This design comes from an exercise in tuning for small area and a short achievable clock period on the open sky130 flow, not from production work. At most, simulation tests tie the RTL to the original design; equivalence was not proved. The series may have gaps, and a smaller design here may also do less where the tests do not look. Function not checked in run 2: the RTL went through the layout flow alone. Power and IR drop assume default switching activity.

## flow/design.v

```verilog
module t5_rv32i ( 
   mpc, iwb_wre, iwb_stb, iwb_sel, iwb_adr, dwb_wre, dwb_stb, dwb_sel,
   dwb_dto, dwb_adr,
   sys_rst, sys_ena, sys_clk, sexe, iwb_dat, dwb_dti, dwb_ack
   );
   parameter XLEN = 32;   
   output [31:2]	dwb_adr;		 
   output [31:0]	dwb_dto;		 
   output [3:0]		dwb_sel;		 
   output		dwb_stb;		 
   output		dwb_wre;		 
   output [31:2]	iwb_adr;		 
   output [3:0]		iwb_sel;		 
   output		iwb_stb;		 
   output		iwb_wre;		 
   output [31:2]	mpc;			 
   input		dwb_ack;		 
   input [31:0]		dwb_dti;		 
   input [31:0]		iwb_dat;		 
   input		sexe;			 
   input		sys_clk;		 
   input		sys_ena;		 
   input		sys_rst;		 
   wire			dbra;			 
   wire [31:0]		dcp1;			 
   wire [31:0]		dcp2;			 
   wire			dcsr;			 
   wire			dexc;			 
   wire [14:12]		dfn3;			 
   wire [31:25]		dfn7;			 
   wire [1:0]		dhart;			 
   wire			djmp;			 
   wire [31:0]		dop1;			 
   wire [31:0]		dop2;			 
   wire [6:2]		dopc;			 
   wire			dsub;			 
   wire [1:0]		fhart;			 
   wire [31:0]		fpc;			 
   wire [31:0]		malu;			 
   wire [31:0]		mepc;			 
   wire [1:0]		mhart;			 
   wire [31:0]		mtvec;			 
   wire			mwre;			 
   wire [4:0]		rd0a;			 
   wire [31:0]		rd0d;			 
   wire [4:0]		rs1a;			 
   wire [XLEN-1:0]	rs1d;			 
   wire [4:0]		rs2a;			 
   wire [XLEN-1:0]	rs2d;			 
   wire			sclk;			 
   wire			sena;			 
   wire			srst;			 
   wire [31:2]		xbpc;			 
   wire [1:0]		xbra;			 
   wire [31:0]		xdat;			 
   wire [31:2]		xepc;			 
   wire [14:12]		xfn3;			 
   wire [6:2]		xopc;			 
   wire [31:2]		xpc;			 
   wire [3:0]		xsel;			 
   wire [1:0]		xstb;			 
   wire			xwre;			 
   t5_sysc #( 
	     .XLEN			(XLEN))
   csys ( 
	 .sclk				(sclk),
	 .srst				(srst),
	 .sena				(sena),
	 .sys_clk			(sys_clk),
	 .sys_rst			(sys_rst),
	 .sys_ena			(sys_ena),
	 .xstb				(xstb[1:0]),
	 .dwb_ack			(dwb_ack));
   t5_regs #( 
	     .XLEN			(XLEN))
   regs ( 
	 .rs1d				(rs1d[XLEN-1:0]),
	 .rs2d				(rs2d[XLEN-1:0]),
	 .fhart				(fhart[1:0]),
	 .mhart				(mhart[1:0]),
	 .mwre				(mwre),
	 .rd0a				(rd0a[4:0]),
	 .rd0d				(rd0d[XLEN-1:0]),
	 .rs1a				(rs1a[4:0]),
	 .rs2a				(rs2a[4:0]),
	 .sclk				(sclk));
   t5_back #( 
	     .XLEN			(XLEN))
   back ( 
	 .rd0d				(rd0d[31:0]),
	 .rd0a				(rd0a[4:0]),
	 .mwre				(mwre),
	 .iwb_dat			(iwb_dat[11:7]),
	 .xopc				(xopc[6:2]),
	 .xfn3				(xfn3[14:12]),
	 .xstb				(xstb[1:0]),
	 .dwb_dti			(dwb_dti[31:0]),
	 .xsel				(xsel[3:0]),
	 .malu				(malu[31:0]),
	 .srst				(srst),
	 .sclk				(sclk),
	 .sena				(sena));
   t5_inst #( 
	     .XLEN			(XLEN))
   inst ( 
	 .fpc				(fpc[31:0]),
	 .iwb_adr			(iwb_adr[31:2]),
	 .iwb_wre			(iwb_wre),
	 .iwb_stb			(iwb_stb),
	 .iwb_sel			(iwb_sel[3:0]),
	 .fhart				(fhart[1:0]),
	 .mhart				(mhart[1:0]),
	 .dhart				(dhart[1:0]),
	 .xbpc				(xbpc[31:2]),
	 .xpc				(xpc[31:2]),
	 .xbra				(xbra[1:0]),
	 .xsel				(xsel[3:0]),
	 .xstb				(xstb[1:0]),
	 .sclk				(sclk),
	 .sena				(sena),
	 .srst				(srst),
	 .sys_rst			(sys_rst),
	 .mtvec				(mtvec[31:0]),
	 .mepc				(mepc[31:0]));
   t5_data #( 
	     .XLEN			(XLEN))
   data ( 
	 .dwb_adr			(dwb_adr[31:2]),
	 .dwb_dto			(dwb_dto[31:0]),
	 .dwb_sel			(dwb_sel[3:0]),
	 .dwb_wre			(dwb_wre),
	 .dwb_stb			(dwb_stb),
	 .xsel				(xsel[3:0]),
	 .xstb				(xstb[1:0]),
	 .xwre				(xwre),
	 .xbpc				(xbpc[31:2]),
	 .xdat				(xdat[31:0]),
	 .dopc				(dopc[6:2]),
	 .dfn3				(dfn3[14:12]),
	 .dcp1				(dcp1[1:0]),
	 .dcp2				(dcp2[1:0]),
	 .sclk				(sclk),
	 .srst				(srst),
	 .sena				(sena));
   t5_aslu #( 
	     .XLEN			(XLEN))
   aslu ( 
	 .xfn3				(xfn3[14:12]),
	 .malu				(malu[31:0]),
	 .xbpc				(xbpc[31:2]),
	 .xbra				(xbra[1:0]),
	 .xstb				(xstb[1:0]),
	 .xdat				(xdat[31:0]),
	 .xopc				(xopc[6:2]),
	 .mtvec				(mtvec[31:0]),
	 .mepc				(mepc[31:0]),
	 .xepc				(xepc[31:2]),
	 .dop1				(dop1[31:0]),
	 .dop2				(dop2[31:0]),
	 .dcp1				(dcp1[31:0]),
	 .dcp2				(dcp2[31:0]),
	 .dopc				(dopc[6:2]),
	 .dfn7				(dfn7[31:25]),
	 .dfn3				(dfn3[14:12]),
	 .xpc				(xpc[31:2]),
	 .dhart				(dhart[1:0]),
	 .xwre				(xwre),
	 .dexc				(dexc),
	 .dcsr				(dcsr),
	 .dsub				(dsub),
	 .dbra				(dbra),
	 .djmp				(djmp),
	 .sclk				(sclk),
	 .srst				(srst),
	 .sena				(sena));
   t5_ctrl #( 
	     .XLEN			(XLEN))
   ctrl ( 
	 .dfn3				(dfn3[14:12]),
	 .dfn7				(dfn7[31:25]),
	 .dop1				(dop1[31:0]),
	 .dop2				(dop2[31:0]),
	 .dcp1				(dcp1[31:0]),
	 .dcp2				(dcp2[31:0]),
	 .mpc				(mpc[31:2]),
	 .xpc				(xpc[31:2]),
	 .dopc				(dopc[6:2]),
	 .xepc				(xepc[31:2]),
	 .dexc				(dexc),
	 .dcsr				(dcsr),
	 .dsub				(dsub),
	 .dbra				(dbra),
	 .djmp				(djmp),
	 .rs1a				(rs1a[4:0]),
	 .rs2a				(rs2a[4:0]),
	 .fpc				(fpc[31:2]),
	 .iwb_dat			(iwb_dat[31:0]),
	 .rs2d				(rs2d[31:0]),
	 .rs1d				(rs1d[31:0]),
	 .fhart				(fhart[1:0]),
	 .sclk				(sclk),
	 .srst				(srst),
	 .sena				(sena),
	 .sexe				(sexe));
endmodule  
module t5_sysc( 
   sclk, srst, sena,
   sys_clk, sys_rst, sys_ena, xstb, dwb_ack
   );
   parameter XLEN = 32;
   output sclk;
   output srst;
   output sena;
   input  sys_clk;
   input  sys_rst;
   input  sys_ena;
   input [1:0] xstb;
   input  dwb_ack;   
   assign sclk = sys_clk;
   reg [3:0] rst;
   assign srst = rst[3];
   reg 	     ena;
   assign sena = sys_ena & ena & !(xstb[1] ^ dwb_ack);   
   always @(posedge sys_clk)
     if (sys_rst) begin
	rst <= 4'hF;	
     end else begin
	rst <= {rst[2:0],sys_rst};	
     end
   always @(posedge sys_clk)
     if (srst) begin
	ena <= 1'h0;
     end else begin
	ena <= 1'b1;	
     end
endmodule  
module t5_regs ( 
   rs2d, rs1d,
   sclk, rs2a, rs1a, rd0d, rd0a, mwre, mhart, fhart
   );
   parameter XLEN = 32;
   output [XLEN-1:0]	rs1d;			 
   output [XLEN-1:0]	rs2d;			 
   input [1:0]		fhart;			 
   input [1:0]		mhart;			 
   input		mwre;			 
   input [4:0]		rd0a;			 
   input [XLEN-1:0]	rd0d;			 
   input [4:0]		rs1a;			 
   input [4:0]		rs2a;			 
   input		sclk;			 
   t5_gprf
     #( 
       .XLEN				(XLEN))
   gprf
     ( 
      .rs1d				(rs1d[XLEN-1:0]),
      .rs2d				(rs2d[XLEN-1:0]),
      .fhart				(fhart[1:0]),
      .mhart				(mhart[1:0]),
      .mwre				(mwre),
      .rd0a				(rd0a[4:0]),
      .rd0d				(rd0d[XLEN-1:0]),
      .rs1a				(rs1a[4:0]),
      .rs2a				(rs2a[4:0]),
      .sclk				(sclk));
endmodule  
module t5_gprf(
   rs2d, rs1d,
   sclk, rs2a, rs1a, rd0d, rd0a, mwre, mhart, fhart
   );
   parameter XLEN = 32;
   output [XLEN-1:0] rs1d;
   output [XLEN-1:0] rs2d;
   input [1:0]       fhart;
   input [1:0]       mhart;
   input             mwre;
   input [4:0]       rd0a;
   input [XLEN-1:0]  rd0d;
   input [4:0]       rs1a;
   input [4:0]       rs2a;
   input             sclk;
   wire [3:0] fsel = {fhart == 2'd3, fhart == 2'd2, fhart == 2'd1, fhart == 2'd0};
   wire [3:0] wsel = {mhart == 2'd3, mhart == 2'd2, mhart == 2'd1, mhart == 2'd0};
   wire [XLEN-1:0] cur [0:31];
   assign cur[0] = {XLEN{1'b0}};
   genvar r;
   generate
      for (r = 1; r < 32; r = r + 1) begin : g
         reg [XLEN-1:0] h0, h1, h2, h3;
         wire wr = mwre & (rd0a == r);
         always @(posedge sclk) begin
            if (wr & wsel[0]) h0 <= rd0d;
            if (wr & wsel[1]) h1 <= rd0d;
            if (wr & wsel[2]) h2 <= rd0d;
            if (wr & wsel[3]) h3 <= rd0d;
         end
         assign cur[r] = ({XLEN{fsel[0]}} & h0) | ({XLEN{fsel[1]}} & h1) |
                         ({XLEN{fsel[2]}} & h2) | ({XLEN{fsel[3]}} & h3);
      end
   endgenerate
   reg [XLEN-1:0] rs1x, rs2x;
   integer i;
   always @* begin
      rs1x = {XLEN{1'b0}};
      rs2x = {XLEN{1'b0}};
      for (i = 1; i < 32; i = i + 1) begin
         rs1x = rs1x | ({XLEN{rs1a == i}} & cur[i]);
         rs2x = rs2x | ({XLEN{rs2a == i}} & cur[i]);
      end
   end
   assign rs1d = rs1x;
   assign rs2d = rs2x;
endmodule
module dpram ( 
   dat_o, xdat_o,
   adr_i, dat_i, wre_i, xadr_i, clk_i, ena_i
   ) ;
   parameter AW = 5;  
   parameter DW = 2;  
   output [DW-1:0] dat_o;  
   input [AW-1:0]  adr_i;
   input [DW-1:0]  dat_i;
   input 	   wre_i;
   output [DW-1:0] xdat_o;  
   input [AW-1:0]  xadr_i;
   input 	   clk_i, 
		   ena_i;
   reg [DW-1:0]    rRAM [(1<<AW)-1:0];
   always @(posedge clk_i)
     if (wre_i & ena_i) rRAM[adr_i] <= dat_i;	
   assign 	   dat_o = rRAM[adr_i];
   assign 	   xdat_o = rRAM[xadr_i];   
endmodule  
module t5_back( 
   rd0d, rd0a, mwre,
   iwb_dat, xopc, xfn3, xstb, dwb_dti, xsel, malu, srst, sclk, sena
   );
   parameter XLEN = 32;
   output [31:0] rd0d;
   output [4:0]      rd0a;
   output 	     mwre;
   input [11:7]      iwb_dat;   
   input [6:2] 	     xopc;
   input [14:12]     xfn3;   
   input [1:0] 	     xstb;
   input [31:0]      dwb_dti;
   input [3:0] 	     xsel;   
   input [31:0]      malu;   
   input 	     srst, sclk, sena;   
   wire 	     btype = xopc[6] & !xopc[4] & !xopc[2]; 
   wire 	     stype = !xopc[6] & xopc[5] & !xopc[4];  
   assign rd0a = mrd;
   reg [6:2] 	     mopc;
   always @(posedge sclk)
     if (srst) begin
	mopc <= 5'h0D;	
     end else if (sena) begin
	mopc <= xopc;	
     end
   reg [XLEN-1:0]    dext;
   always @(posedge sclk)
     if (srst) begin
	dext <= {XLEN{1'b0}};
     end else if (sena) begin
	case (xsel)
	  4'h1: begin
	     dext[7:0] <= dwb_dti[7:0];
	     dext[XLEN-1:8] <= (xfn3[14]) ? 24'd0 : {24{dwb_dti[7]}};	   
	  end
	  4'h2: begin
	     dext[7:0] <= dwb_dti[15:8];
	     dext[XLEN-1:8] <= (xfn3[14]) ? 24'd0 : {24{dwb_dti[15]}};	   
	  end
	  4'h4: begin
	     dext[7:0] <= dwb_dti[23:16];
	     dext[XLEN-1:8] <= (xfn3[14]) ? 24'd0 : {24{dwb_dti[23]}};	   
	  end
	  4'h8: begin
	     dext[7:0] <= dwb_dti[31:24];
	     dext[XLEN-1:8] <= (xfn3[14]) ? 24'd0 : {24{dwb_dti[31]}};	   
	  end
	  4'h3: begin
	     dext[15:0] <= dwb_dti[15:0];
	     dext[XLEN-1:16] <= (xfn3[14]) ? 16'd0 : {16{dwb_dti[15]}}; 
	  end
	  4'hC: begin
	     dext[15:0] <= dwb_dti[31:16];
	     dext[XLEN-1:16] <= (xfn3[14]) ? 16'd0 : {16{dwb_dti[31]}}; 
	  end
	  4'hF: begin
	     dext <= dwb_dti;	   
	  end
	  default: dext <= 32'h0;	
	endcase  
     end
   reg [XLEN-1:0] dmux;
   assign rd0d = dmux;   
   always @( dext or malu or mopc) begin
      dmux = (mopc == 5'd0) ? dext : malu;      
   end   
   reg [4:0] 	     drd, xrd, mrd;   
   always @(posedge sclk)
     if (srst) begin
	drd <= 5'h0;
	mrd <= 5'h0;
	xrd <= 5'h0;
     end else if (sena) begin
	mrd <= xrd;
	xrd <= drd;
	drd <= iwb_dat[11:7];	
     end
   reg mwre;   
   always @(posedge sclk)
     if (srst) begin
	mwre <= 1'b1;	
     end else if (sena) begin
	mwre <= ~&xstb & |xrd & !stype & !btype;	
     end
endmodule  
module t5_inst( 
   fpc, iwb_adr, iwb_wre, iwb_stb, iwb_sel, fhart, mhart, dhart,
   xbpc, xpc, xbra, xsel, xstb, sclk, sena, srst, sys_rst, mtvec,
   mepc
   );
   parameter XLEN = 32;
   output [31:0] fpc;   
   output [31:2] iwb_adr;
   output 	 iwb_wre;
   output 	 iwb_stb;   
   output [3:0]  iwb_sel;
   output [1:0]  fhart, mhart, dhart;
   input [31:2]  xbpc, xpc;   
   input [1:0] 	 xbra;
   input [3:0] 	 xsel;
   input [1:0]	 xstb;
   input 	 sclk, sena, srst, sys_rst;
   input [31:0]  mtvec,mepc;   
   assign iwb_sel = 4'hF;
   assign iwb_wre = 1'b0;
   reg [1:0] 	     hart, dhart;
   wire [1:0] 	     whart = {hart[0],!hart[1]};   
   assign mhart = hart;   
   always @(posedge sclk)     
     if (sys_rst) begin
	dhart <= 2'h3;	
	hart <= 2'h0;
     end else if (sena|srst) begin
	hart <= whart;  
	dhart <= ~whart;	
     end
   reg [31:0]    fpc;
   assign fhart = fpc[1:0];
   always @(posedge sclk)
     if (srst) begin
	fpc <= 32'h0;
     end else if (sena) begin 
	fpc <= {iwb_adr, hart};
     end
   reg [31:2]    iwb_adr;
   assign iwb_stb = sena;   
   always @(posedge sclk)
     if (srst) begin
       iwb_adr <= 30'h0;
     end else if (sena) begin
	case ({xbra,&xstb})
	  3'b110,3'b001: iwb_adr <= mtvec[31:2];  
	  3'b010: iwb_adr <= mepc[31:2]; 	  
	  3'b100: iwb_adr <= xbpc[31:2];  
	  default: iwb_adr <= xpc[31:2];  
	endcase  
     end
endmodule  
module t5_data ( 
   dwb_adr, dwb_dto, dwb_sel, dwb_wre, dwb_stb, xsel, xstb, xwre,
   xbpc, xdat, dopc, dfn3, dcp1, dcp2, sclk, srst, sena
   );
   parameter XLEN = 32;
   output [31:2] dwb_adr;
   output [31:0] dwb_dto;
   output [3:0]  dwb_sel;
   output 	 dwb_wre,
		 dwb_stb;
   output [3:0]  xsel;
   output [1:0]  xstb;   
   output 	 xwre;   
   input [31:2]  xbpc;
   input [31:0]  xdat;
   input [6:2] 	 dopc;
   input [14:12] dfn3;
   input [1:0] 	 dcp1, dcp2;		    
   input 	 sclk,
		 srst,
		 sena;   
   reg [3:0] 	 xsel;
   wire [1:0] 	 xoff = dcp1 + dcp2;   
   assign dwb_sel = xsel;
   always @(posedge sclk)
     if (srst) begin
	xsel <= 4'h0;
     end else if (sena) begin
	case ({dfn3[13:12],xoff[1:0]})
	  4'h0: xsel <= 4'h1; 
	  4'h1: xsel <= 4'h2; 
	  4'h2: xsel <= 4'h4; 
	  4'h3: xsel <= 4'h8; 
	  4'h4: xsel <= 4'h3; 
	  4'h6: xsel <= 4'hC; 
	  4'h8: xsel <= 4'hF; 
	  default: xsel <= 4'h0;  
	endcase  
     end
   reg [1:0]		    xstb;
   reg 			    xwre;
   assign dwb_stb = xstb[1];
   assign dwb_wre = xwre;
   always @(posedge sclk)
     if (srst) begin
	xstb <= 2'h0;
	xwre <= 1'h0;
     end else if (sena) begin
	xstb[1] <= !dopc[6] & !dopc[4] & !dopc[2];
	case ({dfn3[13:12],xoff[1:0]})
	  4'h0, 4'h1, 4'h2, 4'h3, 4'h4, 4'h6, 4'h8: begin
	     xstb[0] <= 1'b0;
	  end
	  default: begin  
	     xstb[0] <= 1'b1;
	  end
	endcase  
	xwre <= dopc[5];
     end
   assign dwb_adr = xbpc[31:2];
   assign dwb_dto = xdat[31:0];   
endmodule  
module t5_aslu ( 
   xfn3, malu, xbpc, xbra, xstb, xdat, xopc, mtvec, mepc,
   xepc, dop1, dop2, dcp1, dcp2, dopc, dfn7, dfn3, xpc, dhart, xwre,
   dexc, dcsr, dsub, dbra, djmp, sclk, srst, sena
   );
   parameter XLEN = 32;
   output [14:12] xfn3; 	     
   output [31:0]  malu;
   output [31:2]  xbpc;
   output [1:0]	  xbra;
   input [1:0]	  xstb;
   output [31:0]  xdat;
   output [6:2]   xopc;
   output [31:0]  mtvec,mepc;   
   input [31:2]   xepc;   
   input [31:0]   dop1, dop2;
   input [31:0]   dcp1, dcp2;
   input [6:2] 	  dopc;
   input [31:25]  dfn7;
   input [14:12]  dfn3;
   input [31:2]   xpc;
   input [1:0] 	  dhart;
   input 	  xwre;
   input 	  dexc, dcsr, dsub, dbra, djmp;
   input 	  sclk, srst, sena;
   reg [6:2] 	  xopc;
   reg [14:12] 	  xfn3;
   always @(posedge sclk)
     if (srst) begin
	xopc <= 5'h0D;	
	xfn3 <= 3'h0;
     end else if (sena) begin
	xopc <= dopc;
	xfn3 <= dfn3;	
     end
   reg [31:0] xadr;
   always @( dcp1 or dcp2)
     xadr = dcp1 + dcp2;   
   reg [32:0]    xadd;
   wire [32:0] 	 wop1, wop2;
   assign wop1[32] = (&dfn3[14:13] | &dfn3[13:12]) ? 1'b0 : dop1[31];
   assign wop2[32] = (&dfn3[14:13] | &dfn3[13:12]) ? 1'b0 : dop2[31];
   assign wop1[31:0] = dop1;
   assign wop2[31:0] = dop2;
   always @( dsub or wop1 or wop2)     
       xadd = (dsub) ? wop1 - wop2 :  
	      wop1 + wop2;  
   reg [31:0]    xlog;
   always @( dfn3 or dop1 or dop2)
     case (dfn3[13:12])
       2'b00: xlog = dop1 ^ dop2;  
       2'b10: xlog = dop1 | dop2;  
       2'b11: xlog = dop1 & dop2;  
       default: xlog = 32'h0;       
     endcase  
   reg [31:0]    xshf;
   always @( dfn3 or dfn7 or dop1 or dop2) begin
      case ({dfn3[14],dfn7[30]})
	2'b00: xshf = dop1 << dop2[4:0];  
	2'b10: xshf = dop1 >> dop2[4:0];  
	2'b11: case (dop2[4:0])  
		 5'd00: xshf = dop1;		 
		 5'd01: xshf = {{(1){dop1[31]}}, dop1[31:1]};
		 5'd02: xshf = {{(2){dop1[31]}}, dop1[31:2]};
		 5'd03: xshf = {{(3){dop1[31]}}, dop1[31:3]};
		 5'd04: xshf = {{(4){dop1[31]}}, dop1[31:4]};
		 5'd05: xshf = {{(5){dop1[31]}}, dop1[31:5]};
		 5'd06: xshf = {{(6){dop1[31]}}, dop1[31:6]};
		 5'd07: xshf = {{(7){dop1[31]}}, dop1[31:7]};
		 5'd08: xshf = {{(8){dop1[31]}}, dop1[31:8]};
		 5'd09: xshf = {{(9){dop1[31]}}, dop1[31:9]};
		 5'd10: xshf = {{(10){dop1[31]}}, dop1[31:10]};
		 5'd11: xshf = {{(11){dop1[31]}}, dop1[31:11]};
		 5'd12: xshf = {{(12){dop1[31]}}, dop1[31:12]};
		 5'd13: xshf = {{(13){dop1[31]}}, dop1[31:13]};
		 5'd14: xshf = {{(14){dop1[31]}}, dop1[31:14]};
		 5'd15: xshf = {{(15){dop1[31]}}, dop1[31:15]};
		 5'd16: xshf = {{(16){dop1[31]}}, dop1[31:16]};
		 5'd17: xshf = {{(17){dop1[31]}}, dop1[31:17]};
		 5'd18: xshf = {{(18){dop1[31]}}, dop1[31:18]};
		 5'd19: xshf = {{(19){dop1[31]}}, dop1[31:19]};
		 5'd20: xshf = {{(20){dop1[31]}}, dop1[31:20]};
		 5'd21: xshf = {{(21){dop1[31]}}, dop1[31:21]};
		 5'd22: xshf = {{(22){dop1[31]}}, dop1[31:22]};
		 5'd23: xshf = {{(23){dop1[31]}}, dop1[31:23]};
		 5'd24: xshf = {{(24){dop1[31]}}, dop1[31:24]};
		 5'd25: xshf = {{(25){dop1[31]}}, dop1[31:25]};
		 5'd26: xshf = {{(26){dop1[31]}}, dop1[31:26]};
		 5'd27: xshf = {{(27){dop1[31]}}, dop1[31:27]};
		 5'd28: xshf = {{(28){dop1[31]}}, dop1[31:28]};
		 5'd29: xshf = {{(29){dop1[31]}}, dop1[31:29]};
		 5'd30: xshf = {{(30){dop1[31]}}, dop1[31:30]};
		 5'd31: xshf = {{(31){dop1[31]}}, dop1[31]};
	       endcase  
	default: xshf = 32'h0;	
      endcase  
   end
   wire xneq = |xadd[31:0];   
   reg xcmp;
   always @( dfn3 or xadd or xneq)
     case (dfn3)
       3'o0: xcmp = !xneq;  
       3'o1: xcmp = xneq;  
       3'o2: xcmp = xadd[32];  
       3'o3: xcmp = xadd[32];  
       3'o4: xcmp = xadd[32];  
       3'o5: xcmp = !xadd[32];  
       3'o6: xcmp = xadd[32];  
       3'o7: xcmp = !xadd[32];  
     endcase  
   reg [31:0] xset;
   always @( xadd) begin
     xset = {31'd0, xadd[32]};
   end
   reg [XLEN-1:0] xcsr;
   reg [31:0] 	  rcsr, wcsr;   
   wire [31:0] 	  mask = (dfn3[14]) ? {27'd0,dcp2[19:15]} : dop1;   
   wire 	  wecsr = dcsr;
   always @( dfn3 or mask or rcsr)
     case(dfn3[13:12])
       default: wcsr = 32'h0;       
       2'd1: wcsr = mask;  
       2'd2: wcsr = rcsr | mask;  
       2'd3: wcsr = rcsr & ~mask;  
     endcase  
   localparam [11:0]
     CSR_ECALL = 12'h000,
     CSR_MSTATUS = 12'h300,
     CSR_MISA = 12'h301,
     CSR_MEDELEG = 12'h302,
     CSR_MIDELEG = 12'h303,
     CSR_MIE = 12'h304,
     CSR_MIP = 12'h344,
     CSR_MTVEC = 12'h305,
     CSR_MTVAL = 12'h343,
     CSR_MCAUSE = 12'h342,
     CSR_MSCRATCH = 12'h340,
     CSR_MEPC = 12'h341,
     CSR_MHARTID = 12'hF14;
   reg [31:0] mepc;
   reg [3:0]  mcause;   
   reg [31:0] medeleg, mtvec, mtval;
   reg [31:0] mscratch;   
   reg 	      mie, mpie;
   reg [31:0] mip;   
   always @(posedge sclk)
     if (srst)  begin
	medeleg <= 32'h0;
	mscratch <= 32'h0;
	mtvec <= 32'h0;
     end else if (sena & wecsr) begin
	if (dcp2[31:20] == CSR_MEDELEG) medeleg <= wcsr;
	if (dcp2[31:20] == CSR_MSCRATCH) mscratch <= wcsr;
	if (dcp2[31:20] == CSR_MTVEC) mtvec <= wcsr;
     end
   always @( dcp2 or dhart or mcause or medeleg or mepc
	    or mie or mpie or mscratch or mtval or mtvec)
     case (dcp2[31:20])
       CSR_MHARTID: rcsr = {30'd0,dhart};
       CSR_MISA: rcsr = 32'h40000100;
       CSR_MSCRATCH: rcsr = mscratch;       
       CSR_MEDELEG: rcsr = medeleg;
       CSR_MEPC: rcsr = {mepc[31:2], 2'd0};
       CSR_MTVAL: rcsr = mtval;
       CSR_MTVEC: rcsr = mtvec;
       CSR_MIE,
       CSR_MIP : rcsr = 32'h00000080;  
       CSR_MCAUSE: rcsr = {28'd0,mcause};
       CSR_MSTATUS: rcsr = {21'd3,3'o0,mpie,3'o0,mie,3'o0};       
       default: rcsr = {(XLEN){1'b0}};	  
     endcase  
   always @(posedge sclk)
     if (srst) begin
	xcsr <= {XLEN{1'b0}};
     end else if (sena) begin
	xcsr <= rcsr;	
     end
   wire 	  wbra = (dopc[6] & dopc[5] & !dopc[4] & (dopc[2] | xcmp));  
   wire 	  balign = (|xadr[1:0] & dbra & xcmp) | (djmp & xadr[1]);  
   always @(posedge sclk)
     if (srst) begin
	xbra <= 2'h0;
     end else if (sena) begin
	xbra <= {wbra|(dexc & !dcp2[21]),balign|dexc};	
     end
   reg [31:2] xbpc;
   reg [31:0] xdat;   
   reg [31:0] xmov;
   always @(posedge sclk)
     if (srst) begin
	xbpc <= 30'h0;
	xdat <= 32'h0;
	xmov <= 32'h0;
     end else if (sena) begin
	case ({dexc,dcp2[21]})
	  2'b11: xbpc <= mepc[31:2];  
	  default: xbpc <= {xadr[31:2]};
	endcase  
	xmov <= xadd[31:0];
	case (dfn3[13:12]) 
	  2'o0: xdat <= {4{xadd[7:0]}};
	  2'o1: xdat <= {2{xadd[15:0]}};
	  2'o2: xdat <= xadd[31:0];
	  default: xdat <= 32'h0;       
	endcase  
     end
   reg [XLEN-1:0] xalu, malu;   
   always @(posedge sclk)
     if (srst) begin
	malu <= 32'h0;
	xalu <= {XLEN{1'b0}};
     end else if (sena) begin
	case ({xopc[6],xopc[5],xopc[4],xopc[2]})
	  4'b0111: malu <= xmov;  
	  4'b1101: malu <= {xpc[31:2],2'd0};  
	  4'b0011: malu <= {xbpc[31:2],2'd0};  
	  4'b0010,4'b0110: malu <= xalu;  
	  4'b1110: malu <= xcsr;       
	  default: malu <= 32'h0;       
	endcase  
	case (dfn3)
	  3'o0: xalu <= xadd[31:0];
	  3'o1: xalu <= xshf;
	  3'o2: xalu <= xset;
	  3'o3: xalu <= xset;
	  3'o4: xalu <= xlog;
	  3'o5: xalu <= xshf;
	  3'o6: xalu <= xlog;
	  3'o7: xalu <= xlog;       
	endcase  
     end
   reg [1:0]	  xbra;
   reg [1:0] 	  xoff;
   reg 		  xexc;
   wire 	  wtval = (dcp2[31:20] == CSR_MTVAL) & wecsr;   
   wire 	  wepc = (dcp2[31:20] == CSR_MEPC) & wecsr;
   wire 	  wcause =  (dcp2[31:20] == CSR_MCAUSE) & wecsr;
   wire 	  wstatus = (dcp2[31:20] == CSR_MSTATUS) & wecsr;
   wire 	  xbrk = xbpc[20];
   always @(posedge sclk)
     if (srst) begin
	mcause <= 4'h0;
	mepc <= 32'h0;
	mie <= 1'h0;
	mpie <= 1'h0;
	mtval <= 32'h0;
	xexc <= 1'h0;
	xoff <= 2'h0;
     end else if (sena) begin
	case({xbra,wstatus})
	  3'b110: {mpie,mie} <= {mie,1'b0};
	  3'b010: {mpie,mie} <= {1'b1,mpie};	  
	  default: if (wstatus) {mpie, mie} <= {wcsr[7],wcsr[3]};	  
	endcase  
	case({&xbra|wepc,&xstb|wepc})
	  2'b11: mepc <= wcsr;	  
	  2'b10,2'b01: mepc <= {xepc, 2'd0};
	  default: mepc <= mepc;	  
	endcase  
	case({xexc,&xbra|wcause,&xstb|wcause})
	  3'b011: mcause <= wcsr[3:0];  
	  3'b010: mcause <= 4'h0;  
	  3'b110: mcause <= {!xbrk,3'o3};  
	  3'b001: mcause <= {2'o1, xwre, 1'b0};	 
	  default: mcause <= mcause;	  
	endcase  
	case({&xbra|wtval,&xstb|wtval})
	  2'b11: mtval <= wcsr;	  
	  2'b10, 2'b01: mtval <= {xbpc, xoff};
	  default: mtval <= mtval;	  
	endcase  
	xoff <= (djmp) ? {xadr[1],1'b0} : xadr[1:0];
	xexc <= dexc;
     end
endmodule  
module t5_ctrl ( 
   dfn3, dfn7, dop1, dop2, dcp1, dcp2, mpc, xpc, dopc, xepc, dexc,
   dcsr, dsub, dbra, djmp, rs1a, rs2a,
   fpc, iwb_dat, rs2d, rs1d, fhart, sclk, srst, sena, sexe
   );
   parameter XLEN = 32;
   output [14:12] dfn3;
   output [31:25] dfn7;   
   output [31:0]  dop1, dop2;
   output [31:0]  dcp1, dcp2;
   output [31:2]  mpc, xpc;
   output [6:2]   dopc;
   output [31:2]  xepc;   
   output 	  dexc, dcsr, dsub, dbra, djmp;		  
   output [4:0]   rs1a, rs2a;   
   input [31:2]   fpc;
   input [31:0]   iwb_dat;
   input [31:0]   rs2d, rs1d;
   input [1:0] 	  fhart;
   input 	  sclk, srst, sena, sexe;
   wire [31:0] 	  ireg = iwb_dat;
   wire [6:2] 	  opc = ireg[6:2];
   wire 	  rv32 = ireg[1] & ireg[0];
   wire 	  btype = opc[6] & !opc[4] & !opc[2]; 
   wire 	  stype = !opc[6] & opc[5] & !opc[4];  
   wire 	  utype = !opc[6] & !opc[3] & opc[2];  
   wire 	  jtype = opc[6] & opc[3] & opc[2];  
   wire 	  rtype = !opc[6] & opc[5] & opc[4] & !opc[2];
   wire 	  itype = (!opc[5] & !opc[2]) | (opc == 5'b11001);
   wire 	  ctype = opc[6] & opc[4] & |ireg[13:12];
   wire 	  etype = opc[6] & opc[4] & ~|ireg[13:12];
   reg 		  dexc, dcsr, dsub, dbra, djmp;   
   always @(posedge sclk)
     if (srst) begin
	dbra <= 1'h0;
	dcsr <= 1'h0;
	dexc <= 1'h0;
	djmp <= 1'h0;
	dsub <= 1'h0;
     end else if (sena) begin
	dexc <= etype;
	dcsr <= ctype;
	dsub <= btype | (rtype & (ireg[13] | ireg[30])) | (itype & ireg[13]);
	dbra <= btype;
	djmp <= jtype | (itype & opc[6]);	
     end
   assign rs1a = ireg[19:15];
   assign rs2a = ireg[24:20];   
   reg [31:0]    imm;
   always @( btype or ireg or itype or jtype or stype
	    or utype) begin
      case ({itype,stype})
	2'b10: imm[0] = ireg[20];
	2'b01: imm[0] = ireg[7];
	2'b00: imm[0] = 1'b0;
	default: imm[0] = 1'b0;
      endcase  
      case ({(itype|jtype),(stype|btype)})
	2'b10: imm[4:1] = ireg[24:21];
	2'b01: imm[4:1] = ireg[11:8];
	2'b00: imm[4:1] = 4'h0;	
	default: imm[4:1] = 4'h0;	
      endcase  
      case (utype)
	1'b1: imm[10:5] = 6'd0;
	default: imm[10:5] = ireg[30:25];	
      endcase  
      case ({(utype|jtype),(utype|btype)})
	2'b10: imm[11] = ireg[20];  
	2'b01: imm[11] = ireg[7];  
	2'b11: imm[11] = 1'b0;	 
	default: imm[11] = ireg[31]; 
      endcase  
      case (utype|jtype)
	1'b1: imm[19:12] = ireg[19:12];
	default: imm[19:12] = {8{ireg[31]}};	
      endcase  
      case(utype)
	1'b1: imm[30:20] = ireg[30:20];
	default: imm[30:20] = {11{ireg[31]}};	
      endcase  
      imm[31] = ireg[31];            
   end
   reg [31:0]    dop1, dop2;
   reg [31:0] 	 dcp1, dcp2;
   always @(posedge sclk)
     if (srst) begin
	dcp1 <= 32'h0;
	dcp2 <= 32'h0;
	dop1 <= 32'h0;
	dop2 <= 32'h0;
     end else if (sena & rv32) begin
	dcp1 <= (stype | itype | etype) ? rs1d : {fpc,2'd0};
	dcp2 <= (ctype | etype) ? {ireg[31:15],15'h0} : imm;  
	dop1 <= (rtype | itype | btype | ctype) ? rs1d : 32'd0;	
	dop2 <= (rtype | stype | btype) ? rs2d : imm;		
     end
   reg [14:12] dfn3;
   reg [31:25] dfn7;
   reg [6:2]   dopc;
   always @(posedge sclk)
     if (srst) begin
	dopc <= 5'h0D;	
	dfn3 <= 3'h0;
	dfn7 <= 7'h0;
     end else if (sena & rv32) begin
	dopc <= ireg[6:2];
	dfn3 <= ireg[14:12];
	dfn7 <= ireg[31:25];
     end
   reg [31:2]    dpc, xpc, mpc;
   reg [31:2]    xepc, depc;   
   wire [31:2]   npc = fpc[31:2] + 1;  
   always @(posedge sclk)
     if (srst) begin
	depc <= 30'h0;
	dpc <= 30'h0;
	mpc <= 30'h0;
	xepc <= 30'h0;
	xpc <= 30'h0;
     end else if (sena & rv32) begin
	mpc <= xpc;
	xpc <= dpc;
	dpc <= npc;	
	xepc <= depc;	
	depc <= fpc[31:2];	
     end	 
endmodule  
```

## flow/run.sh

```bash
#!/bin/bash
# synth_recipe.tcl (not shown) runs the flow's synth.tcl, then flattens the netlist and writes it again
# the make line also repeats each setting of config.mk as NAME=value (left out here)
make -C /OpenROAD-flow-scripts/flow DESIGN_CONFIG=/design/flow/config.mk WORK_HOME=/design/flow/orfs CLKGATE_MAP_FILE= SYNTH_SCRIPT=/design/flow/synth_recipe.tcl finish
```

## flow/config.mk

```make
export PLATFORM = sky130hd
export DESIGN_NAME = t5_rv32i
export DESIGN_NICKNAME = t5_rv32i
export VERILOG_FILES = /design/flow/design.v
export SDC_FILE = /design/flow/constraint.sdc
export NUM_CORES = 4
export LEC_CHECK = 0
export CAP_MARGIN = 20
export CELL_PAD_IN_SITES_DETAIL_PLACEMENT = 1
export CORE_MARGIN = 2
export CORE_UTILIZATION = 30
export GPL_ROUTABILITY_DRIVEN = 1
export PLACE_DENSITY = 0.38
export SETUP_SLACK_MARGIN = 5
export SLEW_MARGIN = 20
```

## flow/constraint.sdc

```tcl
create_clock -name core_clock -period 10.0 [get_ports {sys_clk}]
set_input_delay 2.0000 -clock core_clock [delete_from_list [all_inputs] [get_ports {sys_clk}]]
set_output_delay 2.0000 -clock core_clock [all_outputs]
set_load 0.01 [all_outputs]
```

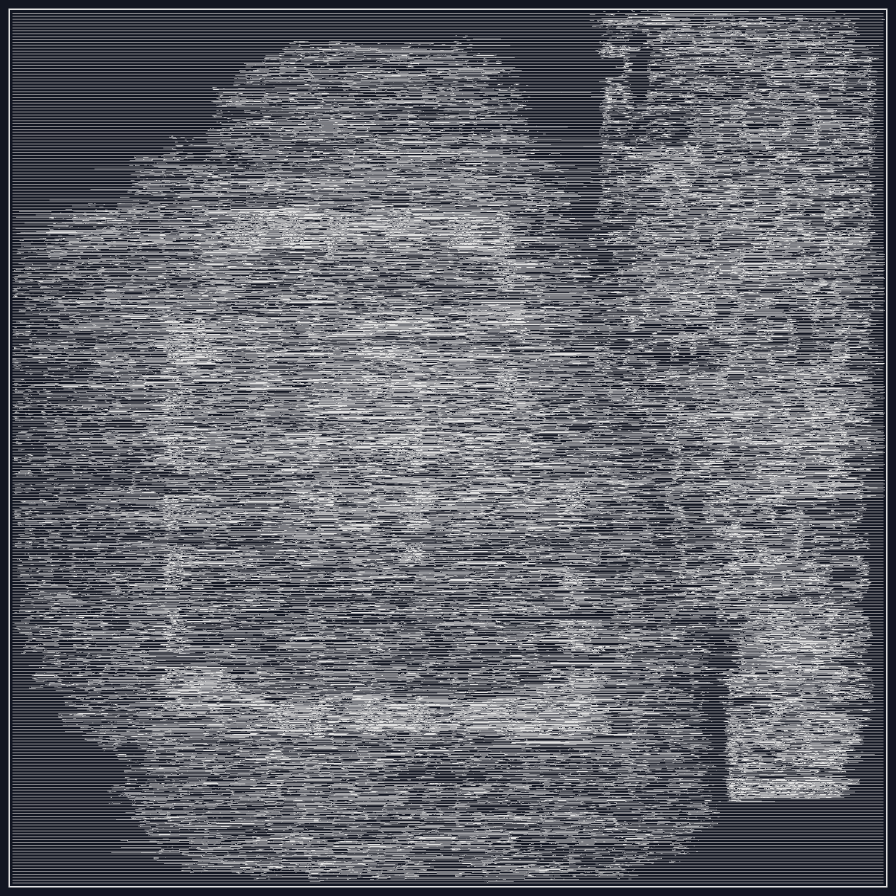
(run_1/met1.png)
Supply wires on this layer in gray.
longest straight run: 214 µm
share of all routed wire: 38%
main direction: horizontal
met1 Use GR: 0.390
routed vias: 145000
Post-Route WL: 1100000 µm

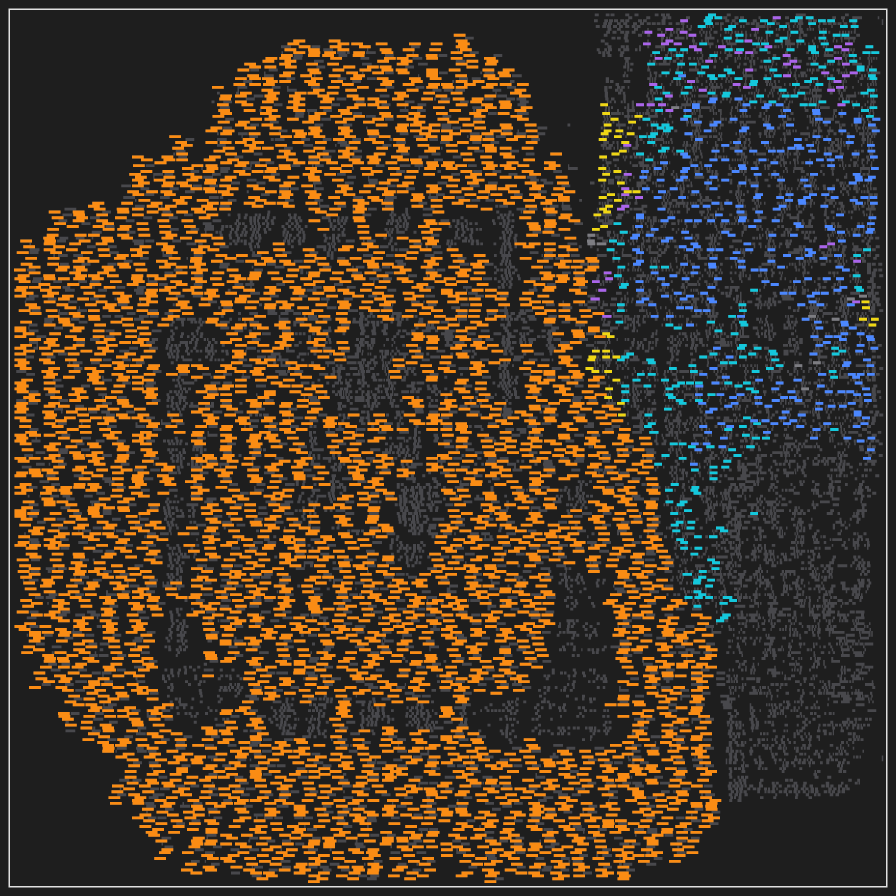
(run_1/hierarchy.png)
Other sequential cells in the stronger gray, the rest of the logic in the fainter gray.
[back] yellow | sequential cells: 53
[regs] orange | sequential cells: 3968
[inst] purple | sequential cells: 66 | where: upper right
[aslu] blue | sequential cells: 365
[ctrl] cyan | sequential cells: 292
not colored: 12
full die area: 0.676 mm²
Post-Route Utilization: 0.355

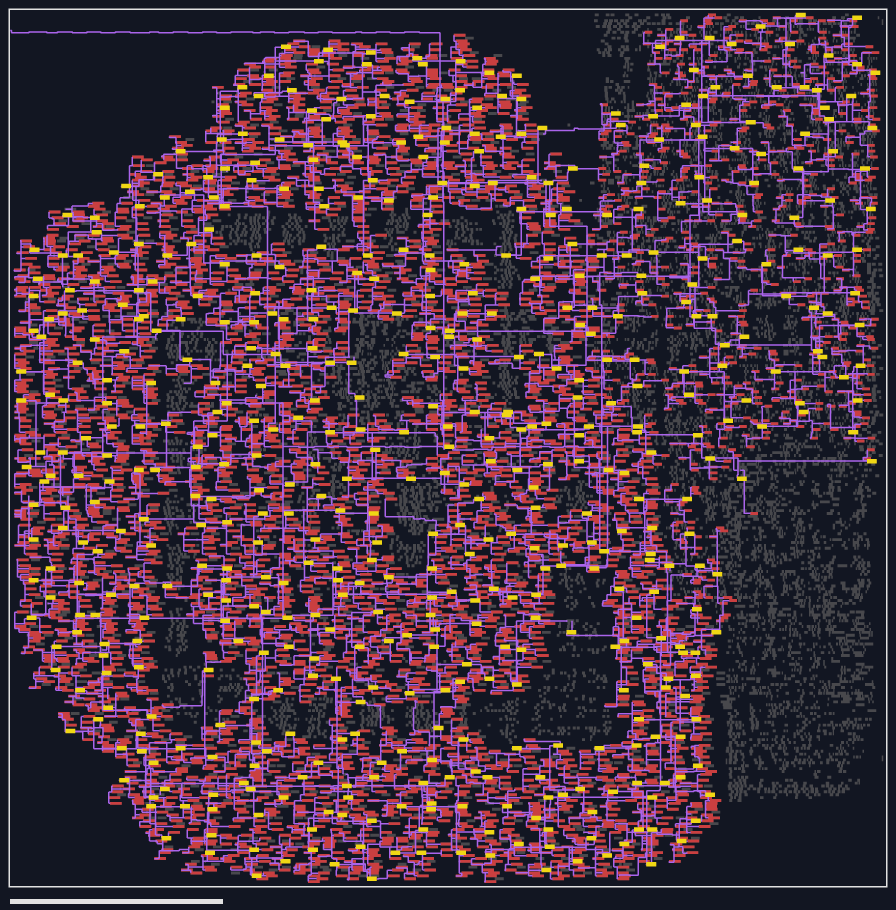
(run_1/clock_map.png)
Scale bar: 200 µm.
[cells driving clock nets] yellow | count: 561
[clock wires] purple | length: 65.6 mm
[flip-flops] red | count: 4756
routed clock nets: 562
flops lie: widely spread
Clock power frac: 0.476
worst clock skew: 0.127 ns
Clock Latency Late Sink: 1.16 ns
P_clk: 0.0200 W

==> summary.md, run 1 <==
| Metric | Value |
|---|---|
| GP Congestion | 0.923 |
| PD cells | 177 mW/mm² |
| Clk buf depth | 4 |
| Final setup viols | 0 |
| Number of clock buffers in the layout | 708 |
| Clock sinks | 4756 |
| GRT overflow | 0 |
| Drc violations | 0 |
| TritonCTS clock tree | yes |
| Cell taking the most area after synthesis | edfxtp_1 |
| Routed wl met2 | 496000 µm |
| Root Buffer | clkbuf_16 |
| First-pass GRT wire length | 1410000 µm |
| Most common cell in the netlist | edfxtp_1 |
| Setup crit end kind | flip-flop |
| Worst hold path cell count | 1 |
| Mapped cell area | 0.201 mm² |
| Worst vdd ir | 0.000189 V |
| Non-clock buffer share | 0.0348 |
| Comb power frac | 0.019 |
| Cells after synthesis | 13200 |
| Met1 Routed Length | 419000 µm |
| Relative slew slack | 0.126 |
| Final hold violation count | 0 |
| P_leak | 76.7 nW |
| Comb group | 0.000812 W |
| Wire length on met3 | 105000 µm |
| Critical Path AT | 6.38 ns |
| Via density | 6.28 |
| Multi-input combinational cell count | 7324 |
| Hold Path End | csys.rst[3] |
| Clock-cell share of area | 0.0737 |
| Met3 usage | 0.0893 |
| Post-synth top flop | edfxtp_1 |
| Critical path's top delay family | simple AND/OR/NAND/NOR gates |
| Chip height | 822 µm |
| Critical path startpoint | iwb_dat[15] |
| Grt peak-use layer | met2 |
| Multi-input logic area | 0.0645 mm² |
| Flip-flop and latch area | 0.135 mm² |
| Slowest CP cell | buf_4 |
| FF-to-FF Start | ctrl.dop2[1] |
| Worst Hold Class | reg -> reg |
| Status | complete, no violations |
| Share of cells above drive strength 1 | 0.218 |
| Least-Margin Pin Slew | 1.30 ns |
| HP Start | csys.rst[2] |
| FFs & Latches | 4756 |
| Final #Nets | 13800 |
| Num tapcells | 8909 |
| Achievable frequency | 0.188 GHz |
| CP required | 11.05 ns |
| Final Cell Area | 0.237 mm² |
| Synthesis-to-layout area growth | 18.1% |
| CP max stage delay | 0.79 ns |
| Fillers | 67400 |
| Seq/total area | 0.569 |
| Switching Share | 0.223 |
| I/O pin count | 203 |
| Pwr top | registers |
| Non-CTS inverters | 109 |
| Post-cts hold buffer count | 0 |
| Stages on the worst setup path | 12 |
| Number of global-route vias before repair | 141000 |
| Die W | 822 µm |
| Area-dominant class | registers |
| Post-route ant nets | 0 |
| Cell Rows | 300 |
| H-tree depth | 6 |
| Core area | 0.667 mm² |
| Maxcap violations | 0 |
| Inserted Clock Buffers | 561 |
| R2r setup slk | 4.95 ns |
| Aggregate negative setup slack | 0 ns |
| Commonest non-fill, non-tap cell in the layout | edfxtp_1 |
| Non-Clock Buffer Count | 881 |
| Synth cell count leaders | edfxtp_1 (3968), a22oi_1 (1148), nand2_1 (1106) |
| Ys async rst share | 0 |
| Crit-path max FO | 20 |
| Yosys warning count | 14 |
## run 1: kinds of logic (layout without fill, tap and decap cells)
kind of cell,count (synthesis),in the layout,share of synthesized area
XOR/XNOR,95,95,0.00415
adder cells (fa/ha/maj),143,143,0.00899
other,2,79,0.0000374
multiplexers,1194,1194,0.126
flip-flops,4756,4756,0.672
buffers and inverters,1155,1973,0.0218
AND/OR/NAND/NOR,2814,2815,0.0621
AO/OA/AOI/OAI,3072,3072,0.105
## run 1: per-stage QoR
| stage | total power [W] | cells | utilization | worst slack (ns) | hold slack (ns) |
|---|---|---|---|---|---|
| 5_1_grt | 0.0429 | 23000 | 0.355 | 4.80 | 0.427 |
| 6_report | 0.0420 | 23000 | 0.355 | 4.68 | 0.409 |
| 4_1_cts | 0.0422 | 22900 | 0.353 | 4.95 | 0.413 |
| 3_5_place_dp | 0.0223 | 21900 | 0.325 | 3.19 | 0.398 |
| 2_1_floorplan | 0.0218 | 13200 | - | 4.96 | 0.389 |
| 3_3_place_gp | 0.0223 | 21900 | 0.325 | 3.12 | 0.393 |
## run 1: repair_timing
item	in CTS	in global routing
pin swaps	46	39
resized for setup	148	132
setup endpoints to repair	153	84
setup buffers	62	30
gates cloned	6	3
--- run 2 (diff from run 1) ---
--- a/flow/design.v
+++ b/flow/design.v
@@ -267,3 +267,3 @@
 endmodule  
-module t5_gprf(
+module t5_gprf( 
    rs2d, rs1d,
@@ -272,44 +272,41 @@
    parameter XLEN = 32;
-   output [XLEN-1:0] rs1d;
-   output [XLEN-1:0] rs2d;
-   input [1:0]       fhart;
-   input [1:0]       mhart;
-   input             mwre;
-   input [4:0]       rd0a;
-   input [XLEN-1:0]  rd0d;
-   input [4:0]       rs1a;
-   input [4:0]       rs2a;
-   input             sclk;
-   wire [3:0] fsel = {fhart == 2'd3, fhart == 2'd2, fhart == 2'd1, fhart == 2'd0};
-   wire [3:0] wsel = {mhart == 2'd3, mhart == 2'd2, mhart == 2'd1, mhart == 2'd0};
-   wire [XLEN-1:0] cur [0:31];
-   assign cur[0] = {XLEN{1'b0}};
-   genvar r;
-   generate
-      for (r = 1; r < 32; r = r + 1) begin : g
-         reg [XLEN-1:0] h0, h1, h2, h3;
-         wire wr = mwre & (rd0a == r);
-         always @(posedge sclk) begin
-            if (wr & wsel[0]) h0 <= rd0d;
-            if (wr & wsel[1]) h1 <= rd0d;
-            if (wr & wsel[2]) h2 <= rd0d;
-            if (wr & wsel[3]) h3 <= rd0d;
-         end
-         assign cur[r] = ({XLEN{fsel[0]}} & h0) | ({XLEN{fsel[1]}} & h1) |
-                         ({XLEN{fsel[2]}} & h2) | ({XLEN{fsel[3]}} & h3);
-      end
-   endgenerate
-   reg [XLEN-1:0] rs1x, rs2x;
-   integer i;
-   always @* begin
-      rs1x = {XLEN{1'b0}};
-      rs2x = {XLEN{1'b0}};
-      for (i = 1; i < 32; i = i + 1) begin
-         rs1x = rs1x | ({XLEN{rs1a == i}} & cur[i]);
-         rs2x = rs2x | ({XLEN{rs2a == i}} & cur[i]);
-      end
-   end
-   assign rs1d = rs1x;
-   assign rs2d = rs2x;
-endmodule
+   localparam AW = 7;   
+   output [XLEN-1:0]	rs1d;			 
+   output [XLEN-1:0]	rs2d;			 
+   input [1:0]		fhart;			 
+   input [1:0]		mhart;			 
+   input		mwre;			 
+   input [4:0]		rd0a;			 
+   input [XLEN-1:0]	rd0d;			 
+   input [4:0]		rs1a;			 
+   input [4:0]		rs2a;			 
+   input		sclk;			 
+   wire [XLEN-1:0]	rs1x, rs2x;
+   assign rs1d = (rs1a == 5'd0) ? {XLEN{1'b0}} : rs1x;
+   assign rs2d = (rs2a == 5'd0) ? {XLEN{1'b0}} : rs2x;
+   dpram #( 
+	   .AW				(AW),			  
+	   .DW				(XLEN))			  
+   rs1 ( 
+	.dat_o				(),			  
+	.xdat_o				(rs1x[XLEN-1:0]),	  
+	.adr_i				({mhart[1:0],rd0a[4:0]}),  
+	.dat_i				(rd0d[XLEN-1:0]),	  
+	.wre_i				(mwre),			  
+	.xadr_i				({fhart[1:0],rs1a[4:0]}),  
+	.clk_i				(sclk),			  
+	.ena_i				(1'b1));			  
+   dpram #( 
+	   .AW				(AW),			  
+	   .DW				(XLEN))			  
+   rs2 ( 
+	.dat_o				(),			  
+	.xdat_o				(rs2x[XLEN-1:0]),	  
+	.adr_i				({mhart[1:0],rd0a[4:0]}),  
+	.dat_i				(rd0d[XLEN-1:0]),	  
+	.wre_i				(mwre),			  
+	.xadr_i				({fhart[1:0],rs2a[4:0]}),  
+	.clk_i				(sclk),			  
+	.ena_i				(1'b1));			  
+endmodule  
 module dpram ( 
--- a/flow/config.mk
+++ b/flow/config.mk
@@ -13,3 +13,2 @@
 export PLACE_DENSITY = 0.38
-export SETUP_SLACK_MARGIN = 5
 export SLEW_MARGIN = 20
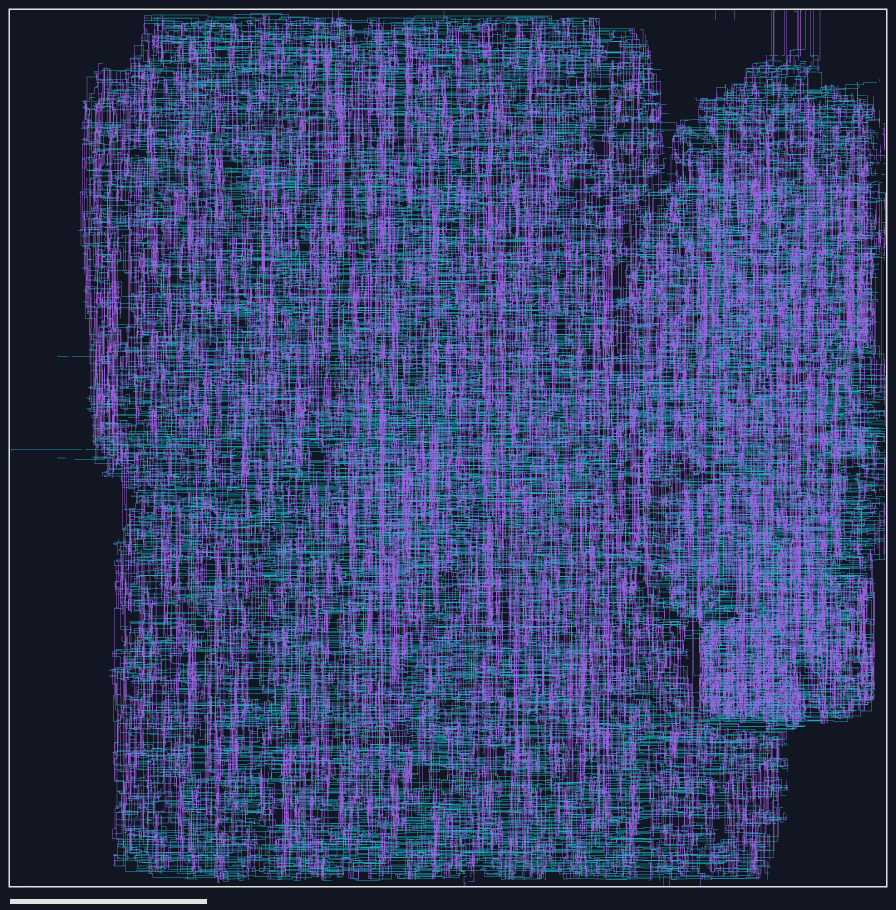
(run_2/metal_stack.png)
Scale bar: 200 µm. Two of the layers only.
[met1] cyan | wire length: 432 mm
[met2] purple | wire length: 482 mm
GRT Overall Usage: 0.255
Post-Route WL: 1030000 µm
DR WL/cell: 41.3 µm
routed vias: 149000

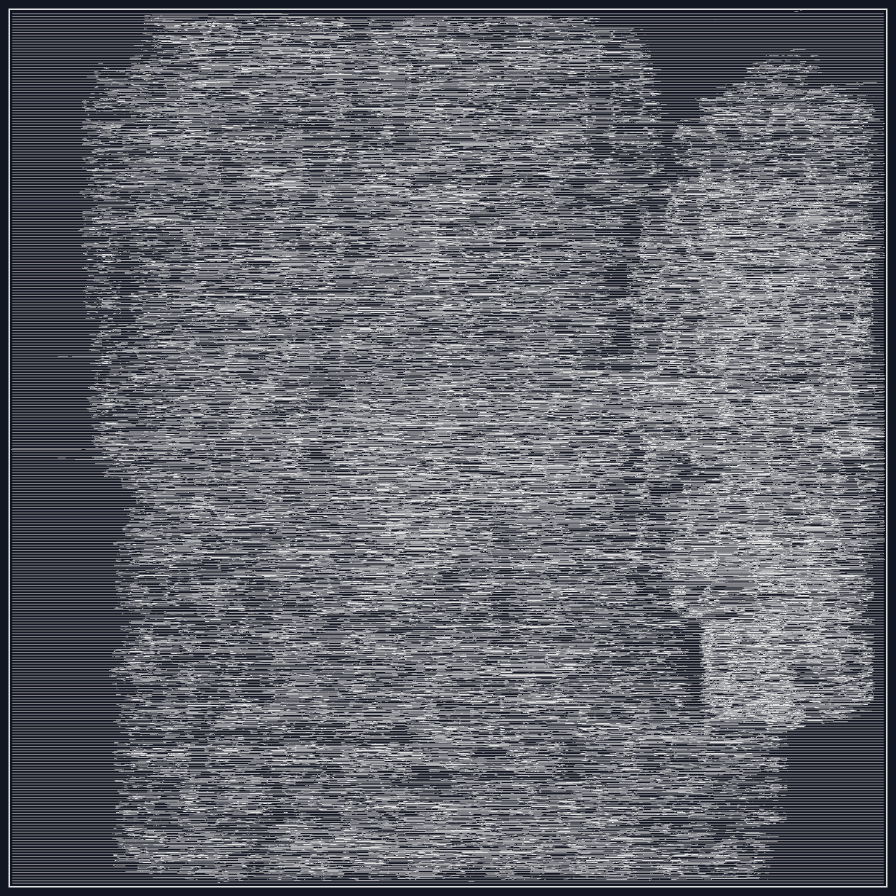
(run_2/met1.png)
Supply wires on this layer in gray.
main direction: horizontal
share of all routed wire: 42%
nets with wire on the layer: 13764
longest straight run: 295 µm
wire length on this layer: 432 mm
met1 Use GR: 0.348

==> summary.md, run 2 <==
| Metric | Value |
|---|---|
| H-tree depth | 6 (unchanged) |
| HP Start | csys.rst[2] |
| Mapped cell area | 0.234 mm² (+17%) |
| Status | complete, no violations |
| Root Buffer | clkbuf_16 |
| Avg Inst Size Synth | 16.7 µm² |
| CP required | 10.98 ns (-0.07 ns) |
| Yosys warning count | 14 (unchanged) |
| GP Congestion | 0.911 (-1.2%) |
| Post-cts hold buffer count | 0 (unchanged) |
| CP Class | reg -> reg |
| CP max stage delay | 0.79 ns (about the same) |
| Achievable frequency | 0.133 GHz (-29%) |
| Post-synth top flop | edfxtp_1 |
| Most common cell in the netlist | edfxtp_1 |
| Register-to-Register Path Depth | 21 |
| #FFs+latches synth | 4884 |
| GRT overflow | 0 (unchanged) |
| Maxcap violations | 0 (unchanged) |
| Sequential fraction of the synthesis area | 0.592 |
| Initial core utilization | 0.301 |
| Cell Chain, Critical Path | clkinv_1 > ha_1 > clkinv_1 > nor4b_2 > buf_4 > nand3_1 > nor2_2 > a31oi_1 > xnor2_1 > ha_1 > a21o_1 > a2111oi_1 > a21oi_1 > nor2b_1 > nor4b_1 > nand3_1 > nor4_2 > nand4b_1 > nor4_4 > mux2i_1 > a41oi_2 |
| Synth cell count leaders | edfxtp_1 (4096), mux4_2 (2660), nand2_1 (957) |
| Number of global-route vias before repair | 155000 (+9.9%) |
| Worst vdd ir | 0.000144 V (-24%) |
| RR Endpoint | aslu.xbra[0] |
| Minimum hold slack | 0.381 ns (-0.0280 ns) |
| Aggregate negative setup slack | 0 ns (unchanged) |
| Inserted Clock Buffers | 585 (+4.3%) |
| I/O pin count | 203 (unchanged) |
| Clk buf depth | 4 (unchanged) |
| Largest Register | regs.gprf.rs2.rRAM |
| Via density | 5.99 (-4.6%) |
| Placement Cell Area | 0.251 mm² |
| Setup crit end kind | flip-flop |
| PostCTS Resize Cnt | 0 (-100%) |
| Largest register FFs | 4064 |
| Post-route minimum period | 7.55 ns |
| Clock Latency Late Sink | 1.15 ns (about the same) |
| Crit start category | flip-flop |
| RSZ-0062 raised after global routing | false |
| Worst hold path cell count | 1 (unchanged) |
| P_leak | 88.2 nW (+15%) |
| Post-route ant nets | 0 (unchanged) |
| Critical path startpoint | ctrl.dop2[1] |
| Commonest cells after routing, fill and taps aside | edfxtp_1 (4096), mux4_2 (2660), nand2_1 (948) |
| FF-to-FF Start | ctrl.dop2[1] |
| Worst clock skew | 0.0671 ns (-0.0597 ns) |
| Cell Rows | 324 (+8.0%) |
| Synth area leaders | edfxtp_1 (52%), mux4_2 (26%), dfxtp_1 (6.7%), nand2_1 (1.5%), nor2_1 (1.4%) |
| Share of cells above drive strength 1 | 0.298 (+0.0803) |
| Drc violations | 0 (unchanged) |
| Synthesis-to-layout area growth | 15.0% |
| TritonCTS clock tree | yes |
| CP Buf/Inv Count | 3 |
| Starting DRC count in detailed routing | 17100 |
| Relative slew slack | 0.191 (+0.0653) |
| First-pass GRT wire length | 1390000 µm (-2.1%) |
| Initial antenna violation count | 137 |
| Largest net degree at the start of global routing | 204 |
| Die W | 888 µm (+8.0%) |
| Cell taking the most area after synthesis | edfxtp_1 |
| Slowest CP cell | ha_1 |
| Final worst slack | 2.45 ns (-2.22 ns) |
| Critical path's top delay family | simple AND/OR/NAND/NOR gates |
| Full die area | 0.788 mm² (+17%) |
| DR pass1 iterations | 9 |
| DP HPWL | 658000 µm |
| Final hold violation count | 0 (unchanged) |
| Post-synth EDFFs | 4096 |
| Final Cell Area | 0.270 mm² (+14%) |
| Port bufs | 196 |
| Non-Filler Instances | 24900 (+8.1%) |
| Post-synth top area share | 0.525 |
| PD cells | 168 mW/mm² (-4.9%) |
| Yosys cell types | 94 |
| Placed insts | 23800 (+8.8%) |
| Stages on the worst setup path | 21 (+9) |
| Post-Route Utilization | 0.346 (-0.00907) |
| Core area | 0.778 mm² (+17%) |
| Clock sinks | 4884 (+2.7%) |
| Crit-path max FO | 31 (+55%) |
| Least-Margin Pin Slew | 1.21 ns (-0.0882 ns) |
| Final #Nets | 14300 (+3.5%) |
| CTS clock-pin slew for the worst setup and hold paths | 0.07 ns |
| Chip height | 888 µm (+8.0%) |
| R2r setup slk | 2.45 ns (-2.50 ns) |
| Worst Hold Class | reg -> reg |
| Commonest non-fill, non-tap cell in the layout | edfxtp_1 |
| Critical Path Sink | aslu.xbra[0] |
| Critical Path AT | 8.53 ns (+2.15 ns) |
| Final period util | 0.755 |
| Post-CTS Repair Setup Buffers | 0 (-100%) |
| Final setup viols | 0 (unchanged) |
| Total power | 0.0453 W (+8.1%) |
| Cells after synthesis | 14000 (+5.8%) |
| Pins Over Slew Limit | 0 |
| Ys async rst share | 0 (unchanged) |
| Pre-CTS setup slack | 2.56 ns (-0.638 ns) |
## run 2: kinds of logic after synthesis
group | synth area share
buf+inv | 0.0224
flops | 0.592
compound gates | 0.0630
xor+xnor | 0.00396
other cells | 0.0000320
fa+ha+maj | 0.00770
simple gates | 0.0413
mux | 0.269
## run 2: report_power, final
group	switching [W]	internal, W
registers	0.0000194	0.0218
clock network	0.00892	0.0120
logic	0.00160	0.00102
## run 2: per-layer routing
layer / track usage / vias to the layer above / routed length, µm
met1: 0.348 / 82900 / 432000
met2: 0.410 / 6160 / 482000
met4: 0.103 / 24 / 49400
met3: 0.0370 / 1463 / 64400
met5: 0 / - / 146
li1: - / 58600 / -
## run 2: worst min-delay path by stage
stage | end | slack [ns]
2_1_floorplan | csys.rst[1] | 0.39
3_3_place_gp | csys.rst[1] | 0.40
3_5_place_dp | csys.rst[3] | 0.40
4_1_cts | csys.rst[3] | 0.38
5_1_grt | csys.rst[3] | 0.41
6_report | csys.rst[3] | 0.38
## run 2: final cells by class
type	count	area, µm²
well taps	10300	12800
diodes	84	210
repair buffers	755	7240
inverters	105	403
clock inverters	261	2150
fillers	77700	509000
flip-flops and latches	4884	139000
clock buffers	769	16000
multi-input cells	7783	91900
--- run 3 (changed files replaced; the others as in run 2) ---
==> flow/design.v <==
module t5_rv32i ( 
   mpc, iwb_wre, iwb_stb, iwb_sel, iwb_adr, dwb_wre, dwb_stb, dwb_sel,
   dwb_dto, dwb_adr,
   sys_rst, sys_ena, sys_clk, sexe, iwb_dat, dwb_dti, dwb_ack
   );
   parameter XLEN = 32;   
   output [31:2]	dwb_adr;		 
   output [31:0]	dwb_dto;		 
   output [3:0]		dwb_sel;		 
   output		dwb_stb;		 
   output		dwb_wre;		 
   output [31:2]	iwb_adr;		 
   output [3:0]		iwb_sel;		 
   output		iwb_stb;		 
   output		iwb_wre;		 
   output [31:2]	mpc;			 
   input		dwb_ack;		 
   input [31:0]		dwb_dti;		 
   input [31:0]		iwb_dat;		 
   input		sexe;			 
   input		sys_clk;		 
   input		sys_ena;		 
   input		sys_rst;		 
   wire			dbra;			 
   wire [31:0]		dcp1;			 
   wire [31:0]		dcp2;			 
   wire			dcsr;			 
   wire			dexc;			 
   wire [14:12]		dfn3;			 
   wire [31:25]		dfn7;			 
   wire [1:0]		dhart;			 
   wire			djmp;			 
   wire [31:0]		dop1;			 
   wire [31:0]		dop2;			 
   wire [6:2]		dopc;			 
   wire			dsub;			 
   wire [1:0]		fhart;			 
   wire [3:0]		fsel;			 
   wire [31:0]		fpc;			 
   wire [31:0]		mald;			 
   wire [31:0]		mepc;			 
   wire [1:0]		mhart;			 
   wire [31:0]		mtvec;			 
   wire			mwre;			 
   wire [4:0]		rd0a;			 
   wire [31:0]		rd0d;			 
   wire [4:0]		rs1a;			 
   wire [XLEN-1:0]	rs1d;			 
   wire [4:0]		rs2a;			 
   wire [XLEN-1:0]	rs2d;			 
   wire			sclk;			 
   wire			sena;			 
   wire			srst;			 
   wire [31:2]		xbpc;			 
   wire [1:0]		xbra;			 
   wire [31:0]		xdat;			 
   wire [31:2]		xepc;			 
   wire [14:12]		xfn3;			 
   wire [6:2]		xopc;			 
   wire [31:2]		xpc;			 
   wire [3:0]		xsel;			 
   wire [1:0]		xstb;			 
   wire			xwre;			 
   t5_sysc #( 
	     .XLEN			(XLEN))
   csys ( 
	 .sclk				(sclk),
	 .srst				(srst),
	 .sena				(sena),
	 .sys_clk			(sys_clk),
	 .sys_rst			(sys_rst),
	 .sys_ena			(sys_ena),
	 .xstb				(xstb[1:0]),
	 .dwb_ack			(dwb_ack));
   t5_regs #( 
	     .XLEN			(XLEN))
   regs ( 
	 .rs1d				(rs1d[XLEN-1:0]),
	 .rs2d				(rs2d[XLEN-1:0]),
	 .fsel				(fsel[3:0]),
	 .mhart				(mhart[1:0]),
	 .mwre				(mwre),
	 .rd0a				(rd0a[4:0]),
	 .rd0d				(rd0d[XLEN-1:0]),
	 .rs1a				(rs1a[4:0]),
	 .rs2a				(rs2a[4:0]),
	 .sclk				(sclk));
   t5_back #( 
	     .XLEN			(XLEN))
   back ( 
	 .rd0d				(rd0d[31:0]),
	 .rd0a				(rd0a[4:0]),
	 .mwre				(mwre),
	 .iwb_dat			(iwb_dat[11:7]),
	 .xopc				(xopc[6:2]),
	 .xfn3				(xfn3[14:12]),
	 .xstb				(xstb[1:0]),
	 .dwb_dti			(dwb_dti[31:0]),
	 .xsel				(xsel[3:0]),
	 .mald				(mald[31:0]),
	 .srst				(srst),
	 .sclk				(sclk),
	 .sena				(sena));
   t5_inst #( 
	     .XLEN			(XLEN))
   inst ( 
	 .fpc				(fpc[31:0]),
	 .iwb_adr			(iwb_adr[31:2]),
	 .iwb_wre			(iwb_wre),
	 .iwb_stb			(iwb_stb),
	 .iwb_sel			(iwb_sel[3:0]),
	 .fhart				(fhart[1:0]),
	 .fsel				(fsel[3:0]),
	 .mhart				(mhart[1:0]),
	 .dhart				(dhart[1:0]),
	 .xbpc				(xbpc[31:2]),
	 .xpc				(xpc[31:2]),
	 .xbra				(xbra[1:0]),
	 .xsel				(xsel[3:0]),
	 .xstb				(xstb[1:0]),
	 .sclk				(sclk),
	 .sena				(sena),
	 .srst				(srst),
	 .sys_rst			(sys_rst),
	 .mtvec				(mtvec[31:0]),
	 .mepc				(mepc[31:0]));
   t5_data #( 
	     .XLEN			(XLEN))
   data ( 
	 .dwb_adr			(dwb_adr[31:2]),
	 .dwb_dto			(dwb_dto[31:0]),
	 .dwb_sel			(dwb_sel[3:0]),
	 .dwb_wre			(dwb_wre),
	 .dwb_stb			(dwb_stb),
	 .xsel				(xsel[3:0]),
	 .xstb				(xstb[1:0]),
	 .xwre				(xwre),
	 .xbpc				(xbpc[31:2]),
	 .xdat				(xdat[31:0]),
	 .dopc				(dopc[6:2]),
	 .dfn3				(dfn3[14:12]),
	 .dcp1				(dcp1[1:0]),
	 .dcp2				(dcp2[1:0]),
	 .sclk				(sclk),
	 .srst				(srst),
	 .sena				(sena));
   t5_aslu #( 
	     .XLEN			(XLEN))
   aslu ( 
	 .xfn3				(xfn3[14:12]),
	 .mald				(mald[31:0]),
	 .xbpc				(xbpc[31:2]),
	 .xbra				(xbra[1:0]),
	 .xstb				(xstb[1:0]),
	 .xdat				(xdat[31:0]),
	 .xopc				(xopc[6:2]),
	 .mtvec				(mtvec[31:0]),
	 .mepc				(mepc[31:0]),
	 .xepc				(xepc[31:2]),
	 .dop1				(dop1[31:0]),
	 .dop2				(dop2[31:0]),
	 .dcp1				(dcp1[31:0]),
	 .dcp2				(dcp2[31:0]),
	 .dopc				(dopc[6:2]),
	 .dfn7				(dfn7[31:25]),
	 .dfn3				(dfn3[14:12]),
	 .xpc				(xpc[31:2]),
	 .dhart				(dhart[1:0]),
	 .xwre				(xwre),
	 .dexc				(dexc),
	 .dcsr				(dcsr),
	 .dsub				(dsub),
	 .dbra				(dbra),
	 .djmp				(djmp),
	 .sclk				(sclk),
	 .srst				(srst),
	 .sena				(sena));
   t5_ctrl #( 
	     .XLEN			(XLEN))
   ctrl ( 
	 .dfn3				(dfn3[14:12]),
	 .dfn7				(dfn7[31:25]),
	 .dop1				(dop1[31:0]),
	 .dop2				(dop2[31:0]),
	 .dcp1				(dcp1[31:0]),
	 .dcp2				(dcp2[31:0]),
	 .mpc				(mpc[31:2]),
	 .xpc				(xpc[31:2]),
	 .dopc				(dopc[6:2]),
	 .xepc				(xepc[31:2]),
	 .dexc				(dexc),
	 .dcsr				(dcsr),
	 .dsub				(dsub),
	 .dbra				(dbra),
	 .djmp				(djmp),
	 .rs1a				(rs1a[4:0]),
	 .rs2a				(rs2a[4:0]),
	 .fpc				(fpc[31:2]),
	 .iwb_dat			(iwb_dat[31:0]),
	 .rs2d				(rs2d[31:0]),
	 .rs1d				(rs1d[31:0]),
	 .fhart				(fhart[1:0]),
	 .sclk				(sclk),
	 .srst				(srst),
	 .sena				(sena),
	 .sexe				(sexe));
endmodule  
module t5_sysc( 
   sclk, srst, sena,
   sys_clk, sys_rst, sys_ena, xstb, dwb_ack
   );
   parameter XLEN = 32;
   output sclk;
   output srst;
   output sena;
   input  sys_clk;
   input  sys_rst;
   input  sys_ena;
   input [1:0] xstb;
   input  dwb_ack;   
   assign sclk = sys_clk;
   reg [3:0] rst;
   assign srst = rst[3];
   reg 	     ena;
   assign sena = sys_ena & ena & !(xstb[1] ^ dwb_ack);   
   always @(posedge sys_clk)
     if (sys_rst) begin
	rst <= 4'hF;	
     end else begin
	rst <= {rst[2:0],sys_rst};	
     end
   always @(posedge sys_clk)
     if (srst) begin
	ena <= 1'h0;
     end else begin
	ena <= 1'b1;	
     end
endmodule  
module t5_regs ( 
   rs2d, rs1d,
   sclk, rs2a, rs1a, rd0d, rd0a, mwre, mhart, fsel
   );
   parameter XLEN = 32;
   output [XLEN-1:0]	rs1d;			 
   output [XLEN-1:0]	rs2d;			 
   input [3:0]		fsel;			 
   input [1:0]		mhart;			 
   input		mwre;			 
   input [4:0]		rd0a;			 
   input [XLEN-1:0]	rd0d;			 
   input [4:0]		rs1a;			 
   input [4:0]		rs2a;			 
   input		sclk;			 
   t5_gprf
     #( 
       .XLEN				(XLEN))
   gprf
     ( 
      .rs1d				(rs1d[XLEN-1:0]),
      .rs2d				(rs2d[XLEN-1:0]),
      .fsel				(fsel[3:0]),
      .mhart				(mhart[1:0]),
      .mwre				(mwre),
      .rd0a				(rd0a[4:0]),
      .rd0d				(rd0d[XLEN-1:0]),
      .rs1a				(rs1a[4:0]),
      .rs2a				(rs2a[4:0]),
      .sclk				(sclk));
endmodule  
module t5_gprf(
   rs2d, rs1d,
   sclk, rs2a, rs1a, rd0d, rd0a, mwre, mhart, fsel
   );
   parameter XLEN = 32;
   output [XLEN-1:0] rs1d;
   output [XLEN-1:0] rs2d;
   input [3:0]       fsel;	 
   input [1:0]       mhart;
   input             mwre;
   input [4:0]       rd0a;
   input [XLEN-1:0]  rd0d;
   input [4:0]       rs1a;
   input [4:0]       rs2a;
   input             sclk;
   wire [3:0] wsel = {mhart == 2'd3, mhart == 2'd2, mhart == 2'd1, mhart == 2'd0};
   wire [XLEN-1:0] cur [0:31];
   assign cur[0] = {XLEN{1'b0}};
   genvar r;
   generate
      for (r = 1; r < 32; r = r + 1) begin : g
         reg [XLEN-1:0] h0, h1, h2, h3;
         wire wr = mwre & (rd0a == r);
         always @(posedge sclk) begin
            if (wr & wsel[0]) h0 <= rd0d;
            if (wr & wsel[1]) h1 <= rd0d;
            if (wr & wsel[2]) h2 <= rd0d;
            if (wr & wsel[3]) h3 <= rd0d;
         end
         assign cur[r] = ({XLEN{fsel[0]}} & h0) | ({XLEN{fsel[1]}} & h1) |
                         ({XLEN{fsel[2]}} & h2) | ({XLEN{fsel[3]}} & h3);
      end
   endgenerate
   reg [XLEN-1:0] rs1x, rs2x;
   integer i;
   always @* begin
      rs1x = {XLEN{1'b0}};
      rs2x = {XLEN{1'b0}};
      for (i = 1; i < 32; i = i + 1) begin
         rs1x = rs1x | ({XLEN{rs1a == i}} & cur[i]);
         rs2x = rs2x | ({XLEN{rs2a == i}} & cur[i]);
      end
   end
   assign rs1d = rs1x;
   assign rs2d = rs2x;
endmodule
module dpram ( 
   dat_o, xdat_o,
   adr_i, dat_i, wre_i, xadr_i, clk_i, ena_i
   ) ;
   parameter AW = 5;  
   parameter DW = 2;  
   output [DW-1:0] dat_o;  
   input [AW-1:0]  adr_i;
   input [DW-1:0]  dat_i;
   input 	   wre_i;
   output [DW-1:0] xdat_o;  
   input [AW-1:0]  xadr_i;
   input 	   clk_i, 
		   ena_i;
   reg [DW-1:0]    rRAM [(1<<AW)-1:0];
   always @(posedge clk_i)
     if (wre_i & ena_i) rRAM[adr_i] <= dat_i;	
   assign 	   dat_o = rRAM[adr_i];
   assign 	   xdat_o = rRAM[xadr_i];   
endmodule  
module t5_back(
   rd0d, rd0a, mwre,
   iwb_dat, xopc, xfn3, xstb, dwb_dti, xsel, mald, srst, sclk, sena
   );
   parameter XLEN = 32;
   output [31:0] rd0d;
   output [4:0]      rd0a;
   output 	     mwre;
   input [11:7]      iwb_dat;   
   input [6:2] 	     xopc;
   input [14:12]     xfn3;   
   input [1:0] 	     xstb;
   input [31:0]      dwb_dti;
   input [3:0] 	     xsel;   
   input [31:0]      mald;   
   input 	     srst, sclk, sena;   
   wire 	     btype = xopc[6] & !xopc[4] & !xopc[2]; 
   wire 	     stype = !xopc[6] & xopc[5] & !xopc[4];  
   assign rd0a = mrd;
   reg [XLEN-1:0]    dext;
   always @* begin
	case (xsel)
	  4'h1: begin
	     dext[7:0] = dwb_dti[7:0];
	     dext[XLEN-1:8] = (xfn3[14]) ? 24'd0 : {24{dwb_dti[7]}};	   
	  end
	  4'h2: begin
	     dext[7:0] = dwb_dti[15:8];
	     dext[XLEN-1:8] = (xfn3[14]) ? 24'd0 : {24{dwb_dti[15]}};	   
	  end
	  4'h4: begin
	     dext[7:0] = dwb_dti[23:16];
	     dext[XLEN-1:8] = (xfn3[14]) ? 24'd0 : {24{dwb_dti[23]}};	   
	  end
	  4'h8: begin
	     dext[7:0] = dwb_dti[31:24];
	     dext[XLEN-1:8] = (xfn3[14]) ? 24'd0 : {24{dwb_dti[31]}};	   
	  end
	  4'h3: begin
	     dext[15:0] = dwb_dti[15:0];
	     dext[XLEN-1:16] = (xfn3[14]) ? 16'd0 : {16{dwb_dti[15]}}; 
	  end
	  4'hC: begin
	     dext[15:0] = dwb_dti[31:16];
	     dext[XLEN-1:16] = (xfn3[14]) ? 16'd0 : {16{dwb_dti[31]}}; 
	  end
	  4'hF: begin
	     dext = dwb_dti;	   
	  end
	  default: dext = 32'h0;	
	endcase
   end
   reg [XLEN-1:0] mres;
   assign rd0d = mres;   
   always @(posedge sclk)
     if (srst) begin
	mres <= {XLEN{1'b0}};
     end else if (sena) begin
	mres <= (xopc == 5'd0) ? dext : mald;
     end
   reg [4:0] 	     drd, xrd, mrd;   
   always @(posedge sclk)
     if (srst) begin
	drd <= 5'h0;
	mrd <= 5'h0;
	xrd <= 5'h0;
     end else if (sena) begin
	mrd <= xrd;
	xrd <= drd;
	drd <= iwb_dat[11:7];	
     end
   reg mwre;   
   always @(posedge sclk)
     if (srst) begin
	mwre <= 1'b1;	
     end else if (sena) begin
	mwre <= ~&xstb & |xrd & !stype & !btype;	
     end
endmodule  
module t5_inst( 
   fpc, iwb_adr, iwb_wre, iwb_stb, iwb_sel, fhart, fsel, mhart, dhart,
   xbpc, xpc, xbra, xsel, xstb, sclk, sena, srst, sys_rst, mtvec,
   mepc
   );
   parameter XLEN = 32;
   output [31:0] fpc;   
   output [31:2] iwb_adr;
   output 	 iwb_wre;
   output 	 iwb_stb;   
   output [3:0]  iwb_sel;
   output [1:0]  fhart, mhart, dhart;
   output [3:0]  fsel;	 
   input [31:2]  xbpc, xpc;   
   input [1:0] 	 xbra;
   input [3:0] 	 xsel;
   input [1:0]	 xstb;
   input 	 sclk, sena, srst, sys_rst;
   input [31:0]  mtvec,mepc;   
   assign iwb_sel = 4'hF;
   assign iwb_wre = 1'b0;
   reg [1:0] 	     hart;
   wire [1:0] 	     dhart = ~hart;
   wire [1:0] 	     whart = {hart[0],!hart[1]};   
   assign mhart = hart;   
   always @(posedge sclk)     
     if (sys_rst) begin
	hart <= 2'h0;
     end else if (sena|srst) begin
	hart <= whart;  
     end
   reg [31:0]    fpc;
   reg [3:0] 	 fsel;
   assign fhart = fpc[1:0];
   always @(posedge sclk)
     if (srst) begin
	fpc <= 32'h0;
	fsel <= 4'h1;
     end else if (sena) begin 
	fpc <= {iwb_adr, hart};
	fsel <= {hart == 2'd3, hart == 2'd2, hart == 2'd1, hart == 2'd0};
     end
   reg [31:2]    iwb_adr;
   assign iwb_stb = sena;   
   always @(posedge sclk)
     if (srst) begin
       iwb_adr <= 30'h0;
     end else if (sena) begin
	case ({xbra,&xstb})
	  3'b110,3'b001: iwb_adr <= mtvec[31:2];  
	  3'b010: iwb_adr <= mepc[31:2]; 	  
	  3'b100: iwb_adr <= xbpc[31:2];  
	  default: iwb_adr <= xpc[31:2];  
	endcase  
     end
endmodule  
module t5_data ( 
   dwb_adr, dwb_dto, dwb_sel, dwb_wre, dwb_stb, xsel, xstb, xwre,
   xbpc, xdat, dopc, dfn3, dcp1, dcp2, sclk, srst, sena
   );
   parameter XLEN = 32;
   output [31:2] dwb_adr;
   output [31:0] dwb_dto;
   output [3:0]  dwb_sel;
   output 	 dwb_wre,
		 dwb_stb;
   output [3:0]  xsel;
   output [1:0]  xstb;   
   output 	 xwre;   
   input [31:2]  xbpc;
   input [31:0]  xdat;
   input [6:2] 	 dopc;
   input [14:12] dfn3;
   input [1:0] 	 dcp1, dcp2;		    
   input 	 sclk,
		 srst,
		 sena;   
   reg [3:0] 	 xsel;
   wire [1:0] 	 xoff = dcp1 + dcp2;   
   assign dwb_sel = xsel;
   always @(posedge sclk)
     if (srst) begin
	xsel <= 4'h0;
     end else if (sena) begin
	case ({dfn3[13:12],xoff[1:0]})
	  4'h0: xsel <= 4'h1; 
	  4'h1: xsel <= 4'h2; 
	  4'h2: xsel <= 4'h4; 
	  4'h3: xsel <= 4'h8; 
	  4'h4: xsel <= 4'h3; 
	  4'h6: xsel <= 4'hC; 
	  4'h8: xsel <= 4'hF; 
	  default: xsel <= 4'h0;  
	endcase  
     end
   reg [1:0]		    xstb;
   reg 			    xwre;
   assign dwb_stb = xstb[1];
   assign dwb_wre = xwre;
   always @(posedge sclk)
     if (srst) begin
	xstb <= 2'h0;
	xwre <= 1'h0;
     end else if (sena) begin
	xstb[1] <= !dopc[6] & !dopc[4] & !dopc[2];
	case ({dfn3[13:12],xoff[1:0]})
	  4'h0, 4'h1, 4'h2, 4'h3, 4'h4, 4'h6, 4'h8: begin
	     xstb[0] <= 1'b0;
	  end
	  default: begin  
	     xstb[0] <= 1'b1;
	  end
	endcase  
	xwre <= dopc[5];
     end
   assign dwb_adr = xbpc[31:2];
   assign dwb_dto = xdat[31:0];   
endmodule  
module t5_aslu (
   xfn3, mald, xbpc, xbra, xstb, xdat, xopc, mtvec, mepc,
   xepc, dop1, dop2, dcp1, dcp2, dopc, dfn7, dfn3, xpc, dhart, xwre,
   dexc, dcsr, dsub, dbra, djmp, sclk, srst, sena
   );
   parameter XLEN = 32;
   output [14:12] xfn3;
   output [31:0]  mald;	 
   output [31:2]  xbpc;
   output [1:0]	  xbra;
   input [1:0]	  xstb;
   output [31:0]  xdat;
   output [6:2]   xopc;
   output [31:0]  mtvec,mepc;   
   input [31:2]   xepc;   
   input [31:0]   dop1, dop2;
   input [31:0]   dcp1, dcp2;
   input [6:2] 	  dopc;
   input [31:25]  dfn7;
   input [14:12]  dfn3;
   input [31:2]   xpc;
   input [1:0] 	  dhart;
   input 	  xwre;
   input 	  dexc, dcsr, dsub, dbra, djmp;
   input 	  sclk, srst, sena;
   reg [6:2] 	  xopc;
   reg [14:12] 	  xfn3;
   always @(posedge sclk)
     if (srst) begin
	xopc <= 5'h0D;	
	xfn3 <= 3'h0;
     end else if (sena) begin
	xopc <= dopc;
	xfn3 <= dfn3;	
     end
   wire [31:0] xadr = dcp1 + dcp2;
   wire [31:0] xadd = dsub ? dop1 - dop2 : dop1 + dop2;
   wire        xuns = &dfn3[14:13] | &dfn3[13:12];
   wire        xlt = {dop1[31] ^ !xuns, dop1[30:0]} < {dop2[31] ^ !xuns, dop2[30:0]};
   wire        xeq = dop1 == dop2;
   reg [31:0]    xlog;
   always @*
     case (dfn3[13:12])
       2'b00: xlog = dop1 ^ dop2;  
       2'b10: xlog = dop1 | dop2;  
       2'b11: xlog = dop1 & dop2;  
       default: xlog = 32'h0;       
     endcase
   wire        sleft = !dfn3[14];
   wire        sarith = dfn3[14] & dfn7[30];
   reg [31:0]  sin, sout, xshf;
   integer     k;
   always @* begin
      for (k = 0; k < 32; k = k + 1) sin[k] = sleft ? dop1[31-k] : dop1[k];
      sout = sin;
      if (dop2[0]) sout = {{1{sarith & sin[31]}}, sout[31:1]};
      if (dop2[1]) sout = {{2{sarith & sin[31]}}, sout[31:2]};
      if (dop2[2]) sout = {{4{sarith & sin[31]}}, sout[31:4]};
      if (dop2[3]) sout = {{8{sarith & sin[31]}}, sout[31:8]};
      if (dop2[4]) sout = {{16{sarith & sin[31]}}, sout[31:16]};
      for (k = 0; k < 32; k = k + 1) xshf[k] = sleft ? sout[31-k] : sout[k];
   end
   reg xcmp;
   always @*
     case (dfn3)
       3'o0: xcmp = xeq;  
       3'o1: xcmp = !xeq;  
       3'o5: xcmp = !xlt;  
       3'o7: xcmp = !xlt;  
       default: xcmp = xlt;
     endcase
   reg [31:0] rcsr, wcsr;   
   wire [31:0] 	  mask = (dfn3[14]) ? {27'd0,dcp2[19:15]} : dop1;   
   wire 	  wecsr = dcsr;
   always @*
     case(dfn3[13:12])
       default: wcsr = 32'h0;       
       2'd1: wcsr = mask;  
       2'd2: wcsr = rcsr | mask;  
       2'd3: wcsr = rcsr & ~mask;  
     endcase
   localparam [11:0]
     CSR_ECALL = 12'h000,
     CSR_MSTATUS = 12'h300,
     CSR_MISA = 12'h301,
     CSR_MEDELEG = 12'h302,
     CSR_MIDELEG = 12'h303,
     CSR_MIE = 12'h304,
     CSR_MIP = 12'h344,
     CSR_MTVEC = 12'h305,
     CSR_MTVAL = 12'h343,
     CSR_MCAUSE = 12'h342,
     CSR_MSCRATCH = 12'h340,
     CSR_MEPC = 12'h341,
     CSR_MHARTID = 12'hF14;
   reg [31:2] mepc_r;
   reg [3:0]  mcause;   
   reg [31:0] medeleg, mtval;
   reg [31:0] mtvec;
   reg [31:0] mscratch;
   reg 	      mie, mpie;
   assign mepc = {mepc_r, 2'b00};
   always @(posedge sclk)
     if (srst)  begin
	medeleg <= 32'h0;
	mscratch <= 32'h0;
	mtvec <= 32'h0;
     end else if (sena & wecsr) begin
	if (dcp2[31:20] == CSR_MEDELEG) medeleg <= wcsr;
	if (dcp2[31:20] == CSR_MSCRATCH) mscratch <= wcsr;
	if (dcp2[31:20] == CSR_MTVEC) mtvec <= wcsr;
     end
   always @*
     case (dcp2[31:20])
       CSR_MHARTID: rcsr = {30'd0,dhart};
       CSR_MISA: rcsr = 32'h40000100;
       CSR_MSCRATCH: rcsr = mscratch;       
       CSR_MEDELEG: rcsr = medeleg;
       CSR_MEPC: rcsr = mepc;
       CSR_MTVAL: rcsr = mtval;
       CSR_MTVEC: rcsr = mtvec;
       CSR_MIE,
       CSR_MIP : rcsr = 32'h00000080;  
       CSR_MCAUSE: rcsr = {28'd0,mcause};
       CSR_MSTATUS: rcsr = {21'd3,3'o0,mpie,3'o0,mie,3'o0};       
       default: rcsr = {(XLEN){1'b0}};	  
     endcase
   wire 	  wbra = (dopc[6] & dopc[5] & !dopc[4] & (dopc[2] | xcmp));  
   wire 	  balign = (|xadr[1:0] & dbra & xcmp) | (djmp & xadr[1]);  
   reg [1:0]	  xbra;
   always @(posedge sclk)
     if (srst) begin
	xbra <= 2'h0;
     end else if (sena) begin
	xbra <= {wbra|(dexc & !dcp2[21]),balign|dexc};	
     end
   reg [31:2] xbpc;
   reg [31:0] xdat;   
   reg [31:0] xres;
   wire       dlui = !dopc[6] & dopc[5] & dopc[4] & dopc[2];
   wire       dsys = dopc[6] & dopc[5] & dopc[4] & !dopc[2];
   always @(posedge sclk)
     if (srst) begin
	xbpc <= 30'h0;
	xdat <= 32'h0;
	xres <= 32'h0;
     end else if (sena) begin
	case ({dexc,dcp2[21]})
	  2'b11: xbpc <= mepc[31:2];  
	  default: xbpc <= {xadr[31:2]};
	endcase
	case (dfn3[13:12]) 
	  2'o0: xdat <= {4{dop2[7:0]}};
	  2'o1: xdat <= {2{dop2[15:0]}};
	  2'o2: xdat <= dop2[31:0];
	  default: xdat <= 32'h0;       
	endcase
	if (dlui) xres <= xadd;
	else if (dsys) xres <= rcsr;
	else case (dfn3)
	  3'o0: xres <= xadd[31:0];
	  3'o1: xres <= xshf;
	  3'o2: xres <= {31'd0, xlt};
	  3'o3: xres <= {31'd0, xlt};
	  3'o5: xres <= xshf;
	  default: xres <= xlog;
	endcase
     end
   reg [31:0] mald;
   always @*
     case ({xopc[6],xopc[5],xopc[4],xopc[2]})
       4'b0111, 4'b0010, 4'b0110, 4'b1110: mald = xres;
       4'b1101: mald = {xpc[31:2],2'd0};  
       4'b0011: mald = {xbpc[31:2],2'd0};  
       default: mald = 32'h0;       
     endcase
   reg [1:0] 	  xoff;
   reg 		  xexc;
   wire 	  wtval = (dcp2[31:20] == CSR_MTVAL) & wecsr;   
   wire 	  wepc = (dcp2[31:20] == CSR_MEPC) & wecsr;
   wire 	  wcause =  (dcp2[31:20] == CSR_MCAUSE) & wecsr;
   wire 	  wstatus = (dcp2[31:20] == CSR_MSTATUS) & wecsr;
   wire 	  xbrk = xbpc[20];
   always @(posedge sclk)
     if (srst) begin
	mcause <= 4'h0;
	mepc_r <= 30'h0;
	mie <= 1'h0;
	mpie <= 1'h0;
	mtval <= 32'h0;
	xexc <= 1'h0;
	xoff <= 2'h0;
     end else if (sena) begin
	case({xbra,wstatus})
	  3'b110: {mpie,mie} <= {mie,1'b0};
	  3'b010: {mpie,mie} <= {1'b1,mpie};	  
	  default: if (wstatus) {mpie, mie} <= {wcsr[7],wcsr[3]};	  
	endcase
	case({&xbra|wepc,&xstb|wepc})
	  2'b11: mepc_r <= wcsr[31:2];	  
	  2'b10,2'b01: mepc_r <= xepc;
	  default: mepc_r <= mepc_r;	  
	endcase
	case({xexc,&xbra|wcause,&xstb|wcause})
	  3'b011: mcause <= wcsr[3:0];  
	  3'b010: mcause <= 4'h0;  
	  3'b110: mcause <= {!xbrk,3'o3};  
	  3'b001: mcause <= {2'o1, xwre, 1'b0};	 
	  default: mcause <= mcause;	  
	endcase
	case({&xbra|wtval,&xstb|wtval})
	  2'b11: mtval <= wcsr;	  
	  2'b10, 2'b01: mtval <= {xbpc, xoff};
	  default: mtval <= mtval;	  
	endcase
	xoff <= (djmp) ? {xadr[1],1'b0} : xadr[1:0];
	xexc <= dexc;
     end
endmodule  
module t5_ctrl ( 
   dfn3, dfn7, dop1, dop2, dcp1, dcp2, mpc, xpc, dopc, xepc, dexc,
   dcsr, dsub, dbra, djmp, rs1a, rs2a,
   fpc, iwb_dat, rs2d, rs1d, fhart, sclk, srst, sena, sexe
   );
   parameter XLEN = 32;
   output [14:12] dfn3;
   output [31:25] dfn7;   
   output [31:0]  dop1, dop2;
   output [31:0]  dcp1, dcp2;
   output [31:2]  mpc, xpc;
   output [6:2]   dopc;
   output [31:2]  xepc;   
   output 	  dexc, dcsr, dsub, dbra, djmp;		  
   output [4:0]   rs1a, rs2a;   
   input [31:2]   fpc;
   input [31:0]   iwb_dat;
   input [31:0]   rs2d, rs1d;
   input [1:0] 	  fhart;
   input 	  sclk, srst, sena, sexe;
   wire [31:0] 	  ireg = iwb_dat;
   wire [6:2] 	  opc = ireg[6:2];
   wire 	  rv32 = ireg[1] & ireg[0];
   wire 	  btype = opc[6] & !opc[4] & !opc[2]; 
   wire 	  stype = !opc[6] & opc[5] & !opc[4];  
   wire 	  utype = !opc[6] & !opc[3] & opc[2];  
   wire 	  jtype = opc[6] & opc[3] & opc[2];  
   wire 	  rtype = !opc[6] & opc[5] & opc[4] & !opc[2];
   wire 	  itype = (!opc[5] & !opc[2]) | (opc == 5'b11001);
   wire 	  ctype = opc[6] & opc[4] & |ireg[13:12];
   wire 	  etype = opc[6] & opc[4] & ~|ireg[13:12];
   reg 		  dexc, dcsr, dsub, dbra, djmp;   
   always @(posedge sclk)
     if (srst) begin
	dbra <= 1'h0;
	dcsr <= 1'h0;
	dexc <= 1'h0;
	djmp <= 1'h0;
	dsub <= 1'h0;
     end else if (sena) begin
	dexc <= etype;
	dcsr <= ctype;
	dsub <= btype | (rtype & (ireg[13] | ireg[30])) | (itype & ireg[13]);
	dbra <= btype;
	djmp <= jtype | (itype & opc[6]);	
     end
   assign rs1a = ireg[19:15];
   assign rs2a = ireg[24:20];   
   reg [31:0]    imm;
   always @( btype or ireg or itype or jtype or stype
	    or utype) begin
      case ({itype,stype})
	2'b10: imm[0] = ireg[20];
	2'b01: imm[0] = ireg[7];
	2'b00: imm[0] = 1'b0;
	default: imm[0] = 1'b0;
      endcase  
      case ({(itype|jtype),(stype|btype)})
	2'b10: imm[4:1] = ireg[24:21];
	2'b01: imm[4:1] = ireg[11:8];
	2'b00: imm[4:1] = 4'h0;	
	default: imm[4:1] = 4'h0;	
      endcase  
      case (utype)
	1'b1: imm[10:5] = 6'd0;
	default: imm[10:5] = ireg[30:25];	
      endcase  
      case ({(utype|jtype),(utype|btype)})
	2'b10: imm[11] = ireg[20];  
	2'b01: imm[11] = ireg[7];  
	2'b11: imm[11] = 1'b0;	 
	default: imm[11] = ireg[31]; 
      endcase  
      case (utype|jtype)
	1'b1: imm[19:12] = ireg[19:12];
	default: imm[19:12] = {8{ireg[31]}};	
      endcase  
      case(utype)
	1'b1: imm[30:20] = ireg[30:20];
	default: imm[30:20] = {11{ireg[31]}};	
      endcase  
      imm[31] = ireg[31];            
   end
   reg [31:0]    dop1, dop2;
   reg [31:0] 	 dcp1, dcp2;
   always @(posedge sclk)
     if (srst) begin
	dcp1 <= 32'h0;
	dcp2 <= 32'h0;
	dop1 <= 32'h0;
	dop2 <= 32'h0;
     end else if (sena) begin
	dcp1 <= (stype | itype | etype) ? rs1d : {fpc,2'd0};
	dcp2 <= (ctype | etype) ? {ireg[31:15],15'h0} : imm;  
	dop1 <= (rtype | itype | btype | ctype) ? rs1d : 32'd0;	
	dop2 <= (rtype | stype | btype) ? rs2d : imm;		
     end
   reg [14:12] dfn3;
   reg [31:25] dfn7;
   reg [6:2]   dopc;
   always @(posedge sclk)
     if (srst) begin
	dopc <= 5'h0D;	
	dfn3 <= 3'h0;
	dfn7 <= 7'h0;
     end else if (sena) begin
	dopc <= ireg[6:2];
	dfn3 <= ireg[14:12];
	dfn7 <= ireg[31:25];
     end
   reg [31:2]    mpc;
   reg [31:2]    xepc, depc;
   reg 		 dz, xz;
   assign xpc = xz ? 30'h0 : xepc + 30'd1;
   always @(posedge sclk)
     if (srst) begin
	depc <= 30'h0;
	mpc <= 30'h0;
	xepc <= 30'h0;
	dz <= 1'b1;
	xz <= 1'b1;
     end else if (sena) begin
	mpc <= xpc;
	xepc <= depc;
	depc <= fpc[31:2];
	dz <= 1'b0;
	xz <= dz;
     end
endmodule  
==> flow/config.mk <==
export PLATFORM = sky130hd
export DESIGN_NAME = t5_rv32i
export DESIGN_NICKNAME = t5_rv32i
export VERILOG_FILES = /design/flow/design.v
export SDC_FILE = /design/flow/constraint.sdc
export NUM_CORES = 4
export LEC_CHECK = 0
export CAP_MARGIN = 20
export CELL_PAD_IN_SITES_DETAIL_PLACEMENT = 1
export CORE_MARGIN = 2
export CORE_UTILIZATION = 30
export CTS_BUF_LIST = sky130_fd_sc_hd__clkbuf_8
export GPL_ROUTABILITY_DRIVEN = 1
export PLACE_DENSITY = 0.38
export SETUP_SLACK_MARGIN = 5
export SLEW_MARGIN = 20
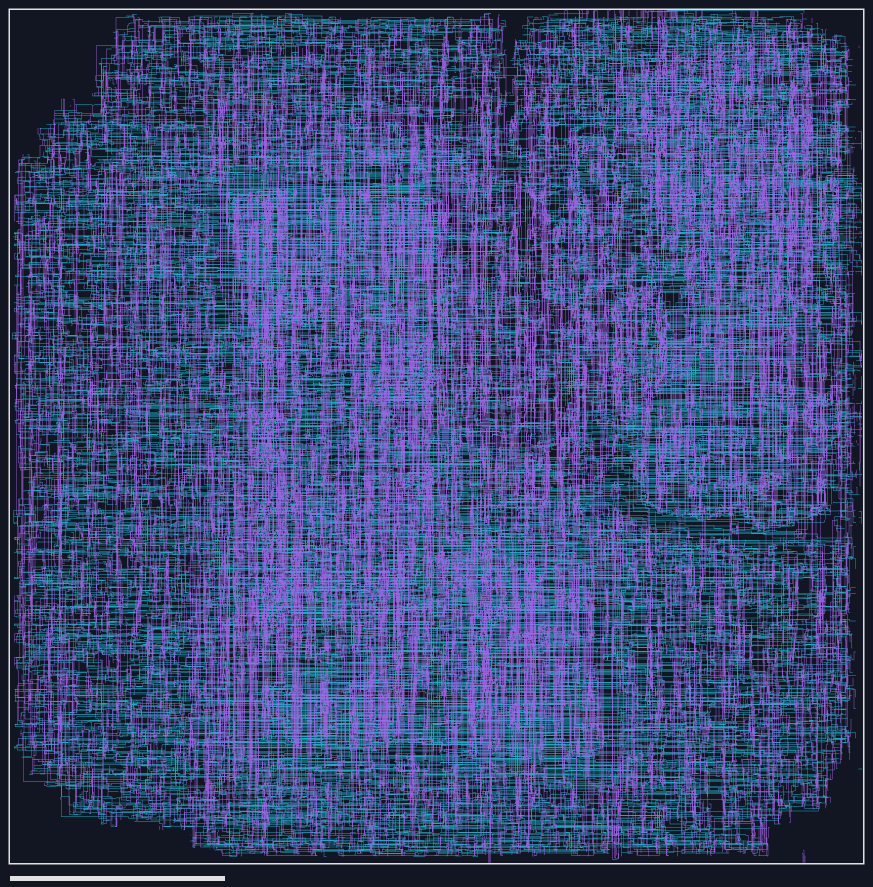
(run_3/metal_stack.png)
Scale bar: 200 µm. Two of the layers only.
[met1] cyan | wire length: 475 mm
[met2] purple | wire length: 469 mm
Post-Route WL: 1110000 µm
GRT Overall Usage: 0.340
routed vias: 145000
DR WL/cell: 47.6 µm

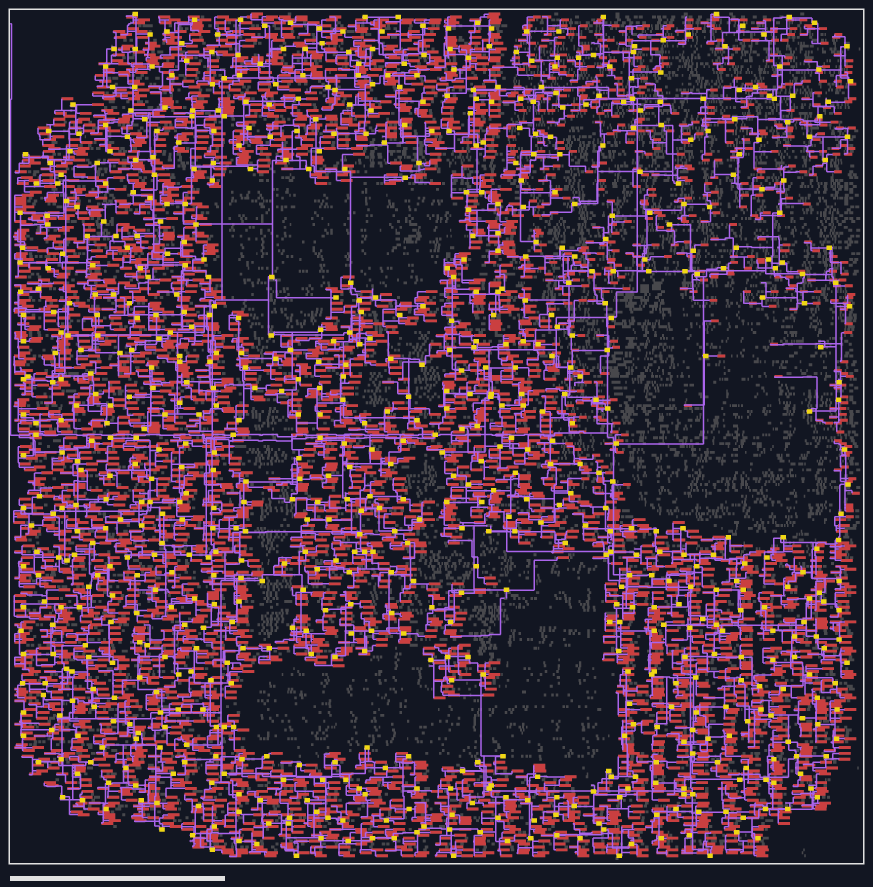
(run_3/clock_map.png)
Scale bar: 200 µm.
[cells driving clock nets] yellow | count: 805
[flip-flops] red | count: 4597
[clock wires] purple | length: 67.4 mm
routed clock nets: 806
Clock power frac: 0.436
worst clock skew: 0.195 ns

==> summary.md, run 3 <==
| Metric | Value |
|---|---|
| First-pass GRT wire length | 1430000 µm (+3.2%) |
| Mapped cell area | 0.187 mm² (-20%) |
| Yosys warning count | 7 (-7) |
| Die W | 794 µm (-11%) |
| CTS clock-pin slew for the worst setup and hold paths | 0.06 ns (about the same) |
| DP HPWL | 762000 µm (+16%) |
| Least-Margin Pin Slew | 1.38 ns (+0.170 ns) |
| Initial antenna violation count | 149 (+8.8%) |
| Clock sinks | 4597 (-5.9%) |
| Starting DRC count in detailed routing | 21300 (+25%) |
| Grt peak-use layer | met2 |
| Post-Route Utilization | 0.355 (+0.00891) |
| Final #Nets | 14600 (+1.7%) |
| Worst Hold Class | reg -> reg |
| Status | complete, no violations |
| Met1 Use GR | 0.467 (+0.119) |
| GP Congestion | 0.987 (+8.2%) |
| Pre-CTS setup slack | 3.05 ns (+0.497 ns) |
| Maxcap violations | 0 (unchanged) |
| Port bufs | 194 (-1.0%) |
| Critical path's top delay family | simple AND/OR/NAND/NOR gates |
| Minimum hold slack | 0.396 ns (+0.0148 ns) |
| Number of global-route vias before repair | 140000 (-9.7%) |
| Sequential fraction of the synthesis area | 0.704 (+0.112) |
| Chip height | 794 µm (-11%) |
| Worst vdd ir | 0.000141 V (-2.6%) |
| Most common cell in the netlist | edfxtp_1 |
| Post-synth top area share | 0.637 (+0.112) |
| Critical Path AT | 6.50 ns (-2.03 ns) |
| Register-to-Register Path Depth | 10 (-52%) |
| Switching Share | 0.237 (+0.00459) |
| Ys async rst share | 0 (unchanged) |
| Initial core utilization | 0.301 (-0.000486) |
| Final period util | 0.531 (-0.223) |
| Post-route ant nets | 0 (unchanged) |
| Internal power | 0.0287 W (-18%) |
| Routed wl met2 | 469000 µm (-2.7%) |
| PD cells | 170 mW/mm² (+1.1%) |
| Pins Over Slew Limit | 0 (unchanged) |
| Achievable frequency | 0.188 GHz (+42%) |
| Post-synth top flop | edfxtp_1 |
| Stages on the worst setup path | 10 (-52%) |
| Comb group | 0.000679 W (-74%) |
| DR pass1 iterations | 9 (unchanged) |
| Avg Inst Size Synth | 13.9 µm² (-17%) |
| P_clk | 0.0164 W (-22%) |
| Core area | 0.623 mm² (-20%) |
| Inserted Clock Buffers | 805 (+38%) |
| Uppermost layer routed | met5 |
| CP required | 11.19 ns (+0.21 ns) |
| Post-cts hold buffer count | 0 (unchanged) |
| Final setup viols | 0 (unchanged) |
| Pwr top | registers |
| Relative slew slack | 0.0775 (-0.113) |
| Synth area leaders | edfxtp_1 (64%), dfxtp_1 (6.7%), a221oi_1 (4.6%), a22o_1 (4.6%), o22ai_1 (3.0%) |
| Psw | 0.00892 W (-15%) |
| Final worst slack | 4.69 ns (+2.23 ns) |
| Clock Latency Late Sink | 1.44 ns (+0.29 ns) |
| Crit-path max FO | 19 (-39%) |
| Via density | 6.19 (+3.4%) |
| CP max stage delay | 0.76 ns (-0.03 ns) |
| CP Class | in -> reg |
| Aggregate negative setup slack | 0 ns (unchanged) |
| Full die area | 0.630 mm² (-20%) |
| Wire length on met3 | 106000 µm (+65%) |
[run 3: path summary, 6_finish.rpt]
path / end / slack, ns
setup reg to reg: ctrl.dop2[2] / 4.88
setup / recovery: ctrl.dop2[2] / 4.69
hold / removal: csys.rst[3] / 0.40
hold reg to reg: csys.rst[3] / 0.40
[run 3: final cells by class]
cell class	instances	area, µm²	share of cell area
flip-flops and latches	4597	132000	0.596
multi-input cells	7635	53500	0.242
clock buffers	839	11500	0.0522
well taps	8322	10400	0.0471
repair buffers	1177	9910	0.0448
clock inverters	603	3180	0.0144
inverters	141	552	0.00249
diodes	53	133	0.000600
repair inverters	3	26.3	0.000119
[run 3: cells by family (layout without fill, tap and decap cells)]
logic type | Yosys count | in the layout | synth area share
compound gates | 4730 | 4730 | 0.183
other cells | 2 | 58 | 0.0000401
buf+inv | 1213 | 2763 | 0.0255
flops | 4597 | 4597 | 0.704
mux | 174 | 174 | 0.0143
simple gates | 2506 | 2507 | 0.0602
fa+ha+maj | 138 | 138 | 0.00933
xor+xnor | 81 | 81 | 0.00379
[run 3: repair_timing]
action	4_1_cts	5_1_grt
gates cloned	4	0
buffers inserted	7	8
pin swaps	5	4
endpoints found under the setup margin	53	41
resized for setup	43	32
--- run 4 (diff from run 3) ---
--- a/flow/design.v
+++ b/flow/design.v
@@ -224,3 +224,4 @@
    reg 	     ena;
-   assign sena = sys_ena & ena & !(xstb[1] ^ dwb_ack);   
+   wire      idle = ena & !xstb[1];
+   assign sena = (sys_ena & idle) | (sys_ena & ena & dwb_ack);
    always @(posedge sys_clk)
==> flow/flow/run.sh (new file) <==
#!/bin/bash
# The standard layout (standard.sh: the standard flow's synthesis, floorplan, placement,
# CTS and routing), with two changes:
#  - the port buffers that global placement inserts are buf_4 cells, which
#    repair can resize, instead of the delay cell buffer_ports picks itself;
#  - timing repair aims for a setup slack of SETUP_MARGIN ns at the 10 ns clock.
set -euo pipefail
SETUP_MARGIN=5.3
export BUFFER_PORTS_ARGS="-buffer_cell sky130_fd_sc_hd__buf_4"
bash standard.sh SETUP_SLACK_MARGIN=$SETUP_MARGIN finish > standard.log 2>&1
==> flow/standard.sh (new file) <==
#!/bin/bash
# synth_recipe.tcl (not shown) runs the flow's synth.tcl, then flattens the netlist and writes it again
# the make line also repeats each setting of config.mk as NAME=value (left out here)
make -C /OpenROAD-flow-scripts/flow DESIGN_CONFIG=/design/flow/config.mk WORK_HOME=/design/flow/orfs CLKGATE_MAP_FILE= SYNTH_SCRIPT=/design/flow/synth_recipe.tcl "${@:-finish}"
--- a/flow/config.mk
+++ b/flow/config.mk
@@ -14,3 +14,2 @@
 export PLACE_DENSITY = 0.38
-export SETUP_SLACK_MARGIN = 5
 export SLEW_MARGIN = 20
removed: flow/run.sh
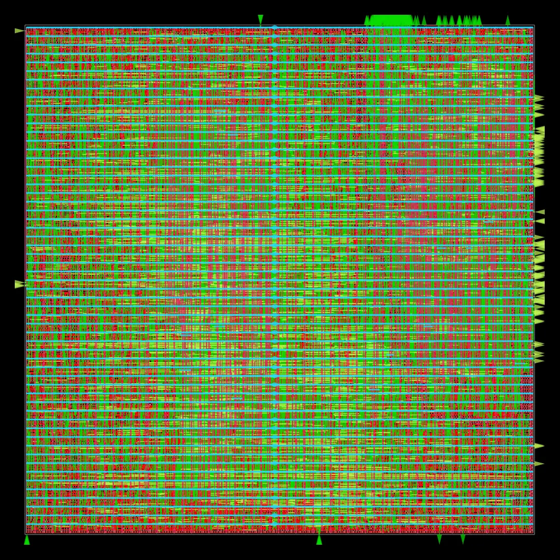
(run_4/final_all.png)
Post-Route Utilization: 0.359
I/O pin count: 203
Final Cell Area: 0.224 mm²

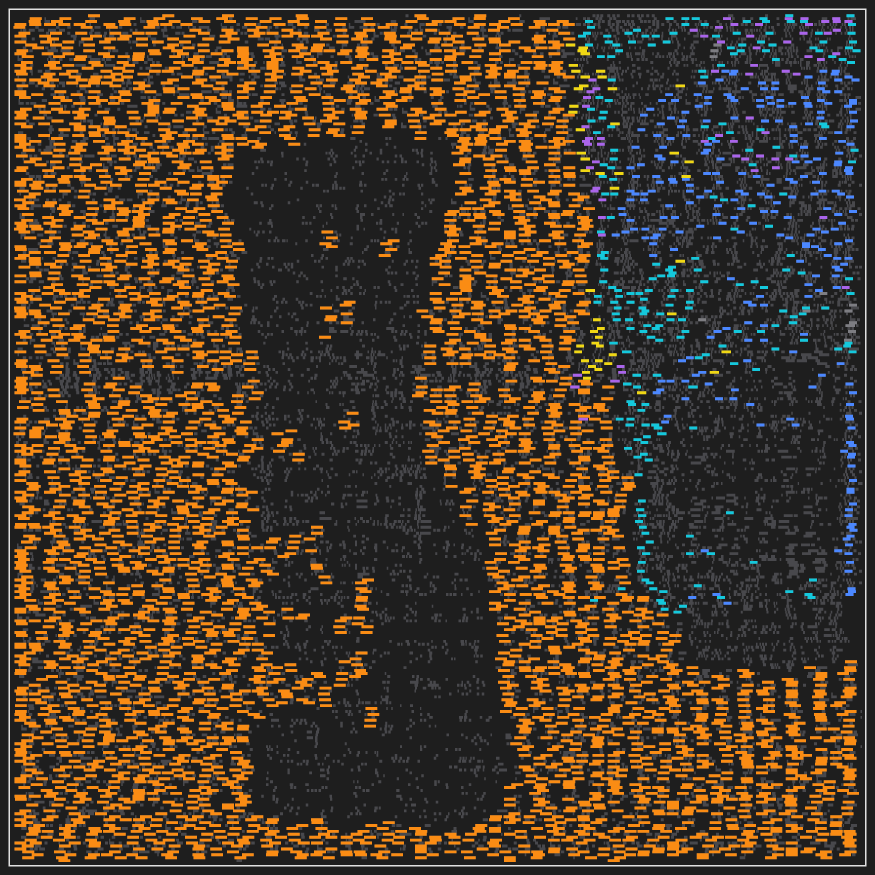
(run_4/hierarchy.png)
Other sequential cells in the stronger gray, the rest of the logic in the fainter gray.
[aslu] blue | sequential cells: 269
[back] yellow | sequential cells: 48
[inst] purple | sequential cells: 66 | where: upper right
[regs] orange | sequential cells: 3968 | where: widely spread
[ctrl] cyan | sequential cells: 234
Non-Filler Instances: 23600
full die area: 0.633 mm²

==> summary.md, run 4 <==
| Metric | Value |
|---|---|
| P_leak | 76.3 nW |
| Switching Share | 0.239 (+0.00184) |
| Clock-cell share of area | 0.0663 (-0.000230) |
| DP HPWL | 826000 µm (+8.4%) |
| Post-synthesis xor/xnor area fraction | 0.00359 (-0.000201) |
| P_clk | 0.0166 W (about the same) |
| Routed vias | 145000 (+0.52%) |
| Status | complete, no violations |
| Seq/total area | 0.590 (-0.00652) |
| Number of clock buffers in the layout | 834 (-0.60%) |
| CTS clock-pin slew for the worst setup and hold paths | 0.06 ns (about the same) |
| Post-route ant nets | 0 (unchanged) |
| Maxcap violations | 0 (unchanged) |
| Num tapcells | 8322 (unchanged) |
| Placed insts | 22100 |
| Pwr top | registers |
| Yosys cell types | 101 |
| Commonest cells after routing, fill and taps aside | edfxtp_1 (3968), nand2_1 (1187), buf_4 (1140) |
| Final worst slack | 5.00 ns (+0.316 ns) |
| CP Buf/Inv Count | 3 |
| Via density | 6.16 (-0.49%) |
| CP max stage delay | 0.98 ns (+0.22 ns) |
| Aggregate negative setup slack | 0 ns (unchanged) |
| Total power | 0.0379 W |
| Post-Route WL | 1170000 µm (+5.1%) |
| Avg Inst Size Synth | 13.8 µm² (-0.61%) |
| Internal power | 0.0288 W (+0.42%) |
| TritonCTS clock tree | yes |
| Initial antenna violation count | 128 (-14%) |
| Crit-path max FO | 19 (unchanged) |
| RSZ-0062 raised after global routing | true |
| Worst vdd ir | 0.000158 V (+12%) |
| Flip-flop and latch area | 0.132 mm² (about the same) |
| GP Congestion | 1.02 (+3.1%) |
| Post-route minimum period | 5.00 ns |
| Clock sinks | 4597 (unchanged) |
| Post-synth top flop | edfxtp_1 |
| Worst Hold Class | reg -> reg |
| Setup crit end kind | flip-flop |
| Final setup viols | 0 (unchanged) |
| HP Start | ctrl.depc[4] |
| Seq group | 0.0205 W |
| Compound-Gate Fraction of Synth Area | 0.183 (-0.000527) |
| Pre-CTS setup slack | 3.45 ns (+0.402 ns) |
| Die W | 795 µm (+0.20%) |
| Fillers | 64500 |
| Cell taking the most area after synthesis | edfxtp_1 |
| First-pass GRT wire length | 1490000 µm (+3.9%) |
| Placement Cell Area | 0.207 mm² |
| Post-cts hold buffer count | 0 (unchanged) |
| Starting DRC count in detailed routing | 20500 (-3.9%) |
| Multi-input logic area | 0.0554 mm² (+3.5%) |
| Most common cell in the netlist | edfxtp_1 |
| Synthesis-to-layout area growth | 19.0% |
| Cell Chain, Critical Path | buf_4 > nor2_1 > nand2_1 > buf_4 > buf_4 > o22ai_1 > nor4_1 > and4_1 > o32ai_1 |
| Number of global-route vias before repair | 140000 (+0.23%) |
| Non-Clock Buffer Count | 1260 (+7.1%) |
| Multi-input combinational cell count | 7797 (+2.1%) |
| Non-CTS inverters | 131 (-9.0%) |
| Cell Rows | 290 |
| Final period util | 0.500 (-0.0316) |
| Simple-gate share of the synthesized area | 0.0635 (+0.00338) |
| CP required | 11.20 ns (about the same) |
| Comb group | 0.000777 W (+14%) |
| Adder-Cell Fraction of Synth Area | 0.00929 (-0.0000370) |
| PD cells | 169 mW/mm² (-0.45%) |
| FFs & Latches | 4597 (unchanged) |
| Core area | 0.624 mm² (+0.17%) |
| Achievable frequency | 0.200 GHz (+6.3%) |
| Non-clock buffer share | 0.0465 (+0.00169) |
| GRT Overall Usage | 0.356 (+0.0161) |
| Post-synthesis mux area share | 0.0153 (+0.00106) |
| Psw | 0.00904 W (+1.4%) |
| Largest family of logic cells by synthesized area | compound AO/OA/AOI/OAI gates |
| DR pass1 iterations | 6 (-3) |
| Synth area leaders | edfxtp_1 (63%), dfxtp_1 (6.7%), a221oi_1 (4.3%), a22o_1 (4.3%), o22ai_1 (2.8%) |
| Pins Over Slew Limit | 0 (unchanged) |
| Initial core utilization | 0.301 (+0.000671) |
| Share of cells above drive strength 1 | 0.195 |
| Clock power frac | 0.437 (about the same) |
| Ys async rst share | 0 (unchanged) |
| Worst clock skew | 0.102 ns (-0.0923 ns) |
| Critical path's top delay family | simple AND/OR/NAND/NOR gates |
| Port bufs | 194 (unchanged) |
| Fraction of area in multi-input gates | 0.248 (+0.00581) |
| Chip height | 795 µm (+0.20%) |
| Relative slew slack | 0.0466 (-0.0309) |
| Post-synth top area share | 0.634 (-0.00253) |
| Cells after synthesis | 13600 |
| FF-to-FF Start | inst.fsel[2] |
| Commonest non-fill, non-tap cell in the layout | edfxtp_1 |
| DR WL/cell | 49.5 µm (+4.0%) |
| Area-dominant class | registers |
| Inserted Clock Buffers | 800 (-0.62%) |
| Number of diodes | 50 (-5.7%) |
| Post-synth EDFFs | 3968 |
| Clock Latency Late Sink | 1.38 ns (-0.06 ns) |
| Final hold violation count | 0 |
| Sequential fraction of the synthesis area | 0.701 (-0.00279) |
| Crit start category | primary input |
| Yosys warning count | 7 (unchanged) |
| Critical path startpoint | iwb_dat[20] |
| CP Class | in -> reg |
| Critical Path AT | 6.20 ns (-0.30 ns) |
| Final #Nets | 14800 (+1.6%) |
| Seq pwr share | 0.542 |
| Mapped cell area | 0.188 mm² (+0.40%) |
| Least-Margin Pin Slew | 1.43 ns (+0.0463 ns) |
| Minimum hold slack | 0.409 ns (+0.0128 ns) |
| Largest net degree at the start of global routing | 164 |
-- run 4: cell count changes after synthesis, moves of 58 or more --
| cell | before | now |
|---|---|---|
| a221oi_1 | 984 | 925 |
| a22o_1 | 973 | 915 |
| a22oi_1 | 189 | 348 |
| buf_1 | 159 | 271 |
| clkbuf_1 | 849 | 713 |
| nand2_1 | 1044 | 1222 |
| o22ai_1 | 911 | 828 |
-- run 4: worst paths after layout --
check	to	depth (start not counted)	slack, ns
hold reg to reg	ctrl.xepc[4]	2	0.41
setup / recovery	ctrl.dop2[6]	9	5.00
setup reg to reg	ctrl.dcp1[28]	10	5.06
hold / removal	ctrl.xepc[4]	2	0.41
-- run 4: metal layers --
metal | GRT usage | vias up | part of all wire
li1 | - | 57400 | -
met1 | 0.496 | 78800 | 0.43
met2 | 0.528 | 7584 | 0.43
met3 | 0.0792 | 1724 | 0.085
met4 | 0.163 | 26 | 0.055
met5 | 0 | - | 0.00014
-- run 4: repair_timing --
action,CTS,global route
endpoints found under the hold margin,0,0
setup buffers,7,12
pin swaps,11,11
gates resized for setup,91,52
endpoints found under the setup margin,68,37
gates cloned,4,3
==> run 5: too many edits to list; what changed since run 4 <==
flow/design.v: 881 -> 937 lines; modules unchanged: 1
  t5_rv32i: edited, 207 -> 217 lines
  t5_sysc: edited, 32 -> 34 lines
  t5_regs: edited, 31 -> 37 lines
  t5_gprf: edited, 46 -> 80 lines
  t5_back: edited, 79 -> 77 lines
  t5_inst: edited, 56 -> 66 lines
  t5_data: edited, 62 -> 62 lines
  t5_aslu: edited, 219 -> 219 lines
  t5_ctrl: edited, 129 -> 125 lines
==> module t5_data as of run 5 <==
module t5_data ( 
   dwb_adr, dwb_dto, dwb_sel, dwb_wre, dwb_stb, xsel, xstb, xwre,
   xbpc, xdat, dopc, dfn3, dcp1, dcp2, sclk, srst, sena
   );
   parameter XLEN = 32;
   output [31:2] dwb_adr;
   output [31:0] dwb_dto;
   output [3:0]  dwb_sel;
   output 	 dwb_wre,
		 dwb_stb;
   output [3:0]  xsel;
   output [1:0]  xstb;   
   output 	 xwre;   
   input [31:2]  xbpc;
   input [31:0]  xdat;
   input [6:2] 	 dopc;
   input [14:12] dfn3;
   input [1:0] 	 dcp1, dcp2;		    
   input 	 sclk,
		 srst,
		 sena;   
   reg [3:0] 	 xsel;
   wire [1:0] 	 xoff = dcp1 + dcp2;   
   assign dwb_sel = xsel;
   always @(posedge sclk)
     if (sena) begin
	case ({dfn3[13:12],xoff[1:0]})
	  4'h0: xsel <= 4'h1; 
	  4'h1: xsel <= 4'h2; 
	  4'h2: xsel <= 4'h4; 
	  4'h3: xsel <= 4'h8; 
	  4'h4: xsel <= 4'h3; 
	  4'h6: xsel <= 4'hC; 
	  4'h8: xsel <= 4'hF; 
	  default: xsel <= 4'h0;  
	endcase  
     end
   reg [1:0]		    xstb;
   reg 			    xwre;
   assign dwb_stb = xstb[1];
   assign dwb_wre = xwre;
   always @(posedge sclk)
     if (srst) begin
	xstb[1] <= 1'h0;
     end else if (sena) begin
	xstb[1] <= !dopc[6] & !dopc[4] & !dopc[2];
     end
   always @(posedge sclk)
     if (sena) begin
	case ({dfn3[13:12],xoff[1:0]})
	  4'h0, 4'h1, 4'h2, 4'h3, 4'h4, 4'h6, 4'h8: begin
	     xstb[0] <= 1'b0;
	  end
	  default: begin  
	     xstb[0] <= 1'b1;
	  end
	endcase  
	xwre <= dopc[5];
     end
   assign dwb_adr = xbpc[31:2];
   assign dwb_dto = xdat[31:0];   
endmodule  
==> module t5_sysc as of run 5 <==
module t5_sysc( 
   sclk, srst, sena, istb,
   sys_clk, sys_rst, sys_ena, xstb, dwb_ack
   );
   parameter XLEN = 32;
   output sclk;
   output srst;
   output sena;
   output istb;
   input  sys_clk;
   input  sys_rst;
   input  sys_ena;
   input [1:0] xstb;
   input  dwb_ack;   
   assign sclk = sys_clk;
   reg [3:0] rst;
   assign srst = rst[3];
   reg 	     ena;
   assign sena = sys_ena & ena & !(xstb[1] ^ dwb_ack);
   wire      idle = ena & !xstb[1];
   assign istb = (sys_ena & idle) | (sys_ena & ena & dwb_ack);
   always @(posedge sys_clk)
     if (sys_rst) begin
	rst <= 4'hF;	
     end else begin
	rst <= {rst[2:0],sys_rst};	
     end
   always @(posedge sys_clk)
     if (srst) begin
	ena <= 1'h0;
     end else begin
	ena <= 1'b1;	
     end
endmodule  
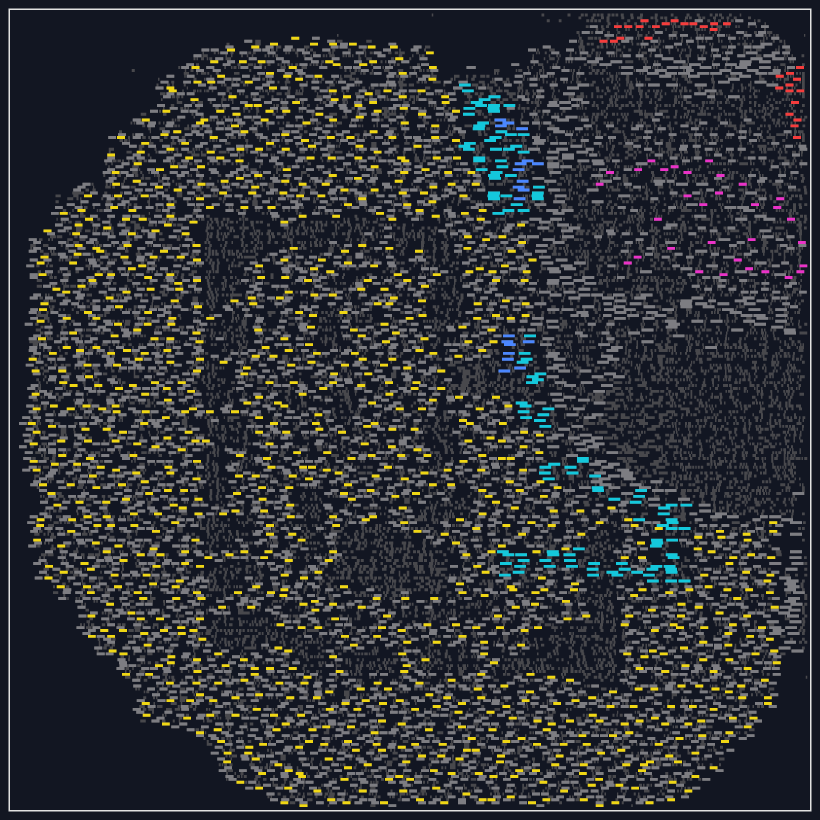
(run_5/registers.png)
Other sequential cells in the stronger gray, the rest of the logic in the fainter gray.
[ctrl.mpc] red | sequential cells: 30 | where: upper right
[regs.gprf.pdat] cyan | sequential cells: 128
[aslu.mtval] magenta | sequential cells: 32 | where: upper right
[regs.gprf.prd] blue | sequential cells: 20
[regs.gprf.g.s2] yellow | sequential cells: 992 | where: widely spread
not colored: 3555
flip-flop and latch area: 0.100 mm²
Seq/total area: 0.517
Seq group: 0.0193 W
Post-Route Utilization: 0.353

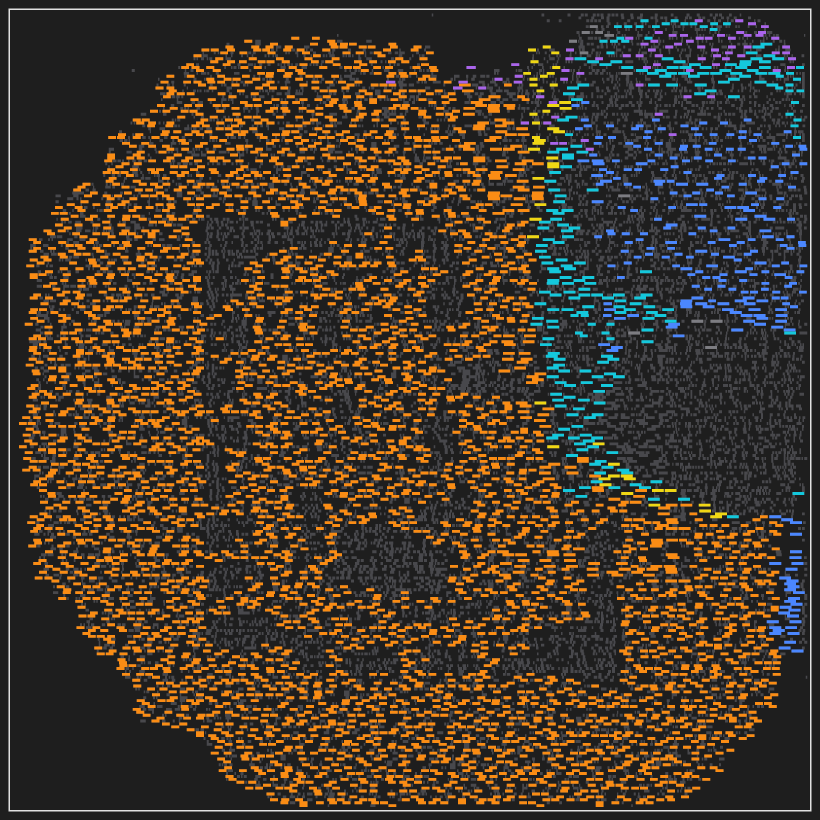
(run_5/hierarchy.png)
Other sequential cells in the stronger gray, the rest of the logic in the fainter gray.
[ctrl] cyan | sequential cells: 234
[back] yellow | sequential cells: 48
[regs] orange | sequential cells: 4120 | where: widely spread
[aslu] blue | sequential cells: 269
[inst] purple | sequential cells: 74 | where: upper right
not colored: 12
Non-Filler Instances: 24200
full die area: 0.556 mm²

==> summary.md, run 5 <==
| Metric | Value |
|---|---|
| Synthesis-to-layout area growth | 17.2% |
| Worst hold path cell count | 0 (-2) |
| Post-synthesis mux area share | 0.0162 (+0.000843) |
| GRT Overall Usage | 0.304 (-0.0522) |
| Worst clock skew | 0.132 ns (+0.0301 ns) |
| HP Start | regs.gprf.g[15].s2[12] |
| Grt peak-use layer | met2 |
| Crit-path max FO | 93 (+74) |
| Core area | 0.549 mm² (-12%) |
| Post-route ant nets | 0 (unchanged) |
| Largest net degree at the start of global routing | 171 (+4.3%) |
| Cell Rows | 272 (-6.2%) |
| Cells after synthesis | 16000 (+18%) |
| RSZ-0062 raised after global routing | true |
| CTS clock-pin slew for the worst setup and hold paths | 0.07 ns (about the same) |
| Fillers | 60800 (-5.7%) |
| Final worst slack | 5.14 ns (+0.141 ns) |
| Aggregate negative setup slack | 0 ns (unchanged) |
| Clock sinks | 4757 (+3.5%) |
| Post-route minimum period | 4.86 ns (-0.141 ns) |
| Met3 usage | 0.0646 (-0.0146) |
| Placed insts | 22700 (+2.7%) |
| Achievable frequency | 0.206 GHz (+2.9%) |
| CP Buf/Inv Count | 2 (-1) |
| Share of cells above drive strength 1 | 0.133 (-0.0626) |
| Sequential fraction of the synthesis area | 0.606 (-0.0954) |
| Post-synth top area share | 0.519 (-0.115) |
| Synth area leaders | dfxtp_1 (52%), edfxtp_1 (8.7%), a22oi_1 (6.3%), nand2_1 (5.8%), o21ai_0 (4.2%) |
| Chip height | 746 µm (-6.2%) |
| Pre-CTS setup slack | 3.26 ns (-0.196 ns) |
| Clock Latency Late Sink | 1.42 ns (+0.04 ns) |
| Port bufs | 194 (unchanged) |
| Most common cell in the netlist | dfxtp_1 |
| Final setup viols | 0 (unchanged) |
| DR WL/cell | 36.5 µm (-26%) |
| Mapped cell area | 0.165 mm² (-12%) |
| CP Class | reg -> reg |
| RR Endpoint | ctrl.dop2[1] |
| I/O pin count | 203 (unchanged) |
| Status | complete, no violations |
| Number of global-route vias before repair | 137000 (-2.8%) |
| FF-to-FF Start | inst.rsel[1] |
| Worst Hold Class | reg -> reg |
| Simple-gate share of the synthesized area | 0.0986 (+0.0351) |
| Cell Chain, Critical Path | buf_12 > buf_4 > a22o_1 > a221oi_1 > o22ai_1 > nor3_1 > nand4_1 > o311ai_1 > o31ai_1 |
[run 5: stage by stage]
step | total power (W) | utilization
floorplan | 0.0199 | -
global placement | 0.0202 | 0.320
detailed placement | 0.0202 | 0.320
CTS | 0.0381 | 0.351
global route | 0.0389 | 0.352
finish | 0.0377 | 0.353
[run 5: cell type report]
class / count / area (µm²) / area share
flip-flops and latches: 4757 / 100000 / 0.517
well taps: 7261 / 9080 / 0.0470
inverters: 130 / 500 / 0.00259
clock inverters: 465 / 2690 / 0.0139
repair buffers: 678 / 5490 / 0.0284
diodes: 86 / 215 / 0.00111
clock buffers: 997 / 13700 / 0.0709
multi-input cells: 9859 / 61700 / 0.319
[run 5: power breakdown]
group | leakage [nW] | switching [W] | internal (W) | total [W]
Clock | 9.64 | 0.00860 | 0.00933 | 0.0179
Sequential | 38.8 | 0.0000181 | 0.0192 | 0.0193
Combinational | 21.9 | 0.000444 | 0.000108 | 0.000552
Total | 70.3 | 0.00906 | 0.0287 | 0.0377
[run 5: repair_timing]
action | CTS | global route
resized for setup | 68 | 73
setup buffers | 4 | 7
hold buffers | 0 | 0
pin swaps | 4 | 13
setup endpoints to repair | 264 | 217
hold endpoints to repair | 0 | 0

==> notes/layouts.md <==
Pictures saved along the way, in no particular order.

M1 wires.
Supply wires on this layer in gray.
image #1
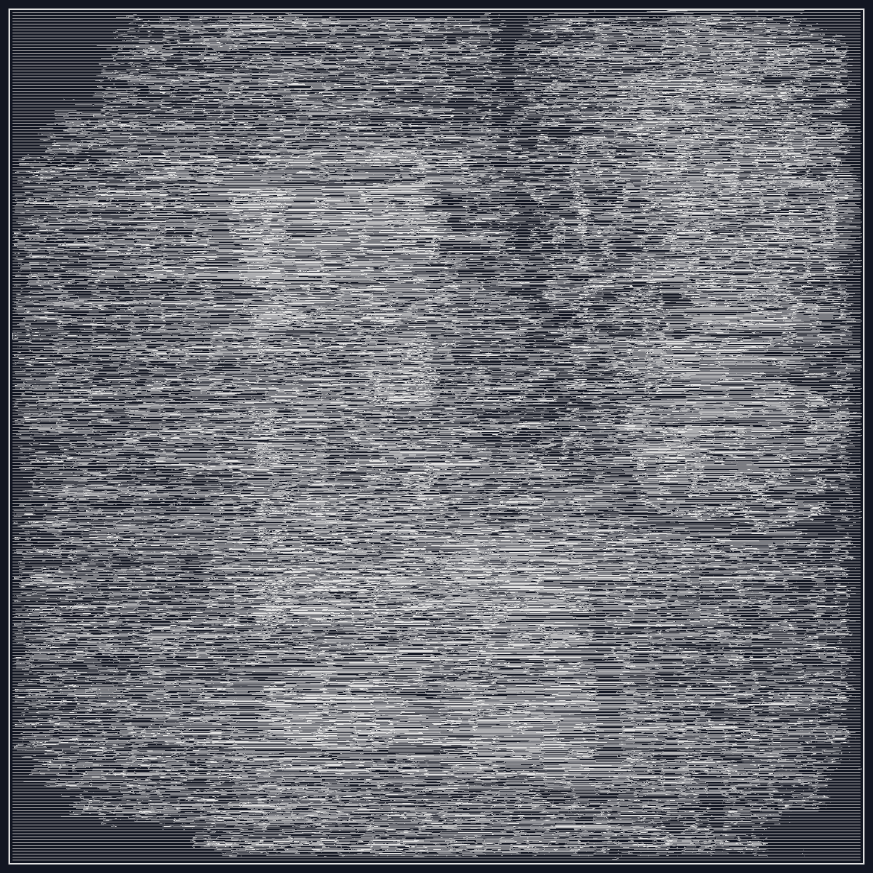
image #2
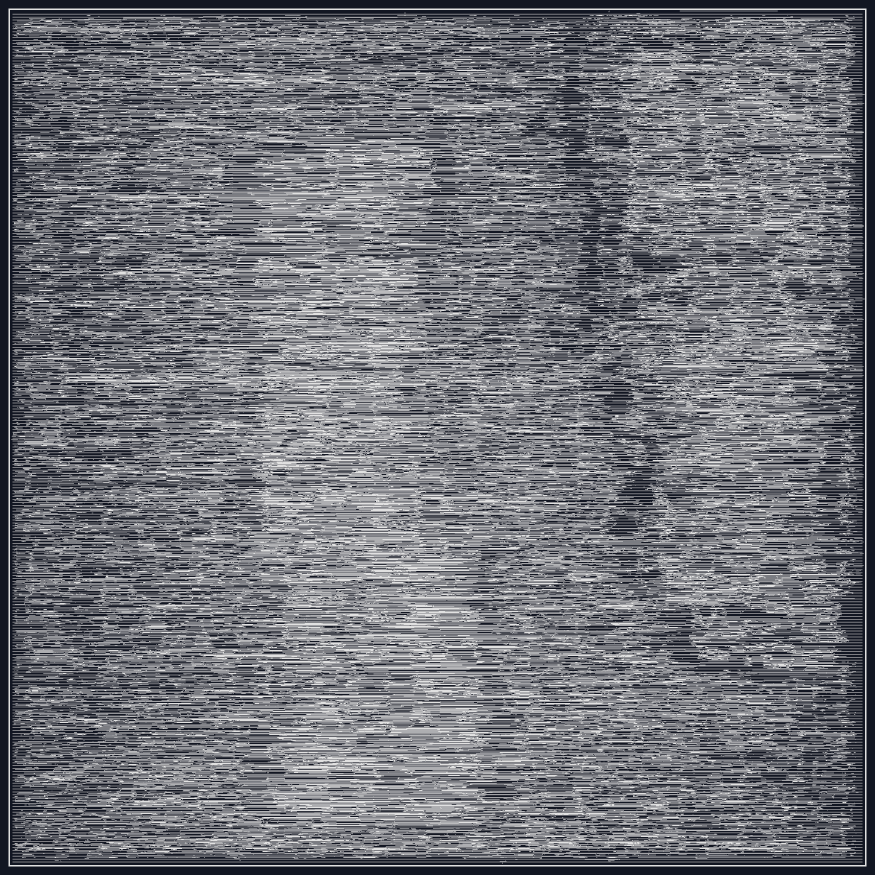
image #3
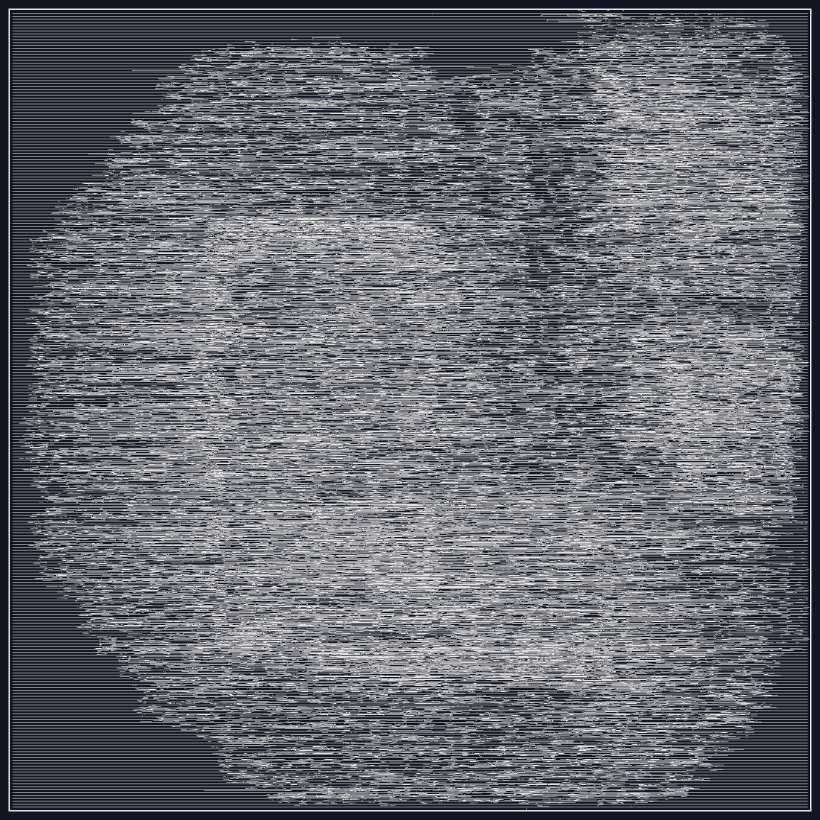
| from | picture |
|---|---|
| run 4 | image #2 |
| run 5 | image #3 |
| run 3 | image #1 |

==> static timing again, ports no longer ideal <==
In the flow no input, the clock included, has a driving cell. The finished layouts below were timed again as built, in two steps.
Step 1, drivers: a clkbuf_16 drives sys_clk and a buf_2 each remaining input, both assumed.
Step 2 times the ports against the registers' clock, not the clock port: input delays grow and output delays shrink by t, the midpoint of the rising clock arrivals with the driver on.
Three values: no drivers, after step 1, after step 2; two values: the first two.
| run | t (ns) | slack for setup (ns) | clock arrival spread, ns |
|---|---|---|---|
| run 1 | 1.226 | 4.679 / 4.674 / 3.449 | 0.134 / 0.133 |
| run 2 | 1.255 | 2.454 / 2.454 / 2.394 | 0.069 / 0.070 |
| run 3 | 1.470 | 4.685 / 4.657 / 3.187 | 0.202 / 0.202 |
| run 4 | 1.470 | 5.001 / 5.059 / 3.644 | 0.116 / 0.116 |
| run 5 | 1.483 | 5.142 / 5.100 / 3.617 | 0.135 / 0.135 |
After both steps every run listed still meets setup and hold. The setup slack of run 5, which loses most, moves by -0.042 ns with the drivers and by -1.525 ns with both steps.
